Context: an optimization exercise on an open-source flow, tuned for small area, a short achievable clock period and few clock cycles per item. The choices shown serve that exercise and are no tape-out recipe. Where RTL was checked, it was by simulation tests only, not by an equivalence proof against the original. The series may have gaps, and a smaller design here may also do less where the tests do not look. Only the layout flow was run in runs 3 to 5; the RTL was not checked for function there.

**flow/run.sh**
```bash
#!/bin/bash
# synth_recipe.tcl (not shown) runs the flow's synth.tcl, then flattens the netlist and writes it again
# the make line also repeats each setting of config.mk as NAME=value (left out here)
make -C /OpenROAD-flow-scripts/flow DESIGN_CONFIG=/design/flow/config.mk WORK_HOME=/design/flow/orfs CLKGATE_MAP_FILE= SYNTH_SCRIPT=/design/flow/synth_recipe.tcl finish
```
**flow/design.v**
```verilog
module rsa #(
    parameter WIDTH = 32,
    parameter E_BITS = 32
)(
    input  wire                   clk,
    input  wire                   rst,
    input  wire                   start,
    input  wire [WIDTH-1:0]       M,
    input  wire [E_BITS-1:0]      E,
    input  wire [WIDTH-1:0]       N,
    input  wire [WIDTH-1:0]       N_INV,
    input  wire [WIDTH-1:0]       R2_MOD_N,
    output wire [WIDTH-1:0]       C,
    output reg                    done
);
    localparam K  = 4;           
    localparam W  = 38;          
    localparam AW = 34;          
    localparam PH_IDLE = 3'd0, PH_C1 = 3'd1, PH_C2 = 3'd2, PH_WAIT = 3'd3,
               PH_SQ = 3'd4, PH_MUL = 3'd5, PH_FIN = 3'd6;
    reg  [2:0]    ph;
    reg           it;          
    reg  [3:0]    j;           
    reg  [32:0]   res;         
    reg  [32:0]   mr;          
    reg  [AW-1:0] s, c;        
    reg           cin;         
    reg  [K-1:0]  a;           
    reg  [31:0]   er;          
    reg  [4:0]    cnt;         
    reg  [31:0]   nr;          
    reg           ez;          
    reg           isn;         
    assign C = res[31:0];
    reg  [3:0] np, npr;
    always @(*) begin
        case (N[3:1])
            3'd0: np = 4'd15;
            3'd1: np = 4'd5;
            3'd2: np = 4'd3;
            3'd3: np = 4'd9;
            3'd4: np = 4'd7;
            3'd5: np = 4'd13;
            3'd6: np = 4'd11;
            default: np = 4'd1;
        endcase
    end
    wire [3:0] u = s[3:0] + c[3:0] + {3'b0, cin} + (a * res[3:0]);
    wire [7:0] qm = u * npr;
    wire [3:0] q = qm[3:0];
    wire [W-1:0] b0 = a[0] ? {5'b0, res}        : {W{1'b0}};
    wire [W-1:0] b1 = a[1] ? {4'b0, res, cin}   : {{(W-1){1'b0}}, cin};
    wire [W-1:0] b2 = a[2] ? {3'b0, res, 2'b0}  : {W{1'b0}};
    wire [W-1:0] b3 = a[3] ? {2'b0, res, 3'b0}  : {W{1'b0}};
    wire [W-1:0] n0 = q[0] ? {6'b0, nr}         : {W{1'b0}};
    wire [W-1:0] n1 = q[1] ? {5'b0, nr, 1'b0}   : {W{1'b0}};
    wire [W-1:0] n2 = q[2] ? {4'b0, nr, 2'b0}   : {W{1'b0}};
    wire [W-1:0] n3 = q[3] ? {3'b0, nr, 3'b0}   : {W{1'b0}};
    wire [W-1:0] s0 = {4'b0, s};
    wire [W-1:0] c0 = {4'b0, c};
    wire [W-1:0] l1a_s = s0 ^ c0 ^ b0;
    wire [W-1:0] l1a_c = ((s0 & c0) | (s0 & b0) | (c0 & b0)) << 1;
    wire [W-1:0] l1b_s = b1 ^ b2 ^ b3;
    wire [W-1:0] l1b_c = ((b1 & b2) | (b1 & b3) | (b2 & b3)) << 1;
    wire [W-1:0] l2_s  = l1a_s ^ l1a_c ^ l1b_s;
    wire [W-1:0] l2_c  = ((l1a_s & l1a_c) | (l1a_s & l1b_s) | (l1a_c & l1b_s)) << 1;
    wire [W-1:0] l3_s  = l2_s ^ l2_c ^ l1b_c;
    wire [W-1:0] l3_c  = ((l2_s & l2_c) | (l2_s & l1b_c) | (l2_c & l1b_c)) << 1;
    wire [W-1:0] l4a_s = l3_s ^ l3_c ^ n0;
    wire [W-1:0] l4a_c = ((l3_s & l3_c) | (l3_s & n0) | (l3_c & n0)) << 1;
    wire [W-1:0] l4b_s = n1 ^ n2 ^ n3;
    wire [W-1:0] l4b_c = ((n1 & n2) | (n1 & n3) | (n2 & n3)) << 1;
    wire [W-1:0] l5_s  = l4a_s ^ l4a_c ^ l4b_s;
    wire [W-1:0] l5_c  = ((l4a_s & l4a_c) | (l4a_s & l4b_s) | (l4a_c & l4b_s)) << 1;
    wire [W-1:0] l6_s  = l5_s ^ l5_c ^ l4b_c;
    wire [W-1:0] l6_c  = ((l5_s & l5_c) | (l5_s & l4b_c) | (l5_c & l4b_c)) << 1;
    wire cin_n = |{l6_s[K-1:0], l6_c[K-1:0]};
    wire [AW-1:0] sum = s + c + {{(AW-1){1'b0}}, cin};
    wire [3:0] jn = it ? j + 4'd1 : 4'd0;    
    wire [35:0] res_w = {3'b0, res};
    wire [35:0] mr_w  = {3'b0, mr};
    reg  [3:0] res_d, mr_d;
    always @(*) begin
        case (jn)
            4'd0: begin res_d = res_w[3:0];   mr_d = mr_w[3:0];   end
            4'd1: begin res_d = res_w[7:4];   mr_d = mr_w[7:4];   end
            4'd2: begin res_d = res_w[11:8];  mr_d = mr_w[11:8];  end
            4'd3: begin res_d = res_w[15:12]; mr_d = mr_w[15:12]; end
            4'd4: begin res_d = res_w[19:16]; mr_d = mr_w[19:16]; end
            4'd5: begin res_d = res_w[23:20]; mr_d = mr_w[23:20]; end
            4'd6: begin res_d = res_w[27:24]; mr_d = mr_w[27:24]; end
            4'd7: begin res_d = res_w[31:28]; mr_d = mr_w[31:28]; end
            4'd8: begin res_d = res_w[35:32]; mr_d = mr_w[35:32]; end
            default: begin res_d = 4'd0; mr_d = 4'd0; end
        endcase
    end
    wire last = (ph == PH_C1) ? (j == 4'd13) : (j == 4'd8);
    wire norm = er[31] | (cnt == 5'd0);
    wire nshift = !norm;
    reg [2:0] ph_nx;
    always @(*) begin
        case (ph)
            PH_C1:   ph_nx = PH_C2;
            PH_C2:   ph_nx = ez ? PH_FIN : (!norm ? PH_WAIT : (cnt == 5'd0 ? PH_FIN : PH_SQ));
            PH_WAIT: ph_nx = !norm ? PH_WAIT : (cnt == 5'd0 ? PH_FIN : PH_SQ);
            PH_SQ:   ph_nx = er[30] ? PH_MUL : (cnt == 5'd1 ? PH_FIN : PH_SQ);
            PH_MUL:  ph_nx = (cnt == 5'd1) ? PH_FIN : PH_SQ;
            default: ph_nx = PH_IDLE;
        endcase
    end
    always @(posedge clk) begin
        nr  <= N;
        npr <= np;
        ez  <= ~|er;
        isn <= (res == {1'b0, nr});
        if (rst) begin
            ph   <= PH_IDLE;
            it   <= 1'b0;
            done <= 1'b0;
        end else begin
            done <= 1'b0;
            if (ph == PH_IDLE) begin
                if (start) begin
                    ph  <= PH_C1;
                    it  <= 1'b1;
                    j   <= 4'd0;
                    res <= {1'b0, R2_MOD_N};
                    er  <= E;
                    cnt <= 5'd31;
                    s   <= {AW{1'b0}};
                    c   <= {AW{1'b0}};
                    cin <= 1'b0;
                    a   <= R2_MOD_N[3:0];
                end
            end else begin
                if ((ph == PH_C1 || ph == PH_C2 || ph == PH_WAIT) && nshift) begin
                    er  <= {er[30:0], 1'b0};
                    cnt <= cnt - 5'd1;
                end
                if (ph == PH_WAIT) begin
                    if (norm) begin
                        ph <= ph_nx;
                        it <= 1'b1;
                        j  <= 4'd0;
                        a  <= (cnt == 5'd0) ? 4'd1 : res[3:0];
                    end
                end else if (it) begin
                    s   <= l6_s[W-1:K];
                    c   <= l6_c[W-1:K];
                    cin <= cin_n;
                    j   <= j + 4'd1;
                    if (last) it <= 1'b0;
                    case (ph)
                        PH_C1, PH_SQ: a <= res_d;
                        PH_C2:        a <= ez ? 4'd0 : mr_d;
                        PH_MUL:       a <= mr_d;
                        default:      a <= 4'd0;
                    endcase
                end else begin
                    s   <= {AW{1'b0}};
                    c   <= {AW{1'b0}};
                    cin <= 1'b0;
                    j   <= 4'd0;
                    ph  <= ph_nx;
                    it  <= (ph_nx != PH_WAIT) && (ph != PH_FIN);
                    case (ph)
                        PH_C1: begin
                            mr  <= sum[32:0];
                            res <= ez ? sum[32:0] : {1'b0, M};
                            a   <= ez ? 4'd1 : sum[3:0];
                        end
                        PH_C2: begin
                            res <= sum[32:0];
                            mr  <= sum[32:0];
                            a   <= (ph_nx == PH_FIN) ? 4'd1 : sum[3:0];
                        end
                        PH_SQ: begin
                            res <= sum[32:0];
                            if (er[30]) begin
                                a <= mr[3:0];
                            end else begin
                                er  <= {er[30:0], 1'b0};
                                cnt <= cnt - 5'd1;
                                a   <= (ph_nx == PH_FIN) ? 4'd1 : sum[3:0];
                            end
                        end
                        PH_MUL: begin
                            res <= sum[32:0];
                            er  <= {er[30:0], 1'b0};
                            cnt <= cnt - 5'd1;
                            a   <= (ph_nx == PH_FIN) ? 4'd1 : sum[3:0];
                        end
                        default: begin    
                            res  <= isn ? 33'd0 : sum[32:0];
                            done <= 1'b1;
                        end
                    endcase
                end
            end
        end
    end
endmodule
```
**flow/constraint.sdc**
```tcl
create_clock -name core_clock -period 15.0 [get_ports {clk}]
set_input_delay 3.0000 -clock core_clock [delete_from_list [all_inputs] [get_ports {clk}]]
set_output_delay 3.0000 -clock core_clock [all_outputs]
set_load 0.01 [all_outputs]
```
**flow/config.mk**
```make
export PLATFORM = sky130hd
export DESIGN_NAME = rsa
export DESIGN_NICKNAME = rsa
export VERILOG_FILES = /design/flow/design.v
export SDC_FILE = /design/flow/constraint.sdc
export NUM_CORES = 4
export LEC_CHECK = 0
export CAP_MARGIN = 20
export CORE_MARGIN = 2
export CORE_UTILIZATION = 40
export PLACE_DENSITY = 0.6
export SLEW_MARGIN = 20
```
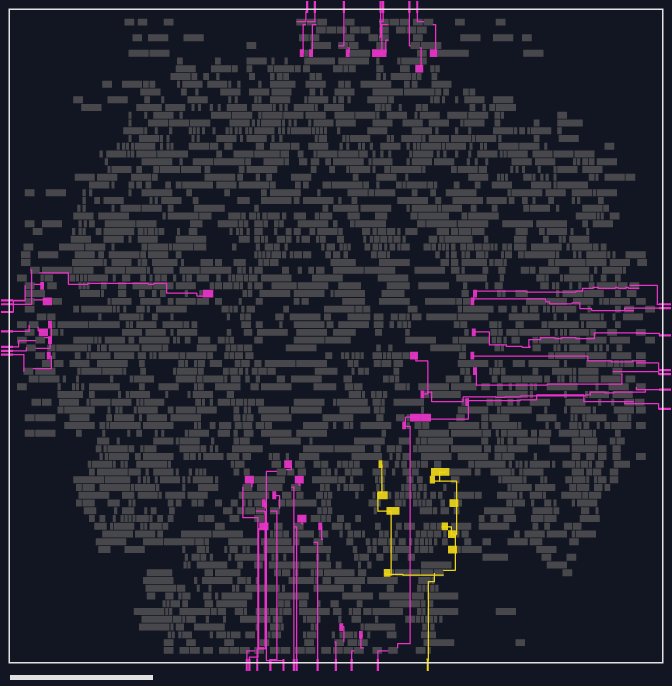
(run_1/port_nets.png)
Bar = 50 µm.
color	port	bits	direction	edge	end cells	wire
yellow	rst	1	input	south	11	156 µm
magenta	R2_MOD_N	32	input	11 south, 7 east, 7 north, 7 west	35	1520 µm

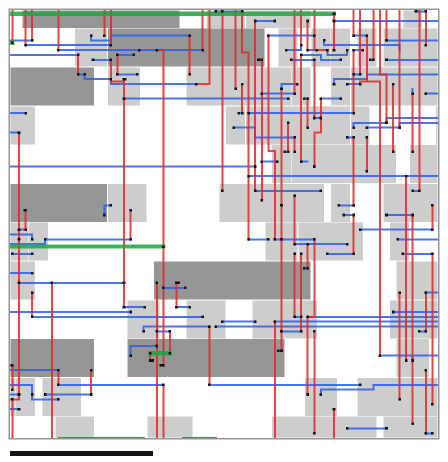
(run_1/zoom.png)
Bar = 10 µm. Region (156, 42) to (186, 72) µm. Cells in gray, sequential cells in the stronger gray; small squares are vias.
color	layer
red	met2
blue	met1
green	met3
netlist names of flops here include	ph (2)
sequential cells in the window	6
cells with their middle in the window	45
most frequent	inv_1 (8), fa_1 (8), ha_1 (5)

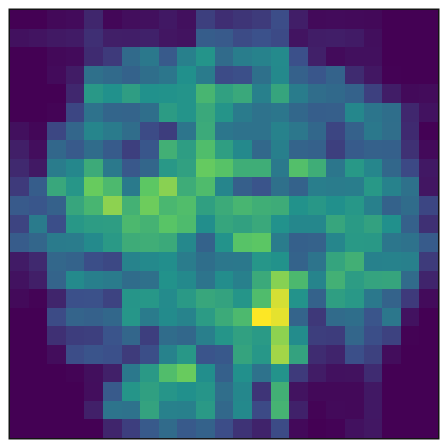
(run_1/wire_density.png)
23 x 23 tiles, from dark purple (low) to yellow (high), scaled to the fullest tile. Values are wire area over tile area, all layers added.
nearly empty tiles	13%
mean over tiles	0.18
emptiest ninth of the die	south-east
tiles over half the peak	24%
fullest tile	0.59
densest ninth of the die	center
vias: 15339
total global-route track usage: 0.2314
WL final: 59.65 mm
Routed wire per std cell: 21.39 µm

==> reports/qor.yml, run 1 <==
timing:
  finalHoldViolations: 0
  worstMarginPinSlew_ns: 1.177
  rsz0062_at_grt: "no"
  setup_viol: 0
  layout_min_cycle_time_ns: 7.199
  setup_tns_ns: 0
  clock_skew_ns: 0.01307
  finalCritPeriodShare: 0.4799
  fmax_mhz: 138.9
  relSlewSlack: 0.2126
  slew_violations: 0
logic_synthesis:
  synth-edff-count: 180
  synth_area_per_cell_um2: 10.11
  synth_top_area_share: 0.2677
  ys_ff_latch: 222
  seq_area_frac_synth: 0.3094
  synthCells: 1997
  ys_types: 69
  synth_ff_type: "edfxtp_1"
  yosysWarnings: 1
  async_flop_share: 0
  syn-num-nets: 2489
  syn_area_mm2: 0.02019
  synth_area_leaders: "edfxtp_1 27%, fa_1 26%, inv_1 5.2%"
  synth_top_cell_by_area: "edfxtp_1"
final_layout:
  fill_cells: 4693
  final_cell_area_mm2: 0.02322
  area.growth.synth_to_final_pct: 15.01
  final_cell_count_no_fill: 2789
  drive_gt1_frac: 0.04683
  final_nets: 2583
  mostFrequentLayoutCells: "282 x inv_1, 262 x fa_1, 204 x nand2_1"
  final_common_cell: "inv_1"
  fin_util: 0.4647
placed_design:
  gp_congestion: 0.9054
  hpwl_mm: 44.52
  place_area_mm2: 0.02230
  io_buffers: 163
  dp.cells: 2732
clock_tree:
  htreeDepth: 1
  cts-resized-gates: 0
  cts_tree: "built"
  postCtsHoldBufs: 0
  clk_pin_slew_worst_paths_ns: 0.06
  postCtsSetupBuffers: 0
  cts_buffers: 29
  insertion_delay_ns: 0.58
  cts_buffer_depth: 3
  root_buffer: "clkbuf_16"
  clock_sinks: 222
floorplan:
  initial_core_util: 0.4041
  ios: 196
  fp.dieW_um: 228.7
  core_mm2: 0.04997
  design.die.area_mm2: 0.05229
  die_h_um: 228.7
  num_rows: 82
routing:
  drc_errors: 0
  via_per_inst: 5.500
  drt_first_pass_iters: 5
  drtIter0Drc: 1577
  ant_nets: 0
setup_path:
  cp_data_arrival_time_ns: 7.53
  reg2reg_slack_ns: 7.80
  cp_data_required_time_ns: 15.33
  crit_type: "reg -> reg"
  reg2reg_depth: 22
  cp-start-kind: "flip-flop"
  critPathMaxFanout: 32
  end_kind: "flip-flop"
  crit_path_start: "a[0]"
  r2r_end: "cin"
  r2r-start: "a[0]"
grt:
  grt_pass1_vias: 15967
  grt_pass1_wl_mm: 93.70
  grt_max_degree: 83
  antenna_found_initial: 3
  grt_overflow: 0
worst_hold_path:
  hold_path_depth: 2
  worstHoldEndpoint: "cnt[4]"
  hp-start: "cnt[4]"
  min_path_type: "reg -> reg"
job:
  maxCapViolations: 0
status:
  status: "timing/DRC/antenna clean"
Testbench counts for the RTL of run 1, summed over its fixed seeds: cycles 112,480, items 320.
==> run 1: cells in the mapped netlist, drive strengths merged (3+ instances only) <==
cell type	instances
dfxtp	42
inv	282
nor4	19
nand2	205
mux2	4
o31ai	6
nor3b	3
a311oi	3
xor2	28
a21boi	3
fa	262
o21ai	51
mux4	8
clkbuf	82
a31oi	18
nand2b	11
a221oi	36
o221ai	3
buf	42
a21oi	66
a222oi	12
a211oi	12
nor3	22
a22o	7
ha	67
nand4	12
a21o	19
edfxtp	180
xnor2	55
or2	3
o211ai	9
and2	136
o22ai	3
and3	74
o21a	7
or3	3
nor2	134
nand3	11
a22oi	20
mux2i	5
nor2b	11
==> run 1: critical path, stage by stage (launching register included) <==
cell	delay (ns)
edfxtp_1	0.85
buf_4	0.38
nand2_1	0.13
inv_1	0.08
ha_1	0.22
ha_1	0.29
fa_1	0.44
ha_1	0.31
ha_1	0.28
ha_1	0.20
xnor2_1	0.20
xnor2_1	0.16
xnor2_1	0.10
xnor2_1	0.25
xnor2_2	0.15
buf_4	0.45
nand2_1	0.17
fa_1	0.53
fa_1	0.55
inv_1	0.05
fa_1	0.43
or4_1	0.54
o21a_1	0.18
==> run 1: logic make-up after synthesis <==
| kind of cell | after synthesis | synth area share |
|---|---|---|
| XOR/XNOR | 83 | 0.03601 |
| flip-flops | 222 | 0.3094 |
| AO/OA/AOI/OAI | 289 | 0.09941 |
| multiplexers | 17 | 0.01363 |
| AND/OR/NAND/NOR | 649 | 0.1580 |
| adder cells (fa/ha/maj) | 329 | 0.3013 |
| buffers and inverters | 408 | 0.08224 |
==> run 1: flip-flops by register name, indices dropped and copies added (netlist names), 4 cells and up <==
register,count
a,4
cnt,5
j,4
mr,33
nr,32
s,34
res,33
c,34
er,32
==> run 1: stage by stage <==
| step | hold WS (ns) | worst slack [ns] |
|---|---|---|
| 2_1_floorplan | 0.5230 | 6.489 |
| 3_3_place_gp | 0.5828 | 8.014 |
| 3_5_place_dp | 0.5946 | 7.890 |
| 4_1_cts | 0.6048 | 7.862 |
| 5_1_grt | 0.6401 | 7.542 |
| 6_report | 0.6133 | 7.801 |
==> run 1: worst max path at each step <==
stage / end / slack (ns) / cells past startpoint
after CTS: cin / 7.86 / 22
after floorplan: c[0] / 6.49 / 2
after global placement: cin / 8.01 / 22
final: cin / 7.80 / 22
after global routing: cin / 7.54 / 22
after detailed placement: cin / 7.89 / 22
==> run 1: routing by layer <==
| metal | part of all wire | track usage | vias to the layer above |
|---|---|---|---|
| met1 | 0.41 | 0.3057 | 7889 |
| met2 | 0.49 | 0.3914 | 558 |
| met5 | 0 | 0 | - |
| met3 | 0.076 | 0.04054 | 85 |
| met4 | 0.023 | 0.06434 | 0 |
| li1 | - | - | 6807 |
==> run 1: layout make-up <==
cell class / instances / area (µm²) / share of cell area
multi-input combinational: 1367 / 12330 / 0.5310
inverter: 284 / 1066 / 0.04591
clock buffer: 38 / 769.5 / 0.03314
clock inverter: 16 / 147.6 / 0.006358
sequential: 222 / 6247 / 0.2690
antenna: 3 / 7.507 / 0.0003233
timing repair buffer: 187 / 1812 / 0.07803
tap: 672 / 840.8 / 0.03621
==> inputs of run 2 (changes only) <==
--- a/flow/config.mk
+++ b/flow/config.mk
@@ -6,4 +6,5 @@
 export NUM_CORES = 4
 export LEC_CHECK = 0
+export ABC_CLOCK_PERIOD_IN_PS = 4000
 export CAP_MARGIN = 20
 export CORE_MARGIN = 2
==> reports/qor.yml, run 2 <==
worst_hold_path:
  min_path_type: "reg -> reg"  # unchanged
  hold_path_depth: 2  # unchanged
timing:
  worstMarginPinSlew_ns: 1.177  # unchanged
  clock_skew_ns: 0.01307  # unchanged
  layout_min_cycle_time_ns: 7.199  # unchanged
  setup_viol: 0  # unchanged
  relSlewSlack: 0.2126  # unchanged
  fmax_mhz: 138.9  # unchanged
routing:
  met1_length_mm: 24.65  # unchanged
  drc_errors: 0  # unchanged
  avgRoutedWirePerCell_um: 21.39  # unchanged
  via_per_inst: 5.500  # unchanged
  num_vias: 15339  # unchanged
  drtIter0Drc: 1577  # unchanged
  met2_length_mm: 29.08  # unchanged
  drt_first_pass_iters: 5  # unchanged
  dr_wl_met3_mm: 4.552  # unchanged
logic_synthesis:
  synth_top_area_share: 0.2677  # unchanged
  ys_types: 69  # unchanged
  async_flop_share: 0  # unchanged
  syn_area_mm2: 0.02019  # unchanged
  synth_area_leaders: "edfxtp_1 27%, fa_1 26%, inv_1 5.2%"  # unchanged
  yosysWarnings: 1  # unchanged
  synth-edff-count: 180  # unchanged
  ys_ff_latch: 222  # unchanged
  synthTopCellsByCount: "282 x inv_1, 262 x fa_1, 205 x nand2_1"  # unchanged
  synth_most_common_cell: "inv_1"  # unchanged
floorplan:
  design.die.area_mm2: 0.05229  # unchanged
  core_mm2: 0.04997  # unchanged
  fp.dieW_um: 228.7  # unchanged
  initial_core_util: 0.4041  # unchanged
clock_tree:
  postCtsSetupBuffers: 0  # unchanged
  clock_sinks: 222  # unchanged
  cts_tree: "built"  # unchanged
  htreeDepth: 1  # unchanged
  root_buffer: "clkbuf_16"  # unchanged
  postCtsHoldBufs: 0  # unchanged
setup_path:
  end_kind: "flip-flop"  # unchanged
  reg2reg_depth: 22  # unchanged
  cp_data_arrival_time_ns: 7.53  # about the same
  cp_data_required_time_ns: 15.33  # about the same
  crit_type: "reg -> reg"  # unchanged
grt:
  antenna_found_initial: 3  # unchanged
  grt_pass1_vias: 15967  # unchanged
  grt_max_degree: 83  # unchanged
final_layout:
  fill_cells: 4693  # unchanged
  area.growth.synth_to_final_pct: 15.01  # unchanged
  multi_input_area_mm2: 0.01233  # unchanged
  final_cell_count_no_fill: 2789  # unchanged
  final_common_cell: "inv_1"  # unchanged
  drive_gt1_frac: 0.04683  # unchanged
  mostFrequentLayoutCells: "282 x inv_1, 262 x fa_1, 204 x nand2_1"  # unchanged
status:
  status: "timing/DRC/antenna clean"  # unchanged
placed_design:
  gp_congestion: 0.9054  # unchanged
  io_buffers: 163  # unchanged
job:
  maxCapViolations: 0  # unchanged
run 2: cell type report:
| class | instances | share of cell area |
|---|---|---|
| clock inverters | 16 | 0.006358 |
| diodes | 3 | 0.0003233 |
| clock buffers | 38 | 0.03314 |
| repair buffers | 187 | 0.07803 |
| inverters | 284 | 0.04591 |
| well taps | 672 | 0.03621 |
| flip-flops and latches | 222 | 0.2690 |
| multi-input cells | 1367 | 0.5310 |
run 2: cells by family (layout without fill, tap and decap cells):
| logic type | Yosys count | in the layout | synth area share |
|---|---|---|---|
| AND/OR/NAND/NOR | 649 | 649 | 0.1580 |
| buffers and inverters | 408 | 525 | 0.08224 |
| adder cells (fa/ha/maj) | 329 | 329 | 0.3013 |
| AO/OA/AOI/OAI | 289 | 289 | 0.09941 |
| flip-flops | 222 | 222 | 0.3094 |
| XOR/XNOR | 83 | 83 | 0.03601 |
| multiplexers | 17 | 17 | 0.01363 |
| other | 0 | 3 | 0 |
run 2: per-stage QoR:
step	setup WS [ns]	area, µm²	utilization	hold slack, ns
floorplan	6.489	20190	-	0.5230
global placement	8.014	22300	0.4462	0.5828
detailed placement	7.890	22300	0.4462	0.5946
CTS	7.862	23210	0.4646	0.6048
global route	7.542	23220	0.4647	0.6401
finish	7.801	23220	0.4647	0.6133
run 2: final timing paths:
path                              from     end  slack [ns]
worst max-delay path              a[0]     cin        7.80
worst min-delay path            cnt[4]  cnt[4]        0.61
worst max register to register    a[0]     cin        7.80
worst min register to register  cnt[4]  cnt[4]        0.61
run 2: metal layers:
layer | up-vias | GRT usage
li1 | 6807 | -
met1 | 7889 | 0.3057
met2 | 558 | 0.3914
met3 | 85 | 0.04054
met4 | 0 | 0.06434
met5 | - | 0
run 2: worst max-delay path, stage by stage (launching register included):
cell	delay, ns
edfxtp_1	0.85
buf_4	0.38
nand2_1	0.13
inv_1	0.08
ha_1	0.22
ha_1	0.29
fa_1	0.44
ha_1	0.31
ha_1	0.28
ha_1	0.20
xnor2_1	0.20
xnor2_1	0.16
xnor2_1	0.10
xnor2_1	0.25
xnor2_2	0.15
buf_4	0.45
nand2_1	0.17
fa_1	0.53
fa_1	0.55
inv_1	0.05
fa_1	0.43
or4_1	0.54
o21a_1	0.18
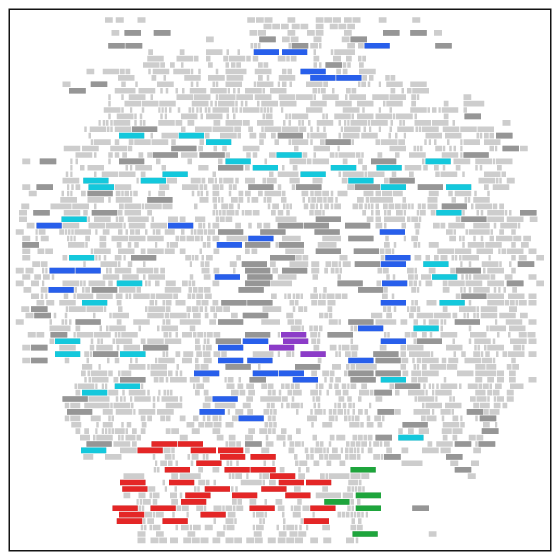
(run_2/registers.png)
color	signal	flops
blue	res	33
green	cnt	5
purple	j	4
cyan	c	34
red	er	32
sequential share of cell area: 0.2690
register area: 0.006247 mm²
final core utilization: 0.4647

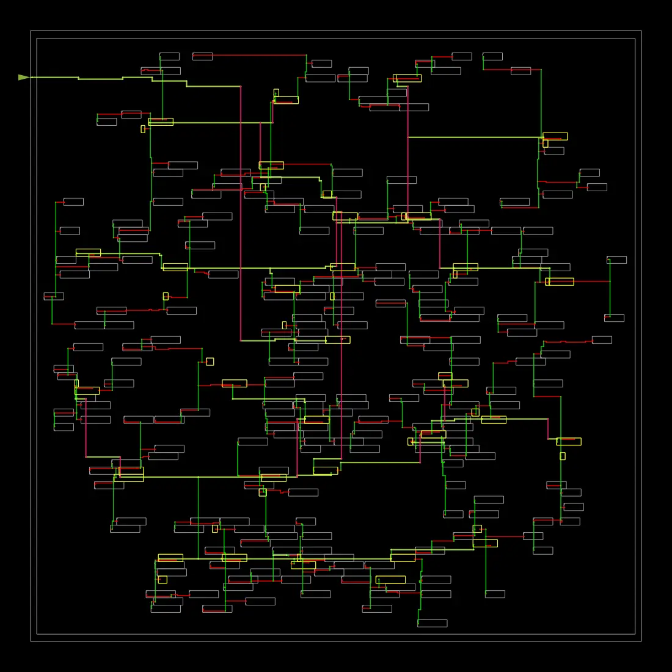
(run_2/final_clocks.png)
TritonCTS Buffers: 29

## Run 3: files that changed since run 2, shown whole
==> flow/design.v <==
module rsa #(
    parameter WIDTH = 32,
    parameter E_BITS = 32
)(
    input  wire                   clk,
    input  wire                   rst,
    input  wire                   start,
    input  wire [WIDTH-1:0]       M,
    input  wire [E_BITS-1:0]      E,
    input  wire [WIDTH-1:0]       N,
    input  wire [WIDTH-1:0]       N_INV,
    input  wire [WIDTH-1:0]       R2_MOD_N,
    output wire [WIDTH-1:0]       C,
    output reg                    done
);
    localparam K  = 4;           
    localparam W  = 38;          
    localparam AW = 34;          
    localparam PH_IDLE = 3'd0, PH_C1 = 3'd1, PH_C2 = 3'd2,
               PH_SQ = 3'd4, PH_MUL = 3'd5, PH_FIN = 3'd6;
    reg  [2:0]    ph;
    reg           it;          
    reg  [3:0]    j;           
    reg  [32:0]   res;         
    reg  [32:0]   mr;          
    reg  [AW-1:0] s, c;        
    reg           cin;         
    reg  [K-1:0]  a;           
    reg  [4:0]    idx;         
    reg           ebit;        
    reg           ez;          
    reg           isn;         
    reg  [3:0]    npr;         
    assign C = res[31:0];
    reg  [3:0] np;
    always @(*) begin
        case (N[3:1])
            3'd0: np = 4'd15;
            3'd1: np = 4'd5;
            3'd2: np = 4'd3;
            3'd3: np = 4'd9;
            3'd4: np = 4'd7;
            3'd5: np = 4'd13;
            3'd6: np = 4'd11;
            default: np = 4'd1;
        endcase
    end
    reg [4:0] lead;
    integer i;
    always @(*) begin
        lead = 5'd0;
        for (i = 0; i < 32; i = i + 1)
            if (E[i]) lead = i[4:0];
    end
    reg  [3:0] t;              
    wire [3:0] u = s[3:0] + c[3:0] + {3'b0, cin} + t;
    wire [3:0] q = u * npr;
    wire [W-1:0] b0 = a[0] ? {5'b0, res}        : {W{1'b0}};
    wire [W-1:0] b1 = a[1] ? {4'b0, res, cin}   : {{(W-1){1'b0}}, cin};
    wire [W-1:0] b2 = a[2] ? {3'b0, res, 2'b0}  : {W{1'b0}};
    wire [W-1:0] b3 = a[3] ? {2'b0, res, 3'b0}  : {W{1'b0}};
    wire [W-1:0] n0 = q[0] ? {6'b0, N}          : {W{1'b0}};
    wire [W-1:0] n1 = q[1] ? {5'b0, N, 1'b0}    : {W{1'b0}};
    wire [W-1:0] n2 = q[2] ? {4'b0, N, 2'b0}    : {W{1'b0}};
    wire [W-1:0] n3 = q[3] ? {3'b0, N, 3'b0}    : {W{1'b0}};
    wire [W-1:0] s0 = {4'b0, s};
    wire [W-1:0] c0 = {4'b0, c};
    wire [W-1:0] l1a_s = s0 ^ c0 ^ b0;
    wire [W-1:0] l1a_c = ((s0 & c0) | (s0 & b0) | (c0 & b0)) << 1;
    wire [W-1:0] l1b_s = b1 ^ b2 ^ b3;
    wire [W-1:0] l1b_c = ((b1 & b2) | (b1 & b3) | (b2 & b3)) << 1;
    wire [W-1:0] l2_s  = l1a_s ^ l1a_c ^ l1b_s;
    wire [W-1:0] l2_c  = ((l1a_s & l1a_c) | (l1a_s & l1b_s) | (l1a_c & l1b_s)) << 1;
    wire [W-1:0] l3_s  = l2_s ^ l2_c ^ l1b_c;
    wire [W-1:0] l3_c  = ((l2_s & l2_c) | (l2_s & l1b_c) | (l2_c & l1b_c)) << 1;
    wire [W-1:0] l4a_s = l3_s ^ l3_c ^ n0;
    wire [W-1:0] l4a_c = ((l3_s & l3_c) | (l3_s & n0) | (l3_c & n0)) << 1;
    wire [W-1:0] l4b_s = n1 ^ n2 ^ n3;
    wire [W-1:0] l4b_c = ((n1 & n2) | (n1 & n3) | (n2 & n3)) << 1;
    wire [W-1:0] l5_s  = l4a_s ^ l4a_c ^ l4b_s;
    wire [W-1:0] l5_c  = ((l4a_s & l4a_c) | (l4a_s & l4b_s) | (l4a_c & l4b_s)) << 1;
    wire [W-1:0] l6_s  = l5_s ^ l5_c ^ l4b_c;
    wire [W-1:0] l6_c  = ((l5_s & l5_c) | (l5_s & l4b_c) | (l5_c & l4b_c)) << 1;
    wire cin_n = |l6_c[K-1:1];
    wire [AW-1:0] sum = s + c + {{(AW-1){1'b0}}, cin};
    wire [3:0] jn = j + 4'd1;
    wire [35:0] res_w = {3'b0, res};
    wire [35:0] mr_w  = {3'b0, mr};
    reg  [3:0] res_d, mr_d;
    always @(*) begin
        case (jn)
            4'd1: begin res_d = res_w[7:4];   mr_d = mr_w[7:4];   end
            4'd2: begin res_d = res_w[11:8];  mr_d = mr_w[11:8];  end
            4'd3: begin res_d = res_w[15:12]; mr_d = mr_w[15:12]; end
            4'd4: begin res_d = res_w[19:16]; mr_d = mr_w[19:16]; end
            4'd5: begin res_d = res_w[23:20]; mr_d = mr_w[23:20]; end
            4'd6: begin res_d = res_w[27:24]; mr_d = mr_w[27:24]; end
            4'd7: begin res_d = res_w[31:28]; mr_d = mr_w[31:28]; end
            4'd8: begin res_d = res_w[35:32]; mr_d = mr_w[35:32]; end
            default: begin res_d = 4'd0; mr_d = 4'd0; end
        endcase
    end
    wire last = (ph == PH_C1) ? (j == 4'd13) : (j == 4'd8);
    wire idx0 = (idx == 5'd0);
    reg [2:0] ph_nx;
    always @(*) begin
        case (ph)
            PH_C1:   ph_nx = PH_C2;
            PH_C2:   ph_nx = (ez | idx0) ? PH_FIN : PH_SQ;
            PH_SQ:   ph_nx = ebit ? PH_MUL : (idx0 ? PH_FIN : PH_SQ);
            PH_MUL:  ph_nx = idx0 ? PH_FIN : PH_SQ;
            default: ph_nx = PH_IDLE;
        endcase
    end
    wire idx_dec = (ph == PH_C2 || ph == PH_MUL || (ph == PH_SQ && !ebit)) && !idx0;
    always @(posedge clk) begin
        if (rst) begin
            ph   <= PH_IDLE;
            it   <= 1'b0;
            done <= 1'b0;
        end else begin
            done <= 1'b0;
            if (ph == PH_IDLE) begin
                if (start) begin
                    ph <= PH_C1;
                    it <= 1'b1;
                end
            end else if (it) begin
                if (last) it <= 1'b0;
            end else begin
                ph   <= ph_nx;
                it   <= (ph != PH_FIN);
                done <= (ph == PH_FIN);
            end
        end
    end
    reg [3:0]  a_nx;
    reg [32:0] res_nx;
    always @(*) begin
        a_nx   = a;
        res_nx = res;
        if (ph == PH_IDLE) begin
            res_nx = {1'b0, R2_MOD_N};
            a_nx   = R2_MOD_N[3:0];
        end else if (it) begin
            case (ph)
                PH_C1, PH_SQ: a_nx = res_d;
                PH_C2:        a_nx = ez ? 4'd0 : mr_d;
                PH_MUL:       a_nx = mr_d;
                default:      a_nx = 4'd0;
            endcase
        end else begin
            case (ph)
                PH_C1: begin
                    res_nx = ez ? sum[32:0] : mr;
                    a_nx   = ez ? 4'd1 : sum[3:0];
                end
                PH_C2: begin
                    res_nx = sum[32:0];
                    a_nx   = (ph_nx == PH_FIN) ? 4'd1 : sum[3:0];
                end
                PH_SQ: begin
                    res_nx = sum[32:0];
                    a_nx   = ebit ? mr[3:0] : ((ph_nx == PH_FIN) ? 4'd1 : sum[3:0]);
                end
                PH_MUL: begin
                    res_nx = sum[32:0];
                    a_nx   = (ph_nx == PH_FIN) ? 4'd1 : sum[3:0];
                end
                default: begin    
                    res_nx = isn ? 33'd0 : sum[32:0];
                end
            endcase
        end
    end
    always @(posedge clk) begin
        npr  <= np;
        ebit <= E[idx];
        isn  <= (res == {1'b0, N});
        a    <= a_nx;
        res  <= res_nx;
        t    <= a_nx * res_nx[3:0];
        if (ph == PH_IDLE || !it) begin
            s   <= {AW{1'b0}};
            c   <= {AW{1'b0}};
            cin <= 1'b0;
            j   <= 4'd0;
        end else begin
            s   <= l6_s[W-1:K];
            c   <= l6_c[W-1:K];
            cin <= cin_n;
            j   <= jn;
        end
        if (ph == PH_IDLE) begin
            mr  <= {1'b0, M};
            idx <= lead;
            ez  <= ~|E;
        end else if (!it) begin
            if (idx_dec) idx <= idx - 5'd1;
            if (ph == PH_C1 || ph == PH_C2) mr <= sum[32:0];
        end
    end
endmodule
==> flow/config.mk <==
export PLATFORM = sky130hd
export DESIGN_NAME = rsa
export DESIGN_NICKNAME = rsa
export VERILOG_FILES = /design/flow/design.v
export SDC_FILE = /design/flow/constraint.sdc
export NUM_CORES = 4
export LEC_CHECK = 0
export CAP_MARGIN = 20
export CORE_MARGIN = 2
export CORE_UTILIZATION = 40
export PLACE_DENSITY = 0.6
export SLEW_MARGIN = 20
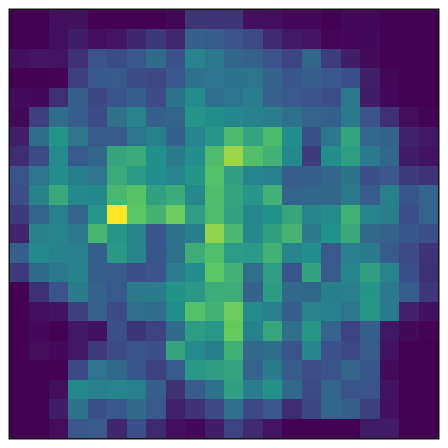
(run_3/wire_density.png)
22 x 22 tiles, from dark purple (low) to yellow (high), scaled to the fullest tile. Values are wire area over tile area, all layers added.
tiles over half the peak	16%
emptiest ninth of the die	north-east
fullest tile	0.62
mean over tiles	0.19

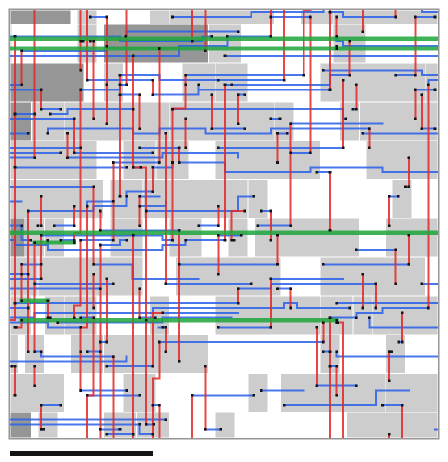
(run_3/zoom.png)
Bar = 10 µm. Region (148, 39) to (178, 69) µm. Cells in gray, sequential cells in the stronger gray; small squares are vias.
color	layer
green	met3
blue	met1
red	met2
sequential cells in the window	2
netlist names of flops here include	c (2)
most frequent	fa_1 (18), inv_1 (13), and2_1 (12)
cells with their middle in the window	58

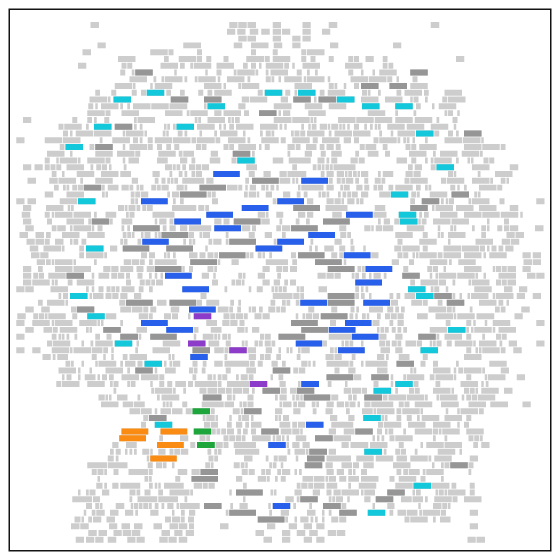
(run_3/registers.png)
color	signal	flops
orange	idx	5
purple	j	4
blue	res	33
cyan	c	34
green	ph	3
not colored	84
register area: 0.003925 mm²
sequential share of cell area: 0.1902
final core utilization: 0.4635

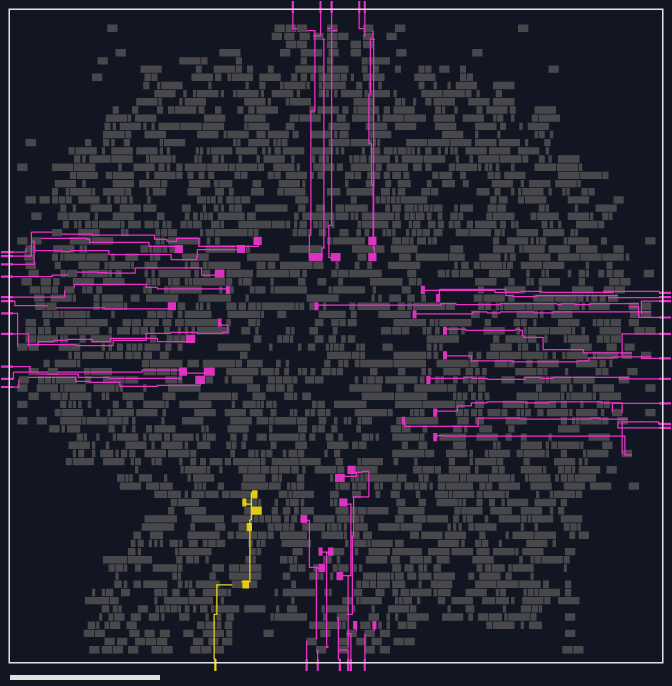
(run_3/port_nets.png)
Bar = 50 µm.
color	port	bits	direction	edge	end cells	wire
yellow	rst	1	input	south	5	69.5 µm
magenta	R2_MOD_N	32	input	11 west, 10 east, 6 south, 5 north	36	2390 µm
io pins: 196
IO Port Bufs: 163

==> reports/qor.yml, run 3 <==
worst_hold_path:
  min_path_type: "reg -> reg"  # unchanged
logic_synthesis:
  synth-edff-count: 66  # was 180
  synthTopCellsByCount: "281 x inv_1, 260 x fa_1, 201 x and2_1"  # was 282 x inv_1, 262 x fa_1, 205 x nand2_1
  synth-xor-area-share: 0.04156  # was 0.03601
  synthMuxAreaShare: 0.02258  # was 0.01363
  yosysWarnings: 1  # unchanged
  synthAdderAreaFrac: 0.3340  # was 0.3013
  synth-compound-area-share: 0.1124  # was 0.09941
  ys_types: 83  # was 69
  syn-num-nets: 2412  # was 2489
  synthCells: 1922  # was 1997
  syn_area_mm2: 0.01812  # was 0.02019 mm²
  synth_top_area_share: 0.2872  # was 0.2677
  synth_area_per_cell_um2: 9.429  # was 10.11 µm²
floorplan:
  die_h_um: 216.9  # was 228.7 µm
  num_rows: 77  # was 82
  design.die.area_mm2: 0.04702  # was 0.05229 mm²
  initial_core_util: 0.4072  # was 0.4041
grt:
  grt_max_degree: 86  # was 83
  grt_pass1_wl_mm: 84.35  # was 93.70 mm
  grt_pass1_vias: 14607  # was 15967
  antenna_found_initial: 0  # was 3
routing:
  drtIter0Drc: 1002  # was 1577
  num_vias: 13996  # was 15339
  avgRoutedWirePerCell_um: 20.84  # was 21.39 µm
  drc_errors: 0  # unchanged
  ant_nets: 0  # unchanged
timing:
  rsz0062_at_grt: "no"  # unchanged
  fmax_mhz: 166.7  # was 138.9 MHz
  layout_min_cycle_time_ns: 5.999  # was 7.199 ns
  whs_ns: 0.5452  # was 0.6133 ns
clock_tree:
  clock_sinks: 163  # was 222
  cts_buffer_depth: 2  # was 3
  root_buffer: "clkbuf_16"  # unchanged
  cts-resized-gates: 0  # unchanged
  htreeDepth: 4  # was 1
setup_path:
  critPathMaxFanout: 30  # was 32
  reg2reg_depth: 21  # was 22
  cp_data_required_time_ns: 15.34  # was 15.33 ns
  crit_type: "reg -> reg"  # unchanged
  cpPeakStageDelay_ns: 0.56  # was 0.85 ns
  crit_path_frequent_cell: "fa_1"  # was ha_1
final_layout:
  area.growth.synth_to_final_pct: 13.85  # was 15.01%
  largestRegisters: "c (34), s (34)"  # unchanged
status:
  status: "timing/DRC/antenna clean"  # unchanged
==> run 3: cell type report <==
type	instances	area, µm²
Tap cell	592	740.7
Fill cell	4343	23880
Timing Repair Buffer	176	1749
Inverter	284	1069
Clock inverter	13	111.4
Multi-Input combinational cell	1356	12580
Sequential cell	163	3925
Clock buffer	19	454.2
==> run 3: layer usage <==
| layer | vias to the layer above | part of all wire |
|---|---|---|
| met4 | 0 | 0.032 |
| met3 | 84 | 0.060 |
| met1 | 7081 | 0.44 |
| met5 | - | 0 |
| met2 | 442 | 0.46 |
| li1 | 6389 | - |
==> run 3: final timing paths <==
kind | startpoint | to | slack, ns
setup / recovery | c[0] | s[12] | 9.00
hold / removal | j[0] | j[0] | 0.55
setup reg to reg | c[0] | s[12] | 9.00
hold reg to reg | j[0] | j[0] | 0.55
==> run 3: cell families (layout without fill, tap and decap cells) <==
logic type | count (synthesis) | after routing
AND/OR/NAND/NOR | 625 | 625
buffers and inverters | 403 | 492
adder cells (fa/ha/maj) | 328 | 328
AO/OA/AOI/OAI | 291 | 291
flip-flops | 163 | 163
XOR/XNOR | 86 | 86
multiplexers | 26 | 26
==> run 3: metrics by stage <==
step / instances / instance area [µm²]
6_report: 2603 / 20630
5_1_grt: 2603 / 20630
4_1_cts: 2602 / 20600
3_3_place_gp: 2570 / 20040
2_1_floorplan: 1922 / 18120
3_5_place_dp: 2570 / 20040
==> inputs of run 4 (changes only) <==
==> flow/flow/run.sh (new file) <==
#!/bin/bash
# Standard layout (standard.sh: standard synthesis, floorplan, place,
# CTS, route), with ORFS's repair_timing asked for 10 ns of setup margin
# instead of 0, so that it also shortens paths that already meet the 15 ns
# clock. The SDC and clock period are the standard flow's.
set -euo pipefail
bash standard.sh SETUP_SLACK_MARGIN=10 finish > make_finish.log 2>&1
==> flow/standard.sh (new file) <==
#!/bin/bash
# synth_recipe.tcl (not shown) runs the flow's synth.tcl, then flattens the netlist and writes it again
# the make line also repeats each setting of config.mk as NAME=value (left out here)
make -C /OpenROAD-flow-scripts/flow DESIGN_CONFIG=/design/flow/config.mk WORK_HOME=/design/flow/orfs CLKGATE_MAP_FILE= SYNTH_SCRIPT=/design/flow/synth_recipe.tcl "${@:-finish}"
--- a/flow/config.mk
+++ b/flow/config.mk
@@ -6,4 +6,5 @@
 export NUM_CORES = 4
 export LEC_CHECK = 0
+export ABC_CLOCK_PERIOD_IN_PS = 5000
 export CAP_MARGIN = 20
 export CORE_MARGIN = 2
removed: flow/run.sh
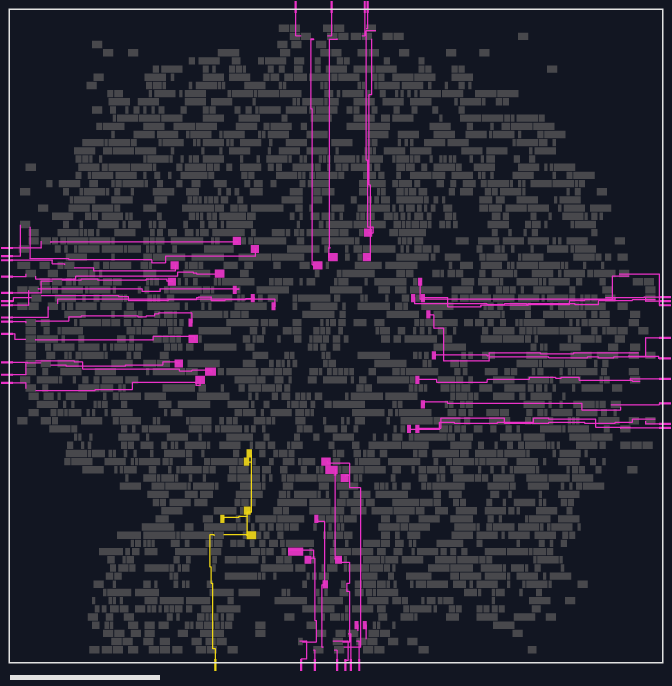
(run_4/port_nets.png)
Bar = 50 µm.
color	port	bits	direction	edge	end cells	wire
magenta	R2_MOD_N	32	input	13 west, 9 east, 6 south, 4 north	36	2410 µm
yellow	rst	1	input	south	5	91.7 µm

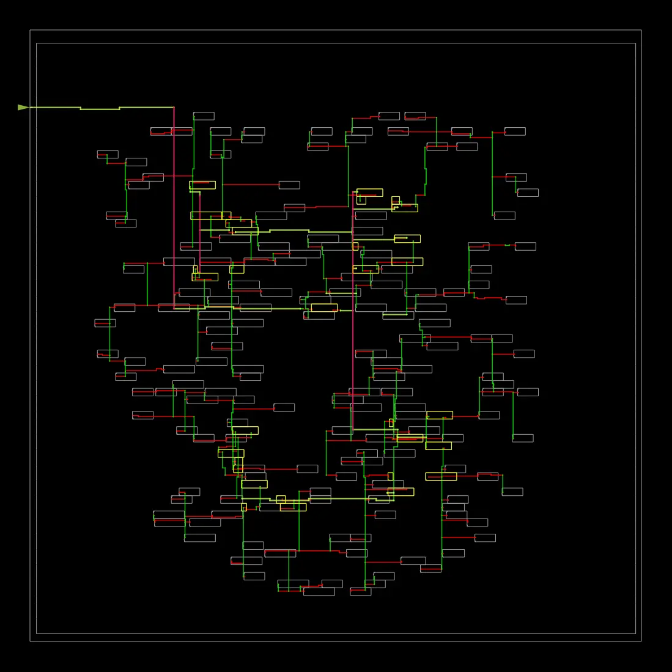
(run_4/final_clocks.png)
clkbuf count: 20
worst clock skew: 0.01661 ns
Seq Cell Count: 163

==> reports/qor.yml, run 4 <==
timing:
  worstMarginPinSlew_ns: 1.122  # was 0.9260 ns
  slew_violations: 0  # unchanged
  rsz0062_at_grt: "yes"  # was no
  setup_tns_ns: 0  # unchanged
  finalCritPeriodShare: 0.3769  # was 0.3999
  fmax_mhz: 176.9  # was 166.7 MHz
  layout_min_cycle_time_ns: 5.654  # was 5.999 ns
  finalHoldViolations: 0  # unchanged
  relSlewSlack: 0.2500  # was 0.3804
  setup_viol: 0  # unchanged
clock_tree:
  insertion_delay_ns: 0.45  # about the same
  htreeDepth: 4  # unchanged
  clock_sinks: 163  # unchanged
  cts_tree: "built"  # unchanged
  cts_buffers: 17  # unchanged
  root_buffer: "clkbuf_16"  # unchanged
  postCtsHoldBufs: 0  # unchanged
  cts_buffer_depth: 2  # unchanged
  clk_pin_slew_worst_paths_ns: 0.07  # about the same
routing:
  drc_errors: 0  # unchanged
  ant_nets: 0  # unchanged
  num_vias: 14018  # was 13996
  drt_first_pass_iters: 7  # was 5
  wirelength_mm: 54.50  # was 54.25 mm
  avgRoutedWirePerCell_um: 20.93  # was 20.84 µm
  drtIter0Drc: 1214  # was 1002
  via_per_inst: 5.383  # was 5.377
final_layout:
  antenna_cells: 0  # unchanged
  drive_gt1_frac: 0.06362  # was 0.04525
  final_nets: 2489  # was 2488
  largestRegisters: "c (34), s (34)"  # unchanged
  final_cell_count_no_fill: 2604  # was 2603
  area.growth.synth_to_final_pct: 14.85  # was 13.85%
  final_common_cell: "inv_1"  # unchanged
  mostFrequentLayoutCells: "281 x inv_1, 260 x fa_1, 186 x and2_1"  # was 281 x inv_1, 260 x fa_1, 201 x and2_1
  fin_util: 0.4676  # was 0.4635
logic_synthesis:
  yosysWarnings: 1  # unchanged
  synth_most_common_cell: "inv_1"  # unchanged
  synth_ff_type: "dfxtp_1"  # unchanged
  synthCells: 1922  # unchanged
  syn_area_mm2: 0.01812  # unchanged
  ys_ff_latch: 163  # unchanged
  synth-edff-count: 66  # unchanged
  synth_top_cell_by_area: "fa_1"  # unchanged
  synth_top_area_share: 0.2872  # unchanged
  synth_area_per_cell_um2: 9.429  # unchanged
  seq_area_frac_synth: 0.2165  # unchanged
  ys_types: 83  # unchanged
  synthTopCellsByCount: "281 x inv_1, 260 x fa_1, 201 x and2_1"  # unchanged
  synth_area_leaders: "fa_1 29%, edfxtp_1 11%, dfxtp_1 11%"  # unchanged
  async_flop_share: 0  # unchanged
  syn-num-nets: 2412  # unchanged
setup_path:
  critPathMaxFanout: 31  # was 30
  crit_type: "reg -> reg"  # unchanged
  r2r-start: "t[0]"  # was c[0]
  crit_path_start: "t[0]"  # was c[0]
  cp_data_arrival_time_ns: 5.98  # was 6.34 ns
  end_kind: "flip-flop"  # unchanged
  cp_data_required_time_ns: 15.33  # was 15.34 ns
  cp-start-kind: "flip-flop"  # unchanged
floorplan:
  design.die.area_mm2: 0.04702  # unchanged
  initial_core_util: 0.4072  # unchanged
  core_mm2: 0.04451  # unchanged
  num_rows: 77  # unchanged
  ios: 196  # unchanged
  die_h_um: 216.9  # unchanged
  fp.dieW_um: 216.9  # unchanged
placed_design:
  dp.cells: 2568  # was 2570
  hpwl_mm: 41.51  # was 42.01 mm
  io_buffers: 163  # unchanged
  gp_congestion: 0.8759  # was 0.9006
grt:
  grt_pass1_vias: 14554  # was 14607
  grt_pass1_wl_mm: 85.33  # was 84.35 mm
  track_usage: 0.2380  # was 0.2357
  grt_max_degree: 87  # was 86
  grt_overflow: 0  # unchanged
  antenna_found_initial: 1  # was 0
status:
  status: "timing/DRC/antenna clean"  # unchanged
worst_hold_path:
  hp-start: "j[0]"  # unchanged
  min_path_type: "reg -> reg"  # unchanged
job:
  maxCapViolations: 0  # unchanged
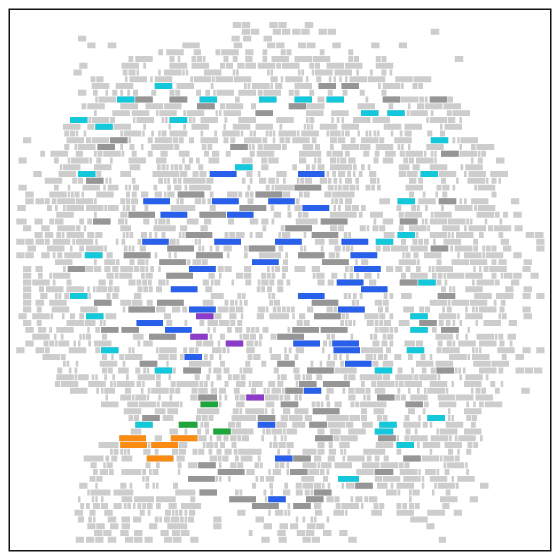
(run_4/registers.png)
color	signal	flops
purple	j	4
green	ph	3
blue	res	33
cyan	c	34
orange	idx	5
not colored	84
register area: 0.003933 mm²
sequential share of cell area: 0.1889

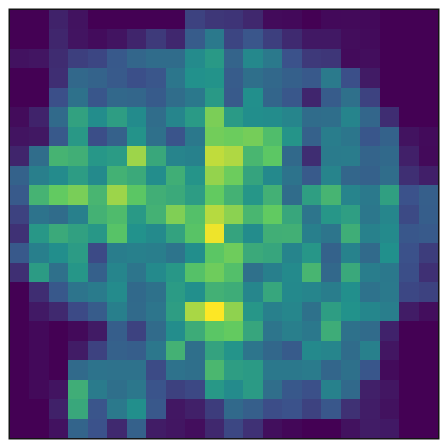
(run_4/wire_density.png)
22 x 22 tiles, from dark purple (low) to yellow (high), scaled to the fullest tile. Values are wire area over tile area, all layers added.
emptiest ninth of the die	north-east
mean over tiles	0.19
tiles over half the peak	24%
nearly empty tiles	12%
densest ninth of the die	center

## run 4: cell counts after synthesis
Identical to the previous run, type by type.
## run 4: worst paths after layout
kind / cells past startpoint / slack (ns) / endpoint
setup / recovery: 21 / 9.35 / s[20]
setup reg to reg: 21 / 9.35 / s[20]
hold reg to reg: 1 / 0.55 / j[0]
hold / removal: 1 / 0.55 / j[0]
## run 4: final cells by class
cell class,instances,area (µm²)
Fill cell,4331,23700
Multi-Input combinational cell,1356,12720
Sequential cell,163,3933
Timing Repair Buffer,177,1745
Inverter,284,1069
Tap cell,592,740.7
Clock buffer,20,446.7
Clock inverter,12,155.1
## run 4: cells by family after synthesis
family / synth area share
and+or+nand+nor: 0.1818
muxes: 0.02258
DFF: 0.2165
buffers and inverters: 0.09113
AOI/OAI and AO/OA: 0.1124
xor gates and xnor gates: 0.04156
adders and majority gates: 0.3340
## run 4: routing by layer
metal	vias up	GRT usage	wire, µm
met4	0	0.06963	1416
met5	-	0	0
met1	7113	0.3288	23780
met2	468	0.3870	25730
met3	64	0.03760	3572
li1	6373	-	-
## run 4: what timing repair did
action / CTS / global route
endpoints found under the setup margin: 65 / 66
gates resized for setup: 11 / 16
pin swaps: 7 / 13
buffers inserted: 3 / 1
## run 4: metrics by stage
stage          setup slack (ns)  hold slack [ns]  area (µm²)
2_1_floorplan             9.816           0.4860       18210
3_3_place_gp              9.041           0.5217       20090
3_5_place_dp              8.941           0.5410       20090
4_1_cts                   9.332           0.5529       20750
5_1_grt                   9.196           0.5917       20810
6_report                  9.346           0.5521       20810
## run 4: critical path, stage by stage (launching register included)
cell and delay, ns:
dfxtp_1 0.33, fa_1 0.59, ha_4 0.15, inv_1 0.04
fa_1 0.50, nor2b_1 0.05, ha_1 0.27, ha_1 0.28
ha_2 0.20, xnor2_2 0.16, xnor2_1 0.15, xnor2_1 0.12
xnor2_1 0.26, xnor2_2 0.18, buf_12 0.23, and2_1 0.20
fa_1 0.53, inv_1 0.06, fa_1 0.52, inv_1 0.05
fa_1 0.44, and3_1 0.19
==> inputs of run 5 (changes only) <==
==> flow/flow/run.sh (replaced) <==
#!/bin/bash
# Standard layout (standard.sh: standard synthesis, floorplan, place,
# CTS, route) with two changes to how it is made:
#  - ORFS's repair_timing is asked for 10.5 ns of setup margin instead of 0, so
#    that it also shortens paths that already meet the 15 ns clock;
#  - the port buffers that global placement inserts use sky130_fd_sc_hd__buf_2.
# The SDC and the clock period are the standard flow's. Make's output goes to make_finish.log.
set -euo pipefail
bash standard.sh SETUP_SLACK_MARGIN=10.5 'BUFFER_PORTS_ARGS=-buffer_cell sky130_fd_sc_hd__buf_2' finish > make_finish.log 2>&1
--- a/flow/config.mk
+++ b/flow/config.mk
@@ -9,5 +9,6 @@
 export CAP_MARGIN = 20
 export CORE_MARGIN = 2
-export CORE_UTILIZATION = 40
-export PLACE_DENSITY = 0.6
+export CORE_UTILIZATION = 60
+export CTS_BUF_LIST = sky130_fd_sc_hd__clkbuf_4 sky130_fd_sc_hd__clkbuf_8
+export PLACE_DENSITY = 0.7
 export SLEW_MARGIN = 20
==> reports/qor.yml, run 5 <==
floorplan:
  core_mm2: 0.02972  # was 0.04451 mm²
  ios: 196  # unchanged
  num_rows: 63  # was 77
  initial_core_util: 0.6098  # was 0.4072
  fp.dieW_um: 177.8  # was 216.9 µm
  die_h_um: 177.8  # was 216.9 µm
  design.die.area_mm2: 0.03161  # was 0.04702 mm²
final_layout:
  ff_latch_area_mm2: 0.003939  # was 0.003933 mm²
  fill_cells: 2506  # was 4331
  area.growth.synth_to_final_pct: 8.609  # was 14.85%
  largestRegisters: "c (34), s (34)"  # unchanged
  final_common_cell: "inv_1"  # unchanged
  final_nets: 2494  # was 2489
  mostFrequentLayoutCells: "268 x inv_1, 251 x fa_1, 183 x and2_1"  # was 281 x inv_1, 260 x fa_1, 186 x and2_1
  antenna_cells: 0  # unchanged
  multi_input_area_mm2: 0.01282  # was 0.01272 mm²
  fin_util: 0.6623  # was 0.4676
  drive_gt1_frac: 0.1616  # was 0.06362
timing:
  relSlewSlack: 0.3055  # was 0.2500
  setup_tns_ns: 0  # unchanged
  rsz0062_at_grt: "yes"  # unchanged
  finalHoldViolations: 0  # unchanged
  fmax_mhz: 178.3  # was 176.9 MHz
  finalCritPeriodShare: 0.3740  # was 0.3769
  setup_viol: 0  # unchanged
  slew_violations: 0  # unchanged
  layout_min_cycle_time_ns: 5.610  # was 5.654 ns
  worstMarginPinSlew_ns: 1.039  # was 1.122 ns
clock_tree:
  cts_buffers: 17  # unchanged
  clk_pin_slew_worst_paths_ns: 0.10  # was 0.07 ns
  cts_buffer_depth: 2  # unchanged
  postCtsHoldBufs: 0  # unchanged
  insertion_delay_ns: 0.48  # was 0.45 ns
  cts_tree: "built"  # unchanged
  htreeDepth: 4  # unchanged
  root_buffer: "clkbuf_8"  # was clkbuf_16
routing:
  drt_first_pass_iters: 6  # was 7
  drc_errors: 0  # unchanged
  via_per_inst: 5.877  # was 5.383
  wirelength_mm: 50.04  # was 54.50 mm
  num_vias: 14146  # was 14018
  ant_nets: 0  # unchanged
  drtIter0Drc: 1277  # was 1214
  avgRoutedWirePerCell_um: 20.79  # was 20.93 µm
setup_path:
  cp_data_arrival_time_ns: 5.98  # about the same
  cp_data_required_time_ns: 15.37  # was 15.33 ns
  cp-start-kind: "flip-flop"  # unchanged
  critPathMaxFanout: 25  # was 31
  crit_type: "reg -> reg"  # unchanged
  cp_cell_sequence: "fa_1, inv_1, fa_1, nor2b_1, ha_1, ha_1, ha_4, xnor2_2, xnor2_1, xnor2_1, xnor2_2, xnor2_4, buf_12, and2_1, fa_1, inv_1, fa_1, inv_1, fa_1, and3_1"  # was fa_1, ha_4, inv_1, fa_1, nor2b_1, ha_1, ha_1, ha_2, xnor2_2, xnor2_1, xnor2_1, xnor2_1, xnor2_2, buf_12, and2_1, fa_1, inv_1, fa_1, inv_1, fa_1, and3_1
  cpPeakStageDelay_ns: 0.59  # about the same
  crit_path_frequent_cell: "fa_1"  # unchanged
  end_kind: "flip-flop"  # unchanged
  crit_slowest_cell: "fa_1"  # unchanged
logic_synthesis:
  synthTopCellsByCount: "281 x inv_1, 260 x fa_1, 201 x and2_1"  # unchanged
  syn-num-nets: 2412  # unchanged
  synth_area_per_cell_um2: 9.429  # unchanged
  async_flop_share: 0  # unchanged
  ys_types: 83  # unchanged
  synth_area_leaders: "fa_1 29%, edfxtp_1 11%, dfxtp_1 11%"  # unchanged
  synth_top_cell_by_area: "fa_1"  # unchanged
  synth_most_common_cell: "inv_1"  # unchanged
  seq_area_frac_synth: 0.2165  # unchanged
  synth_ff_type: "dfxtp_1"  # unchanged
  ys_ff_latch: 163  # unchanged
  syn_area_mm2: 0.01812  # unchanged
  synthCells: 1922  # unchanged
  synth-edff-count: 66  # unchanged
  yosysWarnings: 1  # unchanged
  synth_top_area_share: 0.2872  # unchanged
grt:
  antenna_found_initial: 0  # was 1
  grt_pass1_vias: 14267  # was 14554
  track_usage: 0.3325  # was 0.2380
  grt_pass1_wl_mm: 79.19  # was 85.33 mm
  grt_max_degree: 88  # was 87
  grt_overflow: 0  # unchanged
worst_hold_path:
  min_path_type: "reg -> reg"  # unchanged
placed_design:
  io_buffers: 163  # unchanged
  hpwl_mm: 37.49  # was 41.51 mm
  gp_congestion: 0.9281  # was 0.8759
job:
  maxCapViolations: 0  # unchanged
status:
  status: "timing/DRC/antenna clean"  # unchanged
run 5: final timing paths:
path              start   end  slack, ns  cells past startpoint
setup reg to reg   s[1]  s[6]       9.39                     20
setup / recovery   s[1]  s[6]       9.39                     20
hold reg to reg    j[0]  j[0]       0.56                      1
hold / removal     j[0]  j[0]       0.56                      1
run 5: cell families (layout without fill, tap and decap cells):
family | Yosys count | count (layout) | share of synthesized area
compound gates | 291 | 291 | 0.1124
xor+xnor | 86 | 86 | 0.04156
simple gates | 625 | 625 | 0.1818
mux | 26 | 26 | 0.02258
buf+inv | 403 | 498 | 0.09113
flops | 163 | 163 | 0.2165
fa+ha+maj | 328 | 328 | 0.3340
run 5: metal layers:
layer	GRT usage	routed length, µm
met5	0	0
met4	0.1260	1839
met3	0.04970	3802
met2	0.5396	23620
met1	0.4528	20780
run 5: critical path: cells and delay by family (launching register included):
family | cells | cell delay, ns
DFF | 1 | 0.39
adders and majority gates | 8 | 3.45
and+or+nand+nor | 3 | 0.43
xor gates and xnor gates | 5 | 0.85
buffers and inverters | 4 | 0.37
run 5: repair_timing:
item                                    in CTS  in global routing
endpoints found under the setup margin      68                 68
pin swaps                                   35                 18
buffers inserted                             8                  0
gates resized for setup                     46                 10
run 5: final cells by class:
cell class                 instances  share of cell area
clock buffer                      21             0.01373
clock inverter                    11            0.004196
inverter                         284             0.05435
multi-input combinational       1356              0.6516
sequential                       163              0.2001
tap                              390             0.02479
timing repair buffer             182             0.05124
run 5: per-stage QoR:
| step | std cells | worst slack, ns | hold WS, ns | area [µm²] |
|---|---|---|---|---|
| 4_1_cts | 2407 | 9.422 | 0.5521 | 19670 |
| 2_1_floorplan | 1922 | 9.816 | 0.4860 | 18240 |
| 5_1_grt | 2407 | 9.199 | 0.5942 | 19680 |
| 3_3_place_gp | 2367 | 8.744 | 0.5160 | 19050 |
| 6_report | 2407 | 9.390 | 0.5556 | 19680 |
| 3_5_place_dp | 2367 | 8.642 | 0.5315 | 19050 |
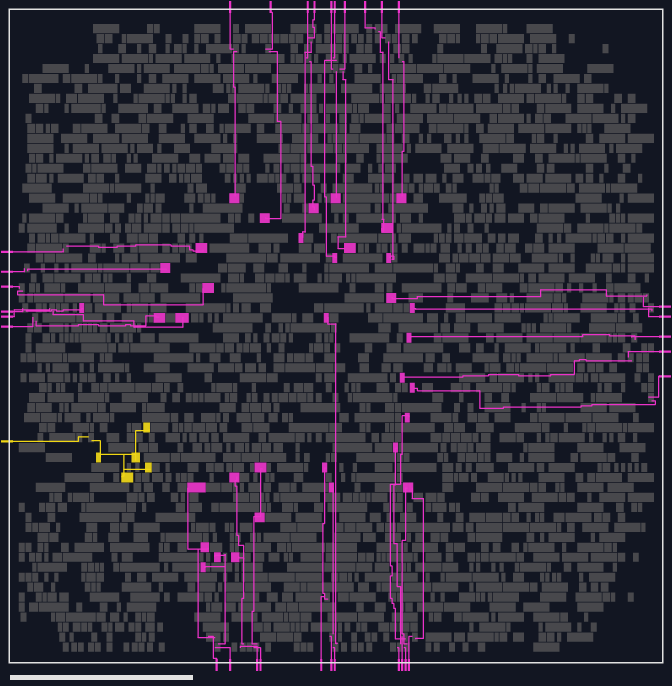
(run_5/port_nets.png)
Bar = 50 µm.
color	port	bits	direction	edge	end cells	wire
magenta	R2_MOD_N	32	input	11 south, 10 north, 6 west, 5 east	36	1950 µm
yellow	rst	1	input	west	5	64.6 µm

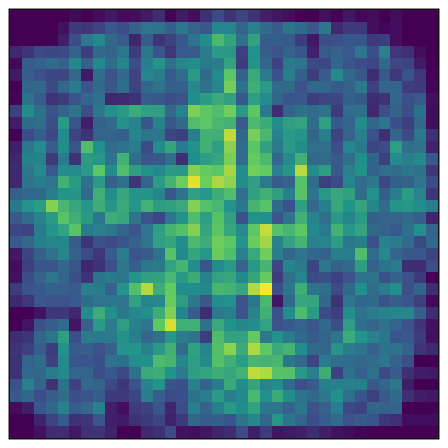
(run_5/wire_density.png)
36 x 36 tiles, from dark purple (low) to yellow (high), scaled to the fullest tile. Values are wire area over tile area, all layers added.
mean over tiles	0.26
tiles over half the peak	23%
fullest tile	0.72
nearly empty tiles	4.6%
densest ninth of the die	center
emptiest ninth of the die	north-east

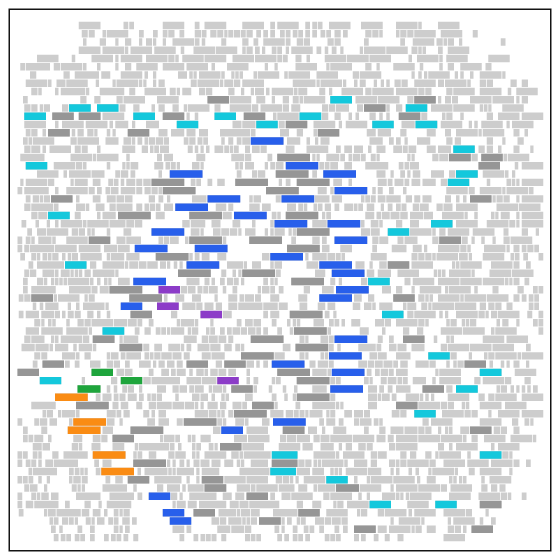
(run_5/registers.png)
color	signal	flops
purple	j	4
blue	res	33
cyan	c	34
orange	idx	5
green	ph	3

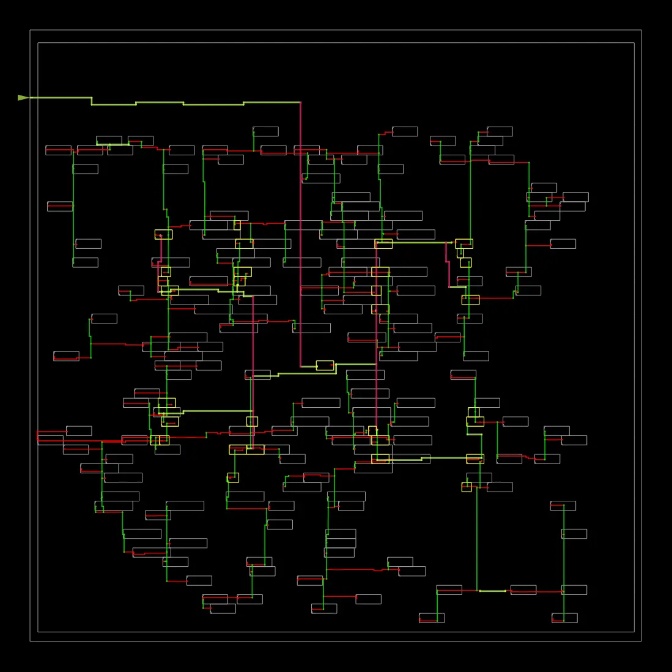
(run_5/final_clocks.png)
worst clock skew: 0.02334 ns
Num Clock Sinks: 163

==> run_5/zoom.png <==
Bar = 10 µm. Region (118, 29) to (148, 59) µm. Cells in gray, sequential cells in the stronger gray; small squares are vias.
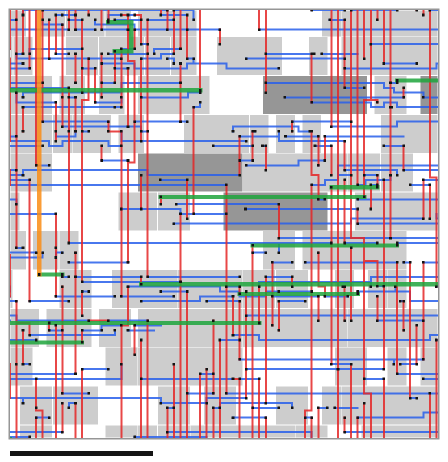

==> inputs of run 6 (changes only) <==
--- a/flow/design.v
+++ b/flow/design.v
@@ -31,4 +31,5 @@
     reg           ez;          
     reg           isn;         
+    reg  [31:0]   nr;          
     reg  [3:0]    npr;         
     assign C = res[31:0];
@@ -53,15 +54,37 @@
             if (E[i]) lead = i[4:0];
     end
+    function [3:0] qmul(input [3:0] y, input [2:0] n);
+        reg c2a, c2b, c2c, c2d;
+        begin
+            qmul[0] = y[0];
+            qmul[1] = y[1] ^ (n[0] & y[0]);
+            c2a = y[2]; c2b = n[0] & y[1]; c2c = n[1] & y[0]; c2d = n[0] & y[1] & y[0];
+            qmul[2] = c2a ^ c2b ^ c2c ^ c2d;
+            qmul[3] = y[3] ^ (n[0] & y[2]) ^ (n[1] & y[1]) ^ (n[2] & y[0])
+                    ^ (c2a & c2b) ^ (c2a & c2c) ^ (c2a & c2d)
+                    ^ (c2b & c2c) ^ (c2b & c2d) ^ (c2c & c2d);
+        end
+    endfunction
     reg  [3:0] t;              
-    wire [3:0] u = s[3:0] + c[3:0] + {3'b0, cin} + t;
-    wire [3:0] q = u * npr;
+    wire [3:0] y_s = s[3:0] ^ c[3:0] ^ t;
+    wire [3:0] y_k = {(s[2:0] & c[2:0]) | (s[2:0] & t[2:0]) | (c[2:0] & t[2:0]), 1'b0};
+    wire [3:0] y_p = y_s ^ y_k;
+    wire [3:0] y_g = y_s & y_k;
+    wire [3:0] y_c;
+    assign y_c[0] = cin;
+    assign y_c[1] = y_g[0] | (y_p[0] & cin);
+    assign y_c[2] = y_g[1] | (y_p[1] & y_g[0]) | (y_p[1] & y_p[0] & cin);
+    assign y_c[3] = y_g[2] | (y_p[2] & y_g[1]) | (y_p[2] & y_p[1] & y_g[0])
+                  | (y_p[2] & y_p[1] & y_p[0] & cin);
+    wire [3:0] u = y_p ^ y_c;
+    wire [3:0] q = qmul(u, npr[3:1]);
     wire [W-1:0] b0 = a[0] ? {5'b0, res}        : {W{1'b0}};
     wire [W-1:0] b1 = a[1] ? {4'b0, res, cin}   : {{(W-1){1'b0}}, cin};
     wire [W-1:0] b2 = a[2] ? {3'b0, res, 2'b0}  : {W{1'b0}};
     wire [W-1:0] b3 = a[3] ? {2'b0, res, 3'b0}  : {W{1'b0}};
-    wire [W-1:0] n0 = q[0] ? {6'b0, N}          : {W{1'b0}};
-    wire [W-1:0] n1 = q[1] ? {5'b0, N, 1'b0}    : {W{1'b0}};
-    wire [W-1:0] n2 = q[2] ? {4'b0, N, 2'b0}    : {W{1'b0}};
-    wire [W-1:0] n3 = q[3] ? {3'b0, N, 3'b0}    : {W{1'b0}};
+    wire [W-1:0] n0 = q[0] ? {6'b0, nr}          : {W{1'b0}};
+    wire [W-1:0] n1 = q[1] ? {5'b0, nr, 1'b0}    : {W{1'b0}};
+    wire [W-1:0] n2 = q[2] ? {4'b0, nr, 2'b0}    : {W{1'b0}};
+    wire [W-1:0] n3 = q[3] ? {3'b0, nr, 3'b0}    : {W{1'b0}};
     wire [W-1:0] s0 = {4'b0, s};
     wire [W-1:0] c0 = {4'b0, c};
@@ -140,8 +163,5 @@
         a_nx   = a;
         res_nx = res;
-        if (ph == PH_IDLE) begin
-            res_nx = {1'b0, R2_MOD_N};
-            a_nx   = R2_MOD_N[3:0];
-        end else if (it) begin
+        if (it) begin
             case (ph)
                 PH_C1, PH_SQ: a_nx = res_d;
@@ -176,9 +196,10 @@
     always @(posedge clk) begin
         npr  <= np;
+        nr   <= N;
         ebit <= E[idx];
-        isn  <= (res == {1'b0, N});
-        a    <= a_nx;
-        res  <= res_nx;
-        t    <= a_nx * res_nx[3:0];
+        isn  <= (res == {1'b0, nr});
+        a    <= (ph == PH_IDLE) ? R2_MOD_N[3:0] : a_nx;
+        res  <= (ph == PH_IDLE) ? {1'b0, R2_MOD_N} : res_nx;
+        t    <= (ph == PH_IDLE) ? R2_MOD_N[3:0] * R2_MOD_N[3:0] : a_nx * res_nx[3:0];
         if (ph == PH_IDLE || !it) begin
             s   <= {AW{1'b0}};
--- a/flow/config.mk
+++ b/flow/config.mk
@@ -10,5 +10,5 @@
 export CORE_MARGIN = 2
 export CORE_UTILIZATION = 60
-export CTS_BUF_LIST = sky130_fd_sc_hd__clkbuf_4 sky130_fd_sc_hd__clkbuf_8
+export CTS_BUF_LIST = sky130_fd_sc_hd__clkbuf_8 sky130_fd_sc_hd__clkbuf_16
 export PLACE_DENSITY = 0.7
 export SLEW_MARGIN = 20
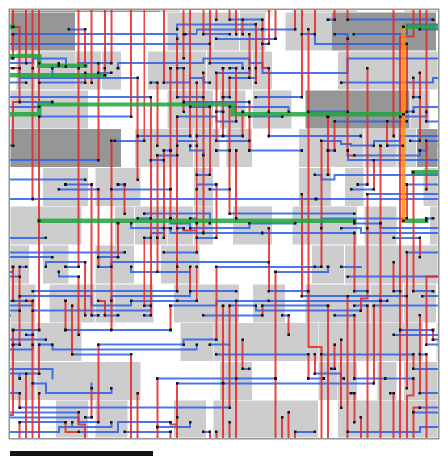
(run_6/zoom.png)
Bar = 10 µm. Region (121, 30) to (151, 60) µm. Cells in gray, sequential cells in the stronger gray; small squares are vias.
color	layer
orange	met4
blue	met1
green	met3
red	met2
netlist names of flops here include	s (2), res (1)
sequential cells in the window	3
cells with their middle in the window	70
most frequent	and2_1 (11), fa_1 (7)

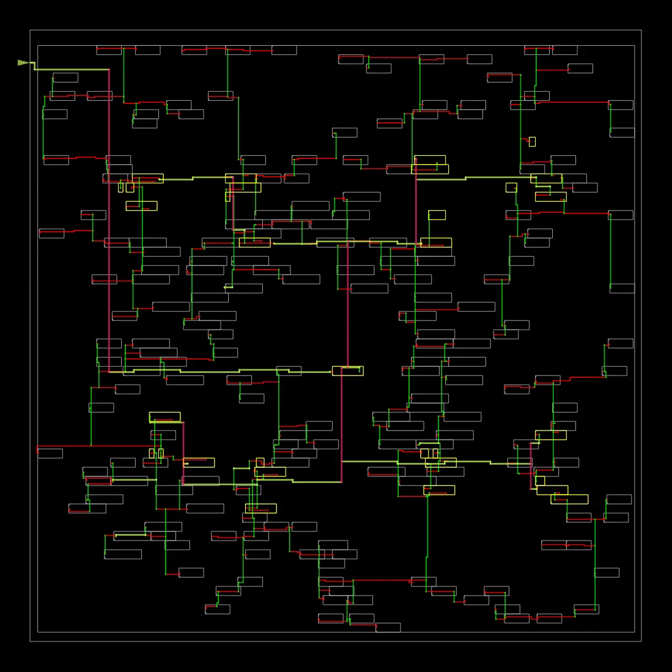
(run_6/final_clocks.png)
worst clock skew: 0.01475 ns
clkbuf count: 19
Seq Cell Count: 195
TritonCTS Buffers: 17
worst skew pair latency: 0.46 ns

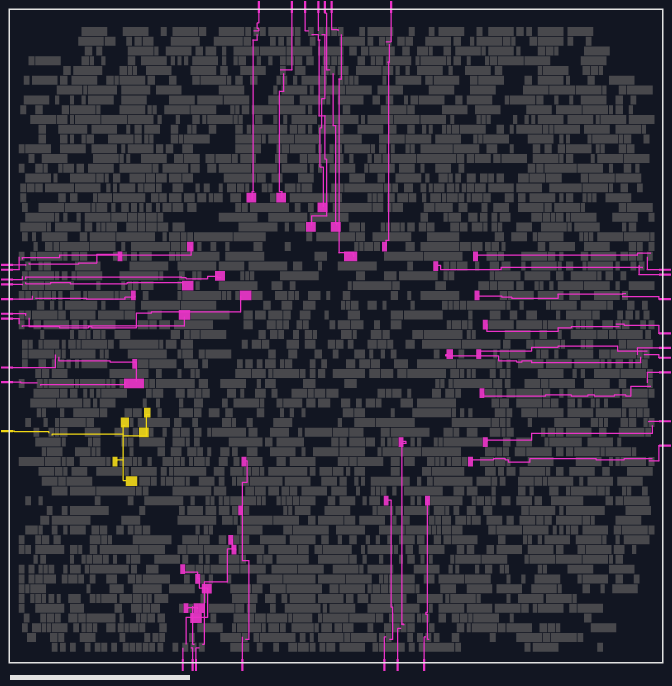
(run_6/port_nets.png)
Bar = 50 µm.
color	port	bits	direction	edge	end cells	wire
yellow	rst	1	input	west	5	63.1 µm
magenta	R2_MOD_N	32	input	9 east, 9 west, 7 south, 7 north	40	1720 µm

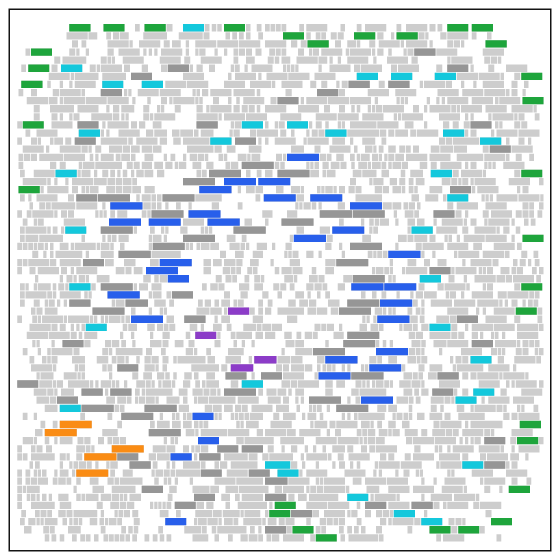
(run_6/registers.png)
color	signal	flops
cyan	c	34
orange	idx	5
green	nr	32
purple	j	4
blue	res	33
final core utilization: 0.6741
register area: 0.004573 mm²
sequential share of cell area: 0.2201

==> reports/qor.yml, run 6 <==
status:
  status: "timing/DRC/antenna clean"  # unchanged
logic_synthesis:
  synth_top_cell_by_area: "fa_1"  # unchanged
  synth_top_area_share: 0.2746  # was 0.2872
  synthTopCellsByCount: "281 x inv_1, 259 x fa_1, 199 x nand2_1"  # was 281 x inv_1, 260 x fa_1, 201 x and2_1
  synthCells: 2005  # was 1922
  synth_most_common_cell: "inv_1"  # unchanged
  syn_area_mm2: 0.01888  # was 0.01812 mm²
  synth_area_per_cell_um2: 9.419  # was 9.429 µm²
  ys_ff_latch: 195  # was 163
grt:
  grt_max_degree: 89  # was 88
  grt_pass1_vias: 15593  # was 14267
  antenna_found_initial: 1  # was 0
  grt_overflow: 0  # unchanged
  grt_pass1_wl_mm: 85.82  # was 79.19 mm
clock_tree:
  clk_pin_slew_worst_paths_ns: 0.07  # was 0.10 ns
  cts_tree: "built"  # unchanged
  cts_buffer_depth: 2  # unchanged
  htreeDepth: 4  # unchanged
  postCtsHoldBufs: 0  # unchanged
  clock_sinks: 195  # was 163
  root_buffer: "clkbuf_16"  # was clkbuf_8
timing:
  finalHoldViolations: 0  # unchanged
  rsz0062_at_grt: "yes"  # unchanged
  layout_min_cycle_time_ns: 4.944  # was 5.610 ns
  setup_viol: 0  # unchanged
  fmax_mhz: 202.3  # was 178.3 MHz
  whs_ns: 0.5286  # was 0.5556 ns
  setup_tns_ns: 0  # unchanged
routing:
  avgRoutedWirePerCell_um: 21.51  # was 20.79 µm
  num_vias: 15074  # was 14146
  drtIter0Drc: 1583  # was 1277
  wirelength_mm: 53.78  # was 50.04 mm
  ant_nets: 0  # unchanged
  via_per_inst: 6.030  # was 5.877
  drc_errors: 0  # unchanged
placed_design:
  io_buffers: 163  # unchanged
  gp_congestion: 0.9239  # was 0.9281
  dp.cells: 2455  # was 2367
final_layout:
  final_cell_count_no_fill: 2500  # was 2407
  final_nets: 2577  # was 2494
  mostFrequentLayoutCells: "272 x inv_1, 246 x fa_1, 197 x nand2_1"  # was 268 x inv_1, 251 x fa_1, 183 x and2_1
  antenna_cells: 0  # unchanged
  drive_gt1_frac: 0.1492  # was 0.1616
  final_common_cell: "inv_1"  # unchanged
  largestRegisters: "c (34), s (34)"  # unchanged
floorplan:
  design.die.area_mm2: 0.03291  # was 0.03161 mm²
  fp.dieW_um: 181.4  # was 177.8 µm
  ios: 196  # unchanged
  die_h_um: 181.4  # was 177.8 µm
  core_mm2: 0.03083  # was 0.02972 mm²
setup_path:
  crit_type: "reg -> reg"  # unchanged
  crit_path_frequent_cell: "fa_1"  # unchanged
  cp_data_required_time_ns: 15.35  # was 15.37 ns
  critPathMaxFanout: 22  # was 25
  cp_data_arrival_time_ns: 5.29  # was 5.98 ns
  end_kind: "flip-flop"  # unchanged
  reg2reg_slack_ns: 10.06  # was 9.39 ns
job:
  maxCapViolations: 0  # unchanged
Testbench counts for the RTL of run 6, summed over its fixed seeds: cycles 112,410, items 320.
-- run 6: changes by cell type after synthesis, sizes merged, moves of 5 or more --
cell / change
dfxtp: +32
nor3: -6
mux4: -6
nor2b: +32
nand2: +26
o211ai: -6
a211oi: +5
and2: -32
nor2: +9
nand4: +9
-- run 6: per-layer routing --
metal | track usage | part of all wire | vias up
met5 | 0 | 0 | -
met4 | 0.1177 | 0.034 | 0
met3 | 0.04412 | 0.068 | 102
met2 | 0.5562 | 0.48 | 621
met1 | 0.4689 | 0.42 | 7656
li1 | - | - | 6695
-- run 6: area by class of cell --
type	instances	area, µm²
Clock inverter	13	118.9
Tap cell	396	495.5
Sequential cell	195	4573
Multi-Input combinational cell	1407	12940
Timing Repair Buffer	187	1129
Inverter	283	1062
Fill cell	2534	10050
Clock buffer	19	464.2
-- run 6: cells by family after synthesis --
| group | count (synthesis) | synth area share |
|---|---|---|
| buffers and inverters | 403 | 0.08792 |
| flip-flops | 195 | 0.2417 |
| XOR/XNOR | 85 | 0.04055 |
| AND/OR/NAND/NOR | 659 | 0.1817 |
| multiplexers | 25 | 0.01636 |
| adder cells (fa/ha/maj) | 324 | 0.3175 |
| AO/OA/AOI/OAI | 314 | 0.1143 |
-- run 6: worst paths after layout --
check                           startpoint  endpoint  cells after the start
worst min-delay path                  j[0]      j[0]                      1
worst max-delay path                  c[1]      s[6]                     18
worst min register to register        j[0]      j[0]                      1
worst max register to register        c[1]      s[6]                     18
-- run 6: critical path, delay by kind of cell, from the launching register on --
family | cells | cell delay, ns
buffers and inverters | 3 | 0.31
XOR/XNOR | 6 | 1.00
AO/OA/AOI/OAI | 1 | 0.27
AND/OR/NAND/NOR | 2 | 0.36
adder cells (fa/ha/maj) | 6 | 2.52
flip-flops | 1 | 0.35
-- run 6: timing repair --
item | in CTS | in global routing
endpoints found under the hold margin | 0 | 0
buffers inserted | 10 | 2
setup endpoints to repair | 66 | 65
cloned | 1 | 0
gates resized for setup | 44 | 16
pin swaps | 24 | 7
-- run 6: per-stage QoR --
stage / setup slack [ns] / area, µm²
2_1_floorplan: 10.45 / 18950
3_3_place_gp: 9.103 / 19790
3_5_place_dp: 9.188 / 19840
4_1_cts: 10.05 / 20720
5_1_grt: 9.904 / 20780
6_report: 10.06 / 20780
==> inputs of run 7 (changes only) <==
==> flow/flow/run.sh (replaced) <==
#!/bin/bash
# Standard layout (standard.sh: standard synthesis, floorplan, place,
# CTS, route) with two changes to how it is made:
#  - ORFS's repair_timing is asked for 11 ns of setup margin instead of 0, so
#    that it also shortens paths that already meet the 15 ns clock;
#  - the port buffers that global placement inserts use sky130_fd_sc_hd__buf_2.
# The SDC and the clock period are the standard flow's. Make's output goes to make_finish.log.
set -euo pipefail
bash standard.sh SETUP_SLACK_MARGIN=11 'BUFFER_PORTS_ARGS=-buffer_cell sky130_fd_sc_hd__buf_2' finish > make_finish.log 2>&1
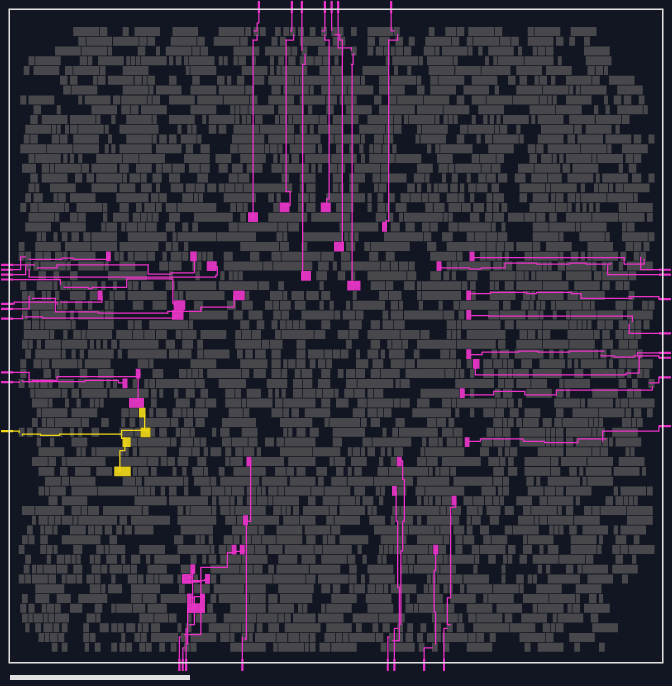
(run_7/port_nets.png)
Bar = 50 µm.
color	port	bits	direction	edge	end cells	wire
magenta	R2_MOD_N	32	input	9 west, 8 south, 8 east, 7 north	40	1750 µm
yellow	rst	1	input	west	5	58.4 µm

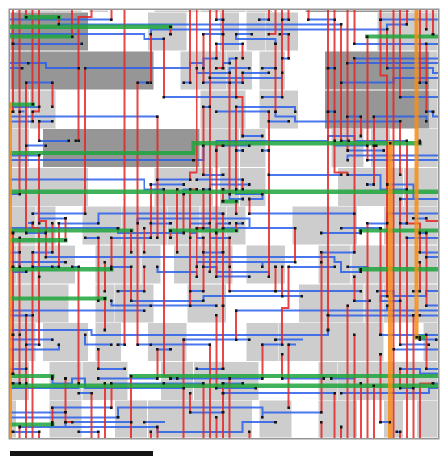
(run_7/zoom.png)
Bar = 10 µm. Region (121, 30) to (151, 60) µm. Cells in gray, sequential cells in the stronger gray; small squares are vias.
color	layer
blue	met1
red	met2
green	met3
orange	met4
cells with their middle in the window	67
most frequent	and2_1 (9), inv_1 (6), nor2_1 (6)
netlist names of flops here include	res (2)
sequential cells in the window	4

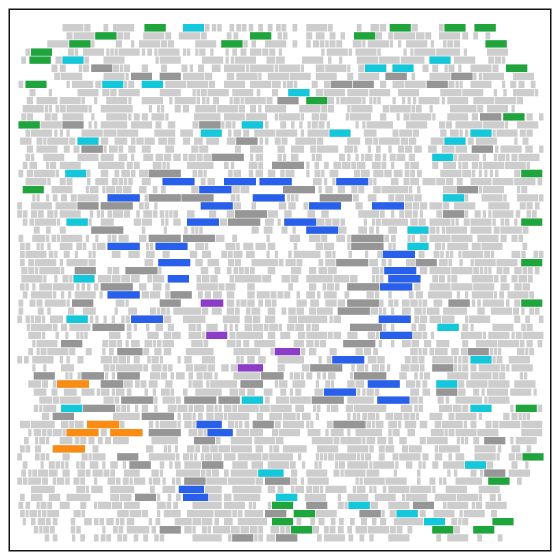
(run_7/registers.png)
color	signal	flops
orange	idx	5
purple	j	4
cyan	c	34
green	nr	32
blue	res	33
not colored	87

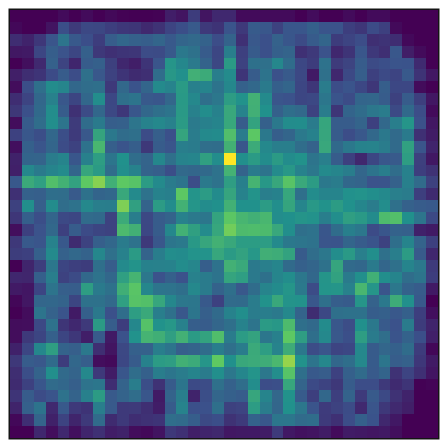
(run_7/wire_density.png)
36 x 36 tiles, from dark purple (low) to yellow (high), scaled to the fullest tile. Values are wire area over tile area, all layers added.
nearly empty tiles	3.7%
mean over tiles	0.29
fullest tile	0.90
tiles over half the peak	15%

==> reports/qor.yml, run 7 <==
floorplan:
  fp.dieW_um: 181.4  # unchanged
  num_rows: 64  # unchanged
  die_h_um: 181.4  # unchanged
  ios: 196  # unchanged
  design.die.area_mm2: 0.03291  # unchanged
  core_mm2: 0.03083  # unchanged
  initial_core_util: 0.6125  # unchanged
placed_design:
  hpwl_mm: 39.17  # was 39.01 mm
  dp_slack_ns: 9.118  # was 9.188 ns
  gp_congestion: 0.9277  # was 0.9239
  dp.cells: 2456  # was 2455
  io_buffers: 163  # unchanged
worst_hold_path:
  worstHoldEndpoint: "ebit"  # was j[0]
  hold_path_depth: 1  # unchanged
  hp-start: "idx[4]"  # was j[0]
  min_path_type: "reg -> reg"  # unchanged
logic_synthesis:
  syn_area_mm2: 0.01888  # unchanged
  synth_ff_type: "dfxtp_1"  # unchanged
  synth_area_leaders: "fa_1 27%, dfxtp_1 14%, edfxtp_1 10%"  # unchanged
  synth-edff-count: 66  # unchanged
  async_flop_share: 0  # unchanged
  yosysWarnings: 1  # unchanged
  synth_top_cell_by_area: "fa_1"  # unchanged
  synth_top_area_share: 0.2746  # unchanged
  synth_most_common_cell: "inv_1"  # unchanged
  synthTopCellsByCount: "281 x inv_1, 259 x fa_1, 199 x nand2_1"  # unchanged
  ys_ff_latch: 195  # unchanged
  synth_area_per_cell_um2: 9.419  # unchanged
  seq_area_frac_synth: 0.2417  # unchanged
  syn-num-nets: 2491  # unchanged
  synthCells: 2005  # unchanged
  ys_types: 91  # unchanged
final_layout:
  largestRegisters: "c (34), s (34)"  # unchanged
  final_nets: 2676  # was 2577
  mostFrequentLayoutCells: "275 x inv_1, 251 x fa_1, 197 x nand2_1"  # was 272 x inv_1, 246 x fa_1, 197 x nand2_1
  area.growth.synth_to_final_pct: 15.95  # was 10.04%
  final_common_cell: "inv_1"  # unchanged
  multi_input_area_mm2: 0.01319  # was 0.01294 mm²
  fill_cells: 2390  # was 2534
  drive_gt1_frac: 0.2006  # was 0.1492
  final_cell_count_no_fill: 2600  # was 2500
  ff_latch_area_mm2: 0.004606  # was 0.004573 mm²
grt:
  track_usage: 0.3471  # was 0.3392
  grt_pass1_wl_mm: 86.97  # was 85.82 mm
  grt_max_degree: 89  # unchanged
  grt_overflow: 0  # unchanged
  grt_pass1_vias: 16029  # was 15593
  antenna_found_initial: 0  # was 1
clock_tree:
  cts_tree: "built"  # unchanged
  root_buffer: "clkbuf_16"  # unchanged
  cts_buffer_depth: 2  # unchanged
  clk_pin_slew_worst_paths_ns: 0.07  # about the same
  clock_sinks: 195  # unchanged
  insertion_delay_ns: 0.47  # was 0.46 ns
  postCtsHoldBufs: 0  # unchanged
  htreeDepth: 4  # unchanged
  cts_buffers: 17  # unchanged
routing:
  ant_nets: 0  # unchanged
  via_per_inst: 5.978  # was 6.030
  drt_first_pass_iters: 17  # was 6
  num_vias: 15543  # was 15074
  avgRoutedWirePerCell_um: 22.04  # was 21.51 µm
  drtIter0Drc: 1432  # was 1583
  drc_errors: 0  # unchanged
  wirelength_mm: 57.31  # was 53.78 mm
setup_path:
  cp_data_arrival_time_ns: 5.34  # was 5.29 ns
  cpPeakStageDelay_ns: 0.57  # about the same
  cp_cell_sequence: "fa_1, ha_4, a31o_4, xor2_4, ha_4, xnor2_2, xnor2_2, xnor2_2, xnor2_2, xnor2_4, clkbuf_16, and2_1, fa_1, inv_1, fa_1, inv_1, fa_1, and3_1"  # was fa_1, ha_4, a31o_4, xor2_2, ha_2, xnor2_2, xnor2_1, xnor2_1, xnor2_2, xnor2_4, buf_16, and2_1, fa_1, inv_1, fa_1, inv_1, fa_1, and3_1
  cp_data_required_time_ns: 15.36  # was 15.35 ns
  path_buf_inv: 3  # unchanged
  crit_type: "reg -> reg"  # unchanged
  end_kind: "flip-flop"  # unchanged
  reg2reg_depth: 18  # unchanged
  cp_top_family: "adder cells"  # unchanged
  reg2reg_slack_ns: 10.02  # was 10.06 ns
  r2r_end: "s[1]"  # was s[6]
  critPathMaxFanout: 12  # was 22
  cp-start-kind: "flip-flop"  # unchanged
  crit_slowest_cell: "fa_1"  # unchanged
  r2r-start: "s[1]"  # was c[1]
timing:
  worstMarginPinSlew_ns: 1.042  # was 1.064 ns
  slew_violations: 0  # unchanged
  finalCritPeriodShare: 0.3320  # was 0.3296
  final.setup.worst_slack_ns: 10.02  # was 10.06 ns
  finalHoldViolations: 0  # unchanged
  layout_min_cycle_time_ns: 4.981  # was 4.944 ns
  rsz0062_at_grt: "yes"  # unchanged
  setup_viol: 0  # unchanged
  setup_tns_ns: 0  # unchanged
  fmax_mhz: 200.8  # was 202.3 MHz
  relSlewSlack: 0.3034  # was 0.2888
  clock_skew_ns: 0.01499  # was 0.01475 ns
status:
  status: "timing/DRC/antenna clean"  # unchanged
job:
  maxCapViolations: 0  # unchanged
## run 7: cell counts after synthesis
No cell type changed its count.
## run 7: worst max path at each step
stage	startpoint	end	slack, ns	cells past startpoint
after floorplan	c[1]	s[21]	10.45	18
after global placement	s[0]	s[13]	9.10	15
final	s[1]	s[1]	10.02	18
after detailed placement	s[0]	s[2]	9.12	16
after CTS	c[1]	s[2]	9.97	18
after global routing	s[1]	s[2]	9.89	18
## run 7: worst register-to-register path, delay by kind of cell (launching register included)
family / cells / cell delay, ns
adders and majority gates: 6 / 2.51
xor gates and xnor gates: 6 / 1.03
and+or+nand+nor: 2 / 0.37
DFF: 1 / 0.36
buffers and inverters: 3 / 0.32
AOI/OAI and AO/OA: 1 / 0.28
## run 7: metrics by stage
| stage | utilization | cell area [µm²] | hold slack [ns] |
|---|---|---|---|
| floorplan | - | 18960 | 0.4886 |
| global placement | 0.6425 | 19810 | 0.5505 |
| detailed placement | 0.6443 | 19860 | 0.5588 |
| CTS | 0.6823 | 21040 | 0.5218 |
| global route | 0.7102 | 21890 | 0.5853 |
| finish | 0.7103 | 21900 | 0.5697 |
## run 7: cell families after synthesis
group | count (synthesis) | share of synthesized area
buf+inv | 403 | 0.08792
flops | 195 | 0.2417
xor+xnor | 85 | 0.04055
compound gates | 314 | 0.1143
simple gates | 659 | 0.1817
mux | 25 | 0.01636
fa+ha+maj | 324 | 0.3175
## run 7: area by class of cell
class                   instances  share of cell area
clock inverters                15            0.007257
well taps                     396             0.02263
inverters                     283             0.04863
flip-flops and latches        195              0.2103
diodes                          1           0.0001143
clock buffers                  17             0.01943
multi-input cells            1409              0.6021
repair buffers                284             0.08948
## run 7: what timing repair did
| action | 4_1_cts | 5_1_grt |
|---|---|---|
| buffers inserted | 64 | 41 |
| resized for setup | 22 | 106 |
| setup endpoints to repair | 100 | 110 |
| cloned | 0 | 6 |
| pin swaps | 6 | 43 |
## run 7: layer usage
layer,global-route usage,vias to the layer above,wire (µm)
met3,0.07541,152,5127
met5,0,-,0
met1,0.4561,7776,22900
met4,0.1837,0,2610
met2,0.5433,703,26680
li1,-,6912,-
==> inputs of run 8 (changes only) <==
==> flow/flow/run.sh (replaced) <==
#!/bin/bash
# Standard layout (standard.sh: standard synthesis, floorplan, place,
# CTS, route) with three changes to how it is made:
#  - before floorplanning, flow/fixpol.tcl (with flow/fixpol.py) flips full
#    adders to remove inverters around them (FA(~a,~b,~c) = ~FA(a,b,c)); the
#    registers and the logic function are unchanged;
#  - ORFS's repair_timing is asked for 10 ns of setup margin instead of 0, so
#    that it also shortens paths that already meet the 15 ns clock;
#  - the port buffers that global placement inserts are sky130_fd_sc_hd__buf_2.
# The SDC and the clock period are the standard flow's. Make's output goes to
# make_finish.log; fixpol writes fixpol_in.txt and fixpol_ops.txt here.
set -euo pipefail
bash standard.sh SETUP_SLACK_MARGIN=10 'BUFFER_PORTS_ARGS=-buffer_cell sky130_fd_sc_hd__buf_2' "PRE_FLOORPLAN_TCL=$(pwd)/flow/fixpol.tcl" finish > make_finish.log 2>&1
==> flow/flow/fixpol.py (new file) <==
#!/usr/bin/env python3
"""Remove inverters around full adders by flipping full adders.

A full adder is self-dual: FA(~a, ~b, ~c) = (~sum, ~cout). Flipping one
(feeding it complemented inputs, so that its outputs carry complemented
values) changes which signals need an inverter. This picks flips greedily to
reduce the number of inverters, then lists the netlist edits.

Input (from fixpol.tcl): lines
  I <inst> <master>
  P <inst> <pin> <net> <INPUT|OUTPUT|INOUT>
  B <port> <net>
Output: lines
  NEWINV <inst> <in_net> <out_net>     (create net out_net and an inverter)
  MOVE <inst> <pin> <net>              (reconnect a pin)
  DEL <inst>                           (delete an inverter)
  DELNET <net>
"""
import sys
from collections import defaultdict

FA_IN = ("A", "B", "CIN")
FA_OUT = ("SUM", "COUT")


def main(src, dst):
    master = {}
    pins = defaultdict(dict)          # inst -> pin -> net
    driver = {}                       # net -> (inst, pin) or ("<port>", name)
    loads = defaultdict(list)         # net -> [(inst, pin)]
    port_nets = set()
    for line in open(src):
        f = line.split()
        if not f:
            continue
        if f[0] == "I":
            master[f[1]] = f[2]
        elif f[0] == "P":
            inst, pin, net, io = f[1], f[2], f[3], f[4]
            pins[inst][pin] = net
            if io == "OUTPUT":
                driver[net] = (inst, pin)
            else:
                loads[net].append((inst, pin))
        elif f[0] == "B":
            port_nets.add(f[2])

    def is_inv(i):
        m = master.get(i, "")
        return m.startswith("sky130_fd_sc_hd__inv_")

    def is_fa(i):
        m = master.get(i, "")
        return m.startswith("sky130_fd_sc_hd__fa_")

    # root and phase of every net through chains of inverters
    memo = {}

    def root(net, depth=0):
        if net in memo:
            return memo[net]
        d = driver.get(net)
        if d is None or depth > 50:
            r = (net, 0)
        elif is_inv(d[0]) and pins[d[0]].get("A") is not None:
            rr, p = root(pins[d[0]]["A"], depth + 1)
            r = (rr, p ^ 1)
        else:
            r = (net, 0)
        memo[net] = r
        return r

    # the inverter tree of each root: inverters and the nets they drive
    tree_invs = defaultdict(list)
    tree_nets = defaultdict(set)
    for i, m in master.items():
        if is_inv(i) and "Y" in pins[i] and "A" in pins[i]:
            r, _ = root(pins[i]["A"])
            tree_invs[r].append(i)
            tree_nets[r].add(pins[i]["Y"])
    for net in list(driver) + list(loads):
        r, _ = root(net)
        tree_nets[r].add(net)

    # consumers of each root: every load pin that is not an inverter input
    cons = defaultdict(list)          # root -> [(inst, pin, phase)]
    for r, nets in tree_nets.items():
        for n in nets:
            _, p = root(n)
            for (i, pin) in loads[n]:
                if is_inv(i) and pin == "A":
                    continue
                cons[r].append((i, pin, p))

    # roots we may rewire: a cell drives them, no port or undriven net in the
    # tree, and every inverter in the tree has exactly A and Y
    fixed = set()
    for r, nets in tree_nets.items():
        d = driver.get(r)
        if d is None or any(n in port_nets for n in nets):
            fixed.add(r)
            continue
        for i in tree_invs[r]:
            if set(pins[i]) - {"A", "Y"}:
                fixed.add(r)

    fas = [i for i in master if is_fa(i)]
    # a full adder may flip only if all its input and output roots may change
    flippable = set()
    for i in fas:
        ok = all(p in pins[i] for p in FA_IN + FA_OUT)
        if ok:
            rs = [root(pins[i][p])[0] for p in FA_IN] + [pins[i][p] for p in FA_OUT]
            ok = all(r not in fixed for r in rs)
        if ok:
            flippable.add(i)

    flip = {i: 0 for i in fas}

    def drv_flip(r):
        d = driver.get(r)
        return flip.get(d[0], 0) if d else 0

    def need(r):
        """phases needed at the physical driver output of root r"""
        df = drv_flip(r)
        ph = set()
        for (i, pin, p) in cons[r]:
            cf = flip.get(i, 0) if pin in FA_IN else 0
            ph.add(p ^ cf ^ df)
        return ph

    def cost(r):
        return 1 if 1 in need(r) else 0

    def touched(i):
        rs = set(root(pins[i][p])[0] for p in FA_IN)
        rs |= set(pins[i][p] for p in FA_OUT)
        return rs

    before = sum(cost(r) for r in cons if r not in fixed)
    improved = True
    rounds = 0
    while improved and rounds < 50:
        improved = False
        rounds += 1
        for i in sorted(flippable):
            rs = touched(i)
            c0 = sum(cost(r) for r in rs)
            flip[i] ^= 1
            c1 = sum(cost(r) for r in rs)
            if c1 < c0:
                improved = True
            else:
                flip[i] ^= 1
    after = sum(cost(r) for r in cons if r not in fixed)

    ops = []
    k = 0
    changed = set()
    for i in fas:
        if flip[i]:
            changed |= touched(i)
    for r in sorted(changed):
        if r in fixed:
            continue
        df = drv_flip(r)
        inv_net = None
        moves = []
        for (i, pin, p) in cons[r]:
            cf = flip.get(i, 0) if pin in FA_IN else 0
            want = p ^ cf ^ df
            if want:
                if inv_net is None:
                    k += 1
                    inv_net = "polfix_n%d" % k
                    ops.append("NEWINV polfix_i%d %s %s" % (k, r, inv_net))
                moves.append((i, pin, inv_net))
            else:
                moves.append((i, pin, r))
        for (i, pin, net) in moves:
            if pins[i][pin] != net:
                ops.append("MOVE %s %s %s" % (i, pin, net))
        for inv in tree_invs[r]:
            ops.append("DEL %s" % inv)
            ops.append("DELNET %s" % pins[inv]["Y"])
    with open(dst, "w") as g:
        g.write("\n".join(ops) + "\n")
    print("fixpol: %d full adders, %d flippable, %d flipped; inverted roots %d -> %d"
          % (len(fas), len(flippable), sum(flip.values()), before, after))


if __name__ == "__main__":
    main(sys.argv[1], sys.argv[2])
==> flow/flow/fixpol.tcl (new file) <==
# PRE_FLOORPLAN_TCL: flip full adders to remove inverters (see fixpol.py).
# Writes fixpol_in.txt and fixpol_ops.txt in the flow's work folder (the
# parent of flow/), then returns to the folder it was called from.
set fixpol_dir [file dirname [file normalize [info script]]]
set fixpol_cwd [pwd]
cd [file dirname $fixpol_dir]
set block [ord::get_db_block]

set f [open fixpol_in.txt w]
foreach inst [$block getInsts] {
  puts $f "I [$inst getName] [[$inst getMaster] getName]"
  foreach it [$inst getITerms] {
    set net [$it getNet]
    if { $net eq "NULL" } { continue }
    if { [$net isSpecial] } { continue }
    set st [$net getSigType]
    if { $st eq "POWER" || $st eq "GROUND" } { continue }
    puts $f "P [$inst getName] [[$it getMTerm] getName] [$net getName] [$it getIoType]"
  }
}
foreach bt [$block getBTerms] {
  set net [$bt getNet]
  if { $net ne "NULL" } { puts $f "B [$bt getName] [$net getName]" }
}
close $f

set msg [exec python3 [file join $fixpol_dir fixpol.py] fixpol_in.txt fixpol_ops.txt]
puts $msg

set inv_master [[ord::get_db] findMaster sky130_fd_sc_hd__inv_1]
set f [open fixpol_ops.txt r]
set nops 0
while { [gets $f line] >= 0 } {
  set w [split [string trim $line] " "]
  if { [llength $w] == 0 } { continue }
  set op [lindex $w 0]
  incr nops
  if { $op eq "NEWINV" } {
    set out [odb::dbNet_create $block [lindex $w 3]]
    set inst [odb::dbInst_create $block $inv_master [lindex $w 1]]
    [$inst findITerm A] connect [$block findNet [lindex $w 2]]
    [$inst findITerm Y] connect $out
  } elseif { $op eq "MOVE" } {
    set it [[$block findInst [lindex $w 1]] findITerm [lindex $w 2]]
    $it disconnect
    $it connect [$block findNet [lindex $w 3]]
  } elseif { $op eq "DEL" } {
    odb::dbInst_destroy [$block findInst [lindex $w 1]]
  } elseif { $op eq "DELNET" } {
    set n [$block findNet [lindex $w 1]]
    if { $n ne "NULL" && [llength [$n getITerms]] == 0 && [llength [$n getBTerms]] == 0 } {
      odb::dbNet_destroy $n
    }
  }
}
close $f
puts "fixpol: applied $nops edits"
cd $fixpol_cwd
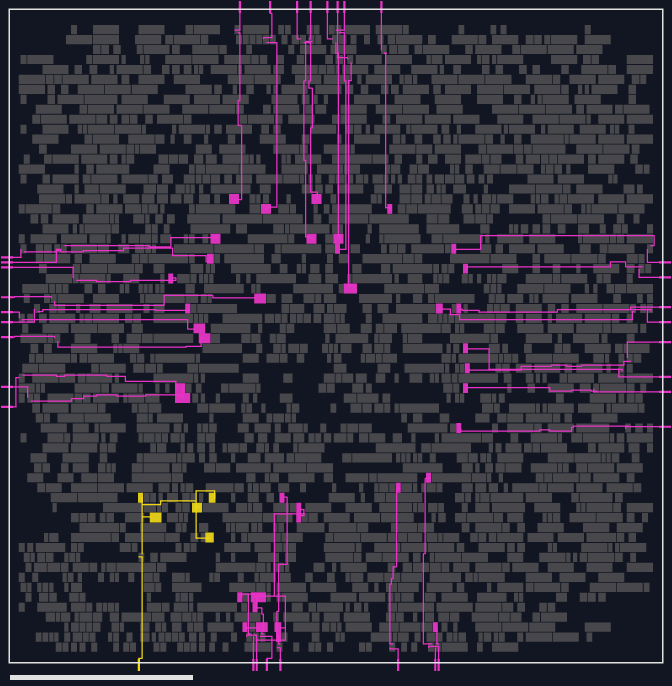
(run_8/port_nets.png)
Bar = 50 µm.
color	port	bits	direction	edge	end cells	wire
magenta	R2_MOD_N	32	input	9 west, 8 east, 8 north, 7 south	40	1820 µm
yellow	rst	1	input	south	5	88.5 µm

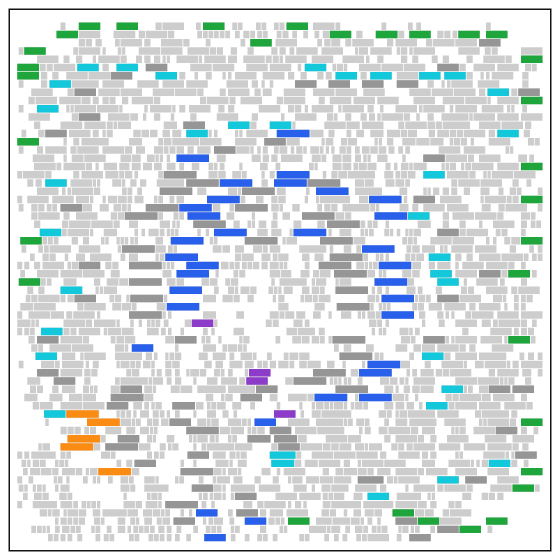
(run_8/registers.png)
color	signal	flops
purple	j	4
orange	idx	5
blue	res	33
cyan	c	34
green	nr	32
not colored	87

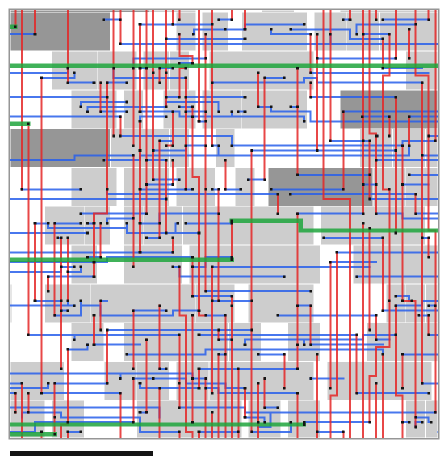
(run_8/zoom.png)
Bar = 10 µm. Region (119, 30) to (149, 60) µm. Cells in gray, sequential cells in the stronger gray; small squares are vias.
color	layer
blue	met1
red	met2
green	met3
cells with their middle in the window	63
most frequent	and2_1 (13), fa_1 (10)
sequential cells in the window	4
netlist names of flops here include	c (2), res (2)

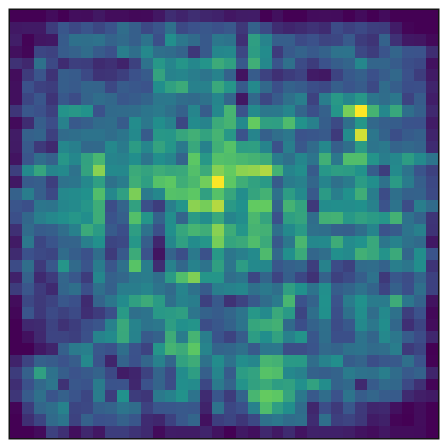
(run_8/wire_density.png)
36 x 36 tiles, from dark purple (low) to yellow (high), scaled to the fullest tile. Values are wire area over tile area, all layers added.
tiles over half the peak	18%
nearly empty tiles	2.9%
densest ninth of the die	center
fullest tile	0.80
mean over tiles	0.27

==> reports/qor.yml, run 8 <==
grt:
  antenna_found_initial: 0  # unchanged
  grt_pass1_wl_mm: 81.34  # was 86.97 mm
  grt_overflow: 0  # unchanged
  track_usage: 0.3419  # was 0.3471
  grt_pass1_vias: 14711  # was 16029
routing:
  avgRoutedWirePerCell_um: 22.71  # was 22.04 µm
  ant_nets: 0  # unchanged
  via_per_inst: 6.140  # was 5.978
floorplan:
  num_rows: 63  # was 64
  fp.dieW_um: 178.1  # was 181.4 µm
  initial_core_util: 0.6118  # was 0.6125
setup_path:
  reg2reg_depth: 18  # unchanged
  crit_type: "reg -> reg"  # unchanged
  end_kind: "flip-flop"  # unchanged
  cp-start-kind: "flip-flop"  # unchanged
  cp_data_arrival_time_ns: 5.34  # about the same
  r2r-start: "t[1]"  # was s[1]
  reg2reg_slack_ns: 10.02  # about the same
  critPathMaxFanout: 8  # was 12
  cp_data_required_time_ns: 15.36  # about the same
placed_design:
  gp_congestion: 0.9602  # was 0.9277
  dp.cells: 2261  # was 2456
  hpwl_mm: 37.84  # was 39.17 mm
  place_area_mm2: 0.01902  # was 0.01986 mm²
  io_buffers: 163  # unchanged
timing:
  setup_tns_ns: 0  # unchanged
  fmax_mhz: 200.7  # was 200.8 MHz
  worstMarginPinSlew_ns: 1.090  # was 1.042 ns
  rsz0062_at_grt: "yes"  # unchanged
  setup_viol: 0  # unchanged
  slew_violations: 0  # unchanged
  layout_min_cycle_time_ns: 4.982  # was 4.981 ns
  finalHoldViolations: 0  # unchanged
logic_synthesis:
  synth_area_per_cell_um2: 10.00  # was 9.419 µm²
  yosysWarnings: 1  # unchanged
  synthCells: 1818  # was 2005
clock_tree:
  insertion_delay_ns: 0.47  # about the same
  cts_tree: "built"  # unchanged
  cts_buffer_depth: 2  # unchanged
final_layout:
  final_common_cell: "fa_1"  # was inv_1
  final_cell_count_no_fill: 2309  # was 2600
  final_cell_area_mm2: 0.01989  # was 0.02190 mm²
  largestRegisters: "c (34), s (34)"  # unchanged
job:
  maxCapViolations: 0  # unchanged
worst_hold_path:
  hp-start: "nr[0]"  # was idx[4]
status:
  status: "timing/DRC/antenna clean"  # unchanged
==> run 8: how the worst max path moves through the flow <==
stage          startpoint    end  slack (ns)  depth (start not counted)
2_1_floorplan        s[1]  s[21]       10.38                         16
3_3_place_gp         c[1]  s[11]        9.22                         15
3_5_place_dp         s[1]   s[0]        9.14                         15
4_1_cts              s[0]  s[12]       10.03                         16
5_1_grt              t[1]   s[0]        9.95                         18
6_report             t[1]   s[0]       10.02                         18
==> run 8: layout make-up <==
cell class / count / area (µm²)
Inverter: 96 / 360.3
Clock buffer: 17 / 425.4
Timing Repair Buffer: 187 / 1071
Clock inverter: 15 / 123.9
Sequential cell: 195 / 4577
Tap cell: 390 / 488.0
Multi-Input combinational cell: 1408 / 12840
Fill cell: 2415 / 9832
Antenna cell: 1 / 2.502
==> run 8: layer usage <==
layer,global-route usage,routed length (µm)
met5,0,0
met4,0.1175,1428
met3,0.07033,4611
met2,0.5547,24980
met1,0.4590,21410
==> run 8: repair_timing <==
item / 4_1_cts / 5_1_grt
resized for setup: 9 / 22
cloned: 1 / 2
endpoints found under the setup margin: 63 / 60
pin swaps: 4 / 51
buffers inserted: 7 / 5
==> run 8: stage by stage <==
stage / hold WS [ns] / setup slack [ns] / util
6_report: 0.5656 / 10.02 / 0.6692
5_1_grt: 0.5846 / 9.947 / 0.6691
3_5_place_dp: 0.5518 / 9.145 / 0.6402
4_1_cts: 0.5639 / 10.03 / 0.6636
3_3_place_gp: 0.5532 / 9.224 / 0.6402
2_1_floorplan: 0.4878 / 10.38 / -
==> run 8: critical path, cell delays in order (launching register included) <==
cell and delay, ns:
dfxtp_2 0.33, fa_1 0.58, ha_4 0.23, a31o_4 0.27
xor2_2 0.16, ha_2 0.19, xnor2_2 0.13, xnor2_1 0.13
xnor2_1 0.27, xnor2_2 0.13, buf_4 0.16, xnor2_4 0.13
buf_4 0.17, clkbuf_16 0.18, and2_4 0.16, fa_1 0.45
fa_2 0.58, fa_1 0.43, and3_1 0.17
==> inputs of run 9 (changes only) <==
--- a/flow/design.v
+++ b/flow/design.v
@@ -67,4 +67,5 @@
     endfunction
     reg  [3:0] t;              
+    reg  [3:0] mlo;            
     wire [3:0] y_s = s[3:0] ^ c[3:0] ^ t;
     wire [3:0] y_k = {(s[2:0] & c[2:0]) | (s[2:0] & t[2:0]) | (c[2:0] & t[2:0]), 1'b0};
@@ -173,5 +174,5 @@
             case (ph)
                 PH_C1: begin
-                    res_nx = ez ? sum[32:0] : mr;
+                    res_nx = ez ? sum[32:0] : {1'b0, M};
                     a_nx   = ez ? 4'd1 : sum[3:0];
                 end
@@ -201,5 +202,7 @@
         a    <= (ph == PH_IDLE) ? R2_MOD_N[3:0] : a_nx;
         res  <= (ph == PH_IDLE) ? {1'b0, R2_MOD_N} : res_nx;
-        t    <= (ph == PH_IDLE) ? R2_MOD_N[3:0] * R2_MOD_N[3:0] : a_nx * res_nx[3:0];
+        t    <= (ph == PH_IDLE) ? R2_MOD_N[3:0] * R2_MOD_N[3:0]
+              : a_nx * ((!it && ph == PH_C1 && !ez) ? mlo : res_nx[3:0]);
+        if (ph == PH_IDLE) mlo <= M[3:0];
         if (ph == PH_IDLE || !it) begin
             s   <= {AW{1'b0}};
@@ -214,5 +217,4 @@
         end
         if (ph == PH_IDLE) begin
-            mr  <= {1'b0, M};
             idx <= lead;
             ez  <= ~|E;
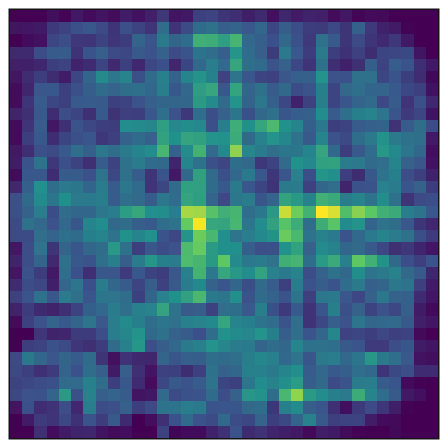
(run_9/wire_density.png)
35 x 35 tiles, from dark purple (low) to yellow (high), scaled to the fullest tile. Values are wire area over tile area, all layers added.
nearly empty tiles	3.4%
emptiest ninth of the die	north-west
mean over tiles	0.27
vias: 13853
Routed wire per std cell: 22.83 µm
WL final: 51.31 mm
total global-route track usage: 0.3409

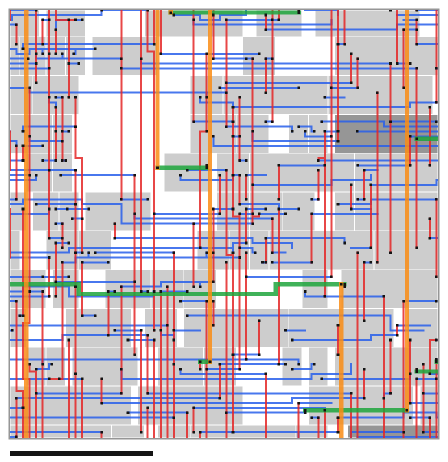
(run_9/zoom.png)
Bar = 10 µm. Region (118, 29) to (148, 59) µm. Cells in gray, sequential cells in the stronger gray; small squares are vias.
color	layer
green	met3
blue	met1
orange	met4
red	met2
most frequent	and2_1 (14), fa_1 (13), inv_1 (8)
sequential cells in the window	1
cells with their middle in the window	67
netlist names of flops here include	c (1)

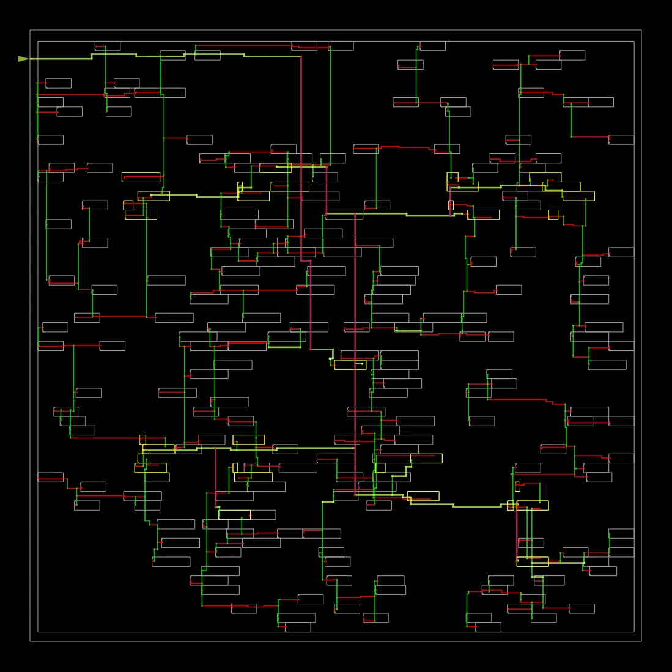
(run_9/final_clocks.png)
clkbuf count: 17
Seq Cell Count: 199
worst clock skew: 0.01678 ns

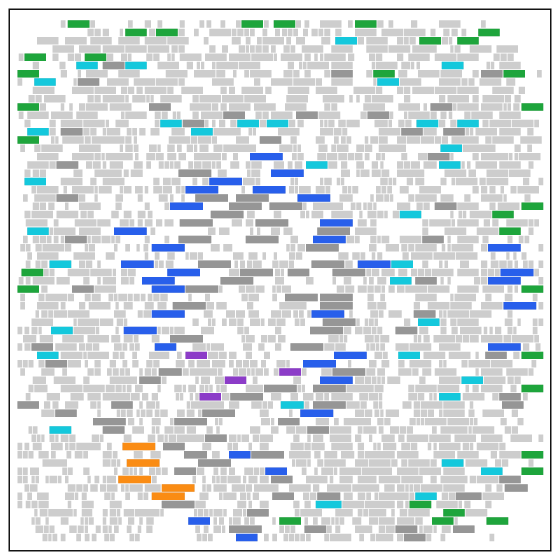
(run_9/registers.png)
color	signal	flops
cyan	c	34
purple	j	4
orange	idx	5
green	nr	32
blue	res	33
not colored	91

==> reports/qor.yml, run 9 <==
worst_hold_path:
  min_path_type: "reg -> reg"  # unchanged
job:
  maxCapViolations: 0  # unchanged
logic_synthesis:
  syn-num-nets: 2242  # was 2304
  synth_area_per_cell_um2: 10.27  # was 10.00 µm²
  yosysWarnings: 1  # unchanged
  synthCells: 1756  # was 1818
  syn_area_mm2: 0.01803  # was 0.01818 mm²
clock_tree:
  htreeDepth: 4  # unchanged
  cts_buffer_depth: 2  # unchanged
  insertion_delay_ns: 0.46  # was 0.47 ns
  postCtsHoldBufs: 0  # unchanged
  cts_buffers: 17  # unchanged
placed_design:
  gp_congestion: 0.9284  # was 0.9602
routing:
  ant_nets: 0  # unchanged
  via_per_inst: 6.165  # was 6.140
  drt_first_pass_iters: 7  # was 8
  drtIter0Drc: 1323  # was 1508
  top_layer: "met4"  # unchanged
  drc_errors: 0  # unchanged
  dr_wl_met3_mm: 4.420  # was 4.611 mm
floorplan:
  core_mm2: 0.02964  # was 0.02972 mm²
grt:
  met1_usage: 0.4509  # was 0.4590
  antenna_found_initial: 0  # unchanged
  grt_overflow: 0  # unchanged
  met3_usage: 0.07905  # was 0.07033
  busiest_layer: "met2"  # unchanged
  grt_pass1_wl_mm: 80.20  # was 81.34 mm
timing:
  finalHoldViolations: 0  # unchanged
  relSlewSlack: 0.2906  # was 0.2731
  setup_viol: 0  # unchanged
  setup_tns_ns: 0  # unchanged
  slew_violations: 0  # unchanged
  worstMarginPinSlew_ns: 1.064  # was 1.090 ns
  finalCritPeriodShare: 0.3282  # was 0.3322
  fmax_mhz: 203.1  # was 200.7 MHz
  layout_min_cycle_time_ns: 4.923  # was 4.982 ns
final_layout:
  fill_cells: 2394  # was 2415
  drive_gt1_frac: 0.1427  # was 0.1413
  area.growth.synth_to_final_pct: 9.659  # was 9.365%
setup_path:
  end_kind: "flip-flop"  # unchanged
  crit_type: "reg -> reg"  # unchanged
  cp-start-kind: "flip-flop"  # unchanged
  cp_data_arrival_time_ns: 5.27  # was 5.34 ns
status:
  status: "timing/DRC/antenna clean"  # unchanged
Testbench counts for the RTL of run 9, summed over its fixed seeds: cycles 112,410, items 320.
-- run 9: what timing repair did --
| item | 4_1_cts | 5_1_grt |
|---|---|---|
| gates resized for setup | 13 | 13 |
| endpoints found under the hold margin | 0 | 0 |
| buffers inserted | 6 | 2 |
| setup endpoints to repair | 64 | 64 |
| gates cloned | 1 | 0 |
| pin swaps | 7 | 31 |
-- run 9: worst max-delay path, stage by stage (launching register included) --
cell and delay, ns:
dfxtp_4 0.37, fa_1 0.55, ha_4 0.23, a31o_4 0.25, xor2_2 0.15, ha_2 0.19
xnor2_2 0.15, xnor2_2 0.17, xnor2_2 0.30, xnor2_4 0.11, buf_12 0.17, xnor2_4 0.13
buf_12 0.19, and2_1 0.18, fa_1 0.56, fa_1 0.46, fa_1 0.48, and3_1 0.19
-- run 9: worst paths after layout --
path	startpoint	endpoint	slack, ns	cells after the start
hold / removal	j[0]	j[0]	0.57	1
setup / recovery	s[1]	s[11]	10.08	17
setup reg to reg	s[1]	s[11]	10.08	17
hold reg to reg	j[0]	j[0]	0.57	1
-- run 9: metrics by stage --
step / cell area, µm² / setup slack [ns] / utilization
after global routing: 19770 / 9.946 / 0.6671
after floorplan: 18030 / 10.35 / -
final: 19770 / 10.08 / 0.6671
after detailed placement: 18900 / 9.224 / 0.6377
after CTS: 19710 / 9.982 / 0.6651
after global placement: 18900 / 9.270 / 0.6377
-- run 9: final cells by class --
type | count | share of cell area
clock buffer | 17 | 0.02151
clock inverter | 15 | 0.009365
inverter | 97 | 0.01841
multi-input combinational | 1345 | 0.6358
sequential | 199 | 0.2381
tap | 390 | 0.02468
timing repair buffer | 184 | 0.05214

==> notes/layouts.md <==
Pictures saved along the way, in no particular order.

The clock network.
(a)
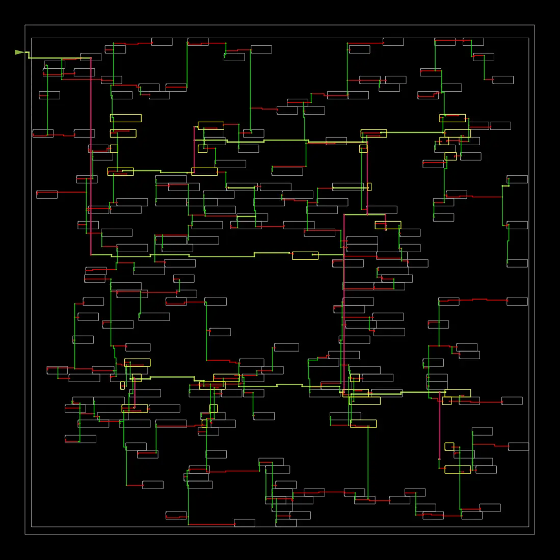
(b)
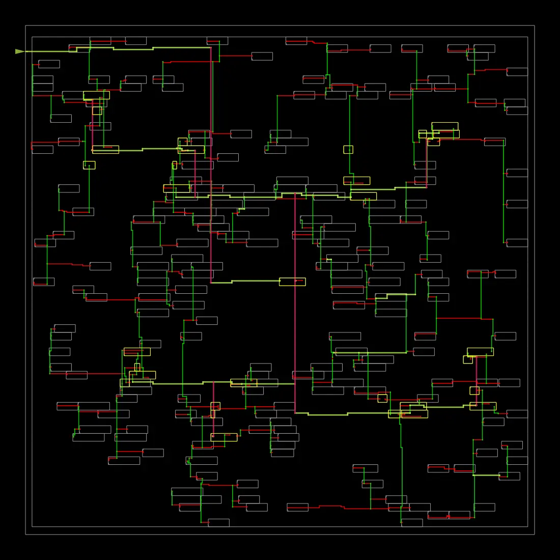
(c)
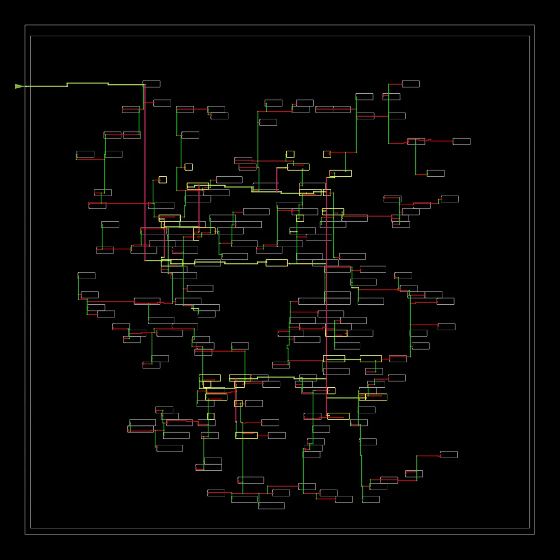
- (b) = run 8
- (c) = run 3
- (a) = run 7
- fewest sequential cells: (c)

-- static timing again, ports no longer ideal --
No port has a modelled driver above. Below, the same layouts with a new extraction and two added sets of constraints.
Step 1 sets driving cells, clkbuf_16 on the clock port and buf_2 on the other inputs (assumed; they add their load-dependent delay and slew).
Step 2 also shifts input and output timing later by t, the mid clock arrival at the registers, as if the neighbouring blocks saw the same clock.
Three values: no drivers, after step 1, after step 2; two values: the first two.
| run | shift t [ns] | slack for setup (ns) | clock arrival spread, ns | worst register clock-pin slew, ns | pins driven straight from the clock port |
|---|---|---|---|---|---|
| run 1 | 0.629 | 7.801 / 7.801 / 7.801 | 0.013 / 0.014 | 0.07 / 0.07 | 1 |
| run 2 | 0.629 | 7.801 / 7.801 / 7.801 | 0.013 / 0.014 | 0.07 / 0.07 | 1 |
| run 3 | 0.497 | 9.001 / 9.001 / 9.001 | 0.014 / 0.013 | 0.08 / 0.08 | 1 |
| run 4 | 0.490 | 9.346 / 9.346 / 9.289 | 0.016 / 0.017 | 0.08 / 0.08 | 1 |
| run 5 | 0.519 | 9.390 / 9.390 / 9.390 | 0.023 / 0.024 | 0.11 / 0.11 | 1 |
| run 6 | 0.510 | 10.056 / 10.056 / 10.056 | 0.015 / 0.015 | 0.08 / 0.08 | 1 |
| run 7 | 0.516 | 10.019 / 10.019 / 10.019 | 0.015 / 0.015 | 0.08 / 0.08 | 1 |
| run 8 | 0.516 | 10.018 / 10.018 / 10.018 | 0.012 / 0.012 | 0.08 / 0.08 | 1 |
| run 9 | 0.503 | 10.077 / 10.077 / 10.077 | 0.017 / 0.016 | 0.08 / 0.08 | 1 |
After both steps every run listed still meets setup and hold. The setup slack of run 4, which loses most, moves by 0.000 ns with the drivers and by -0.057 ns with both steps.
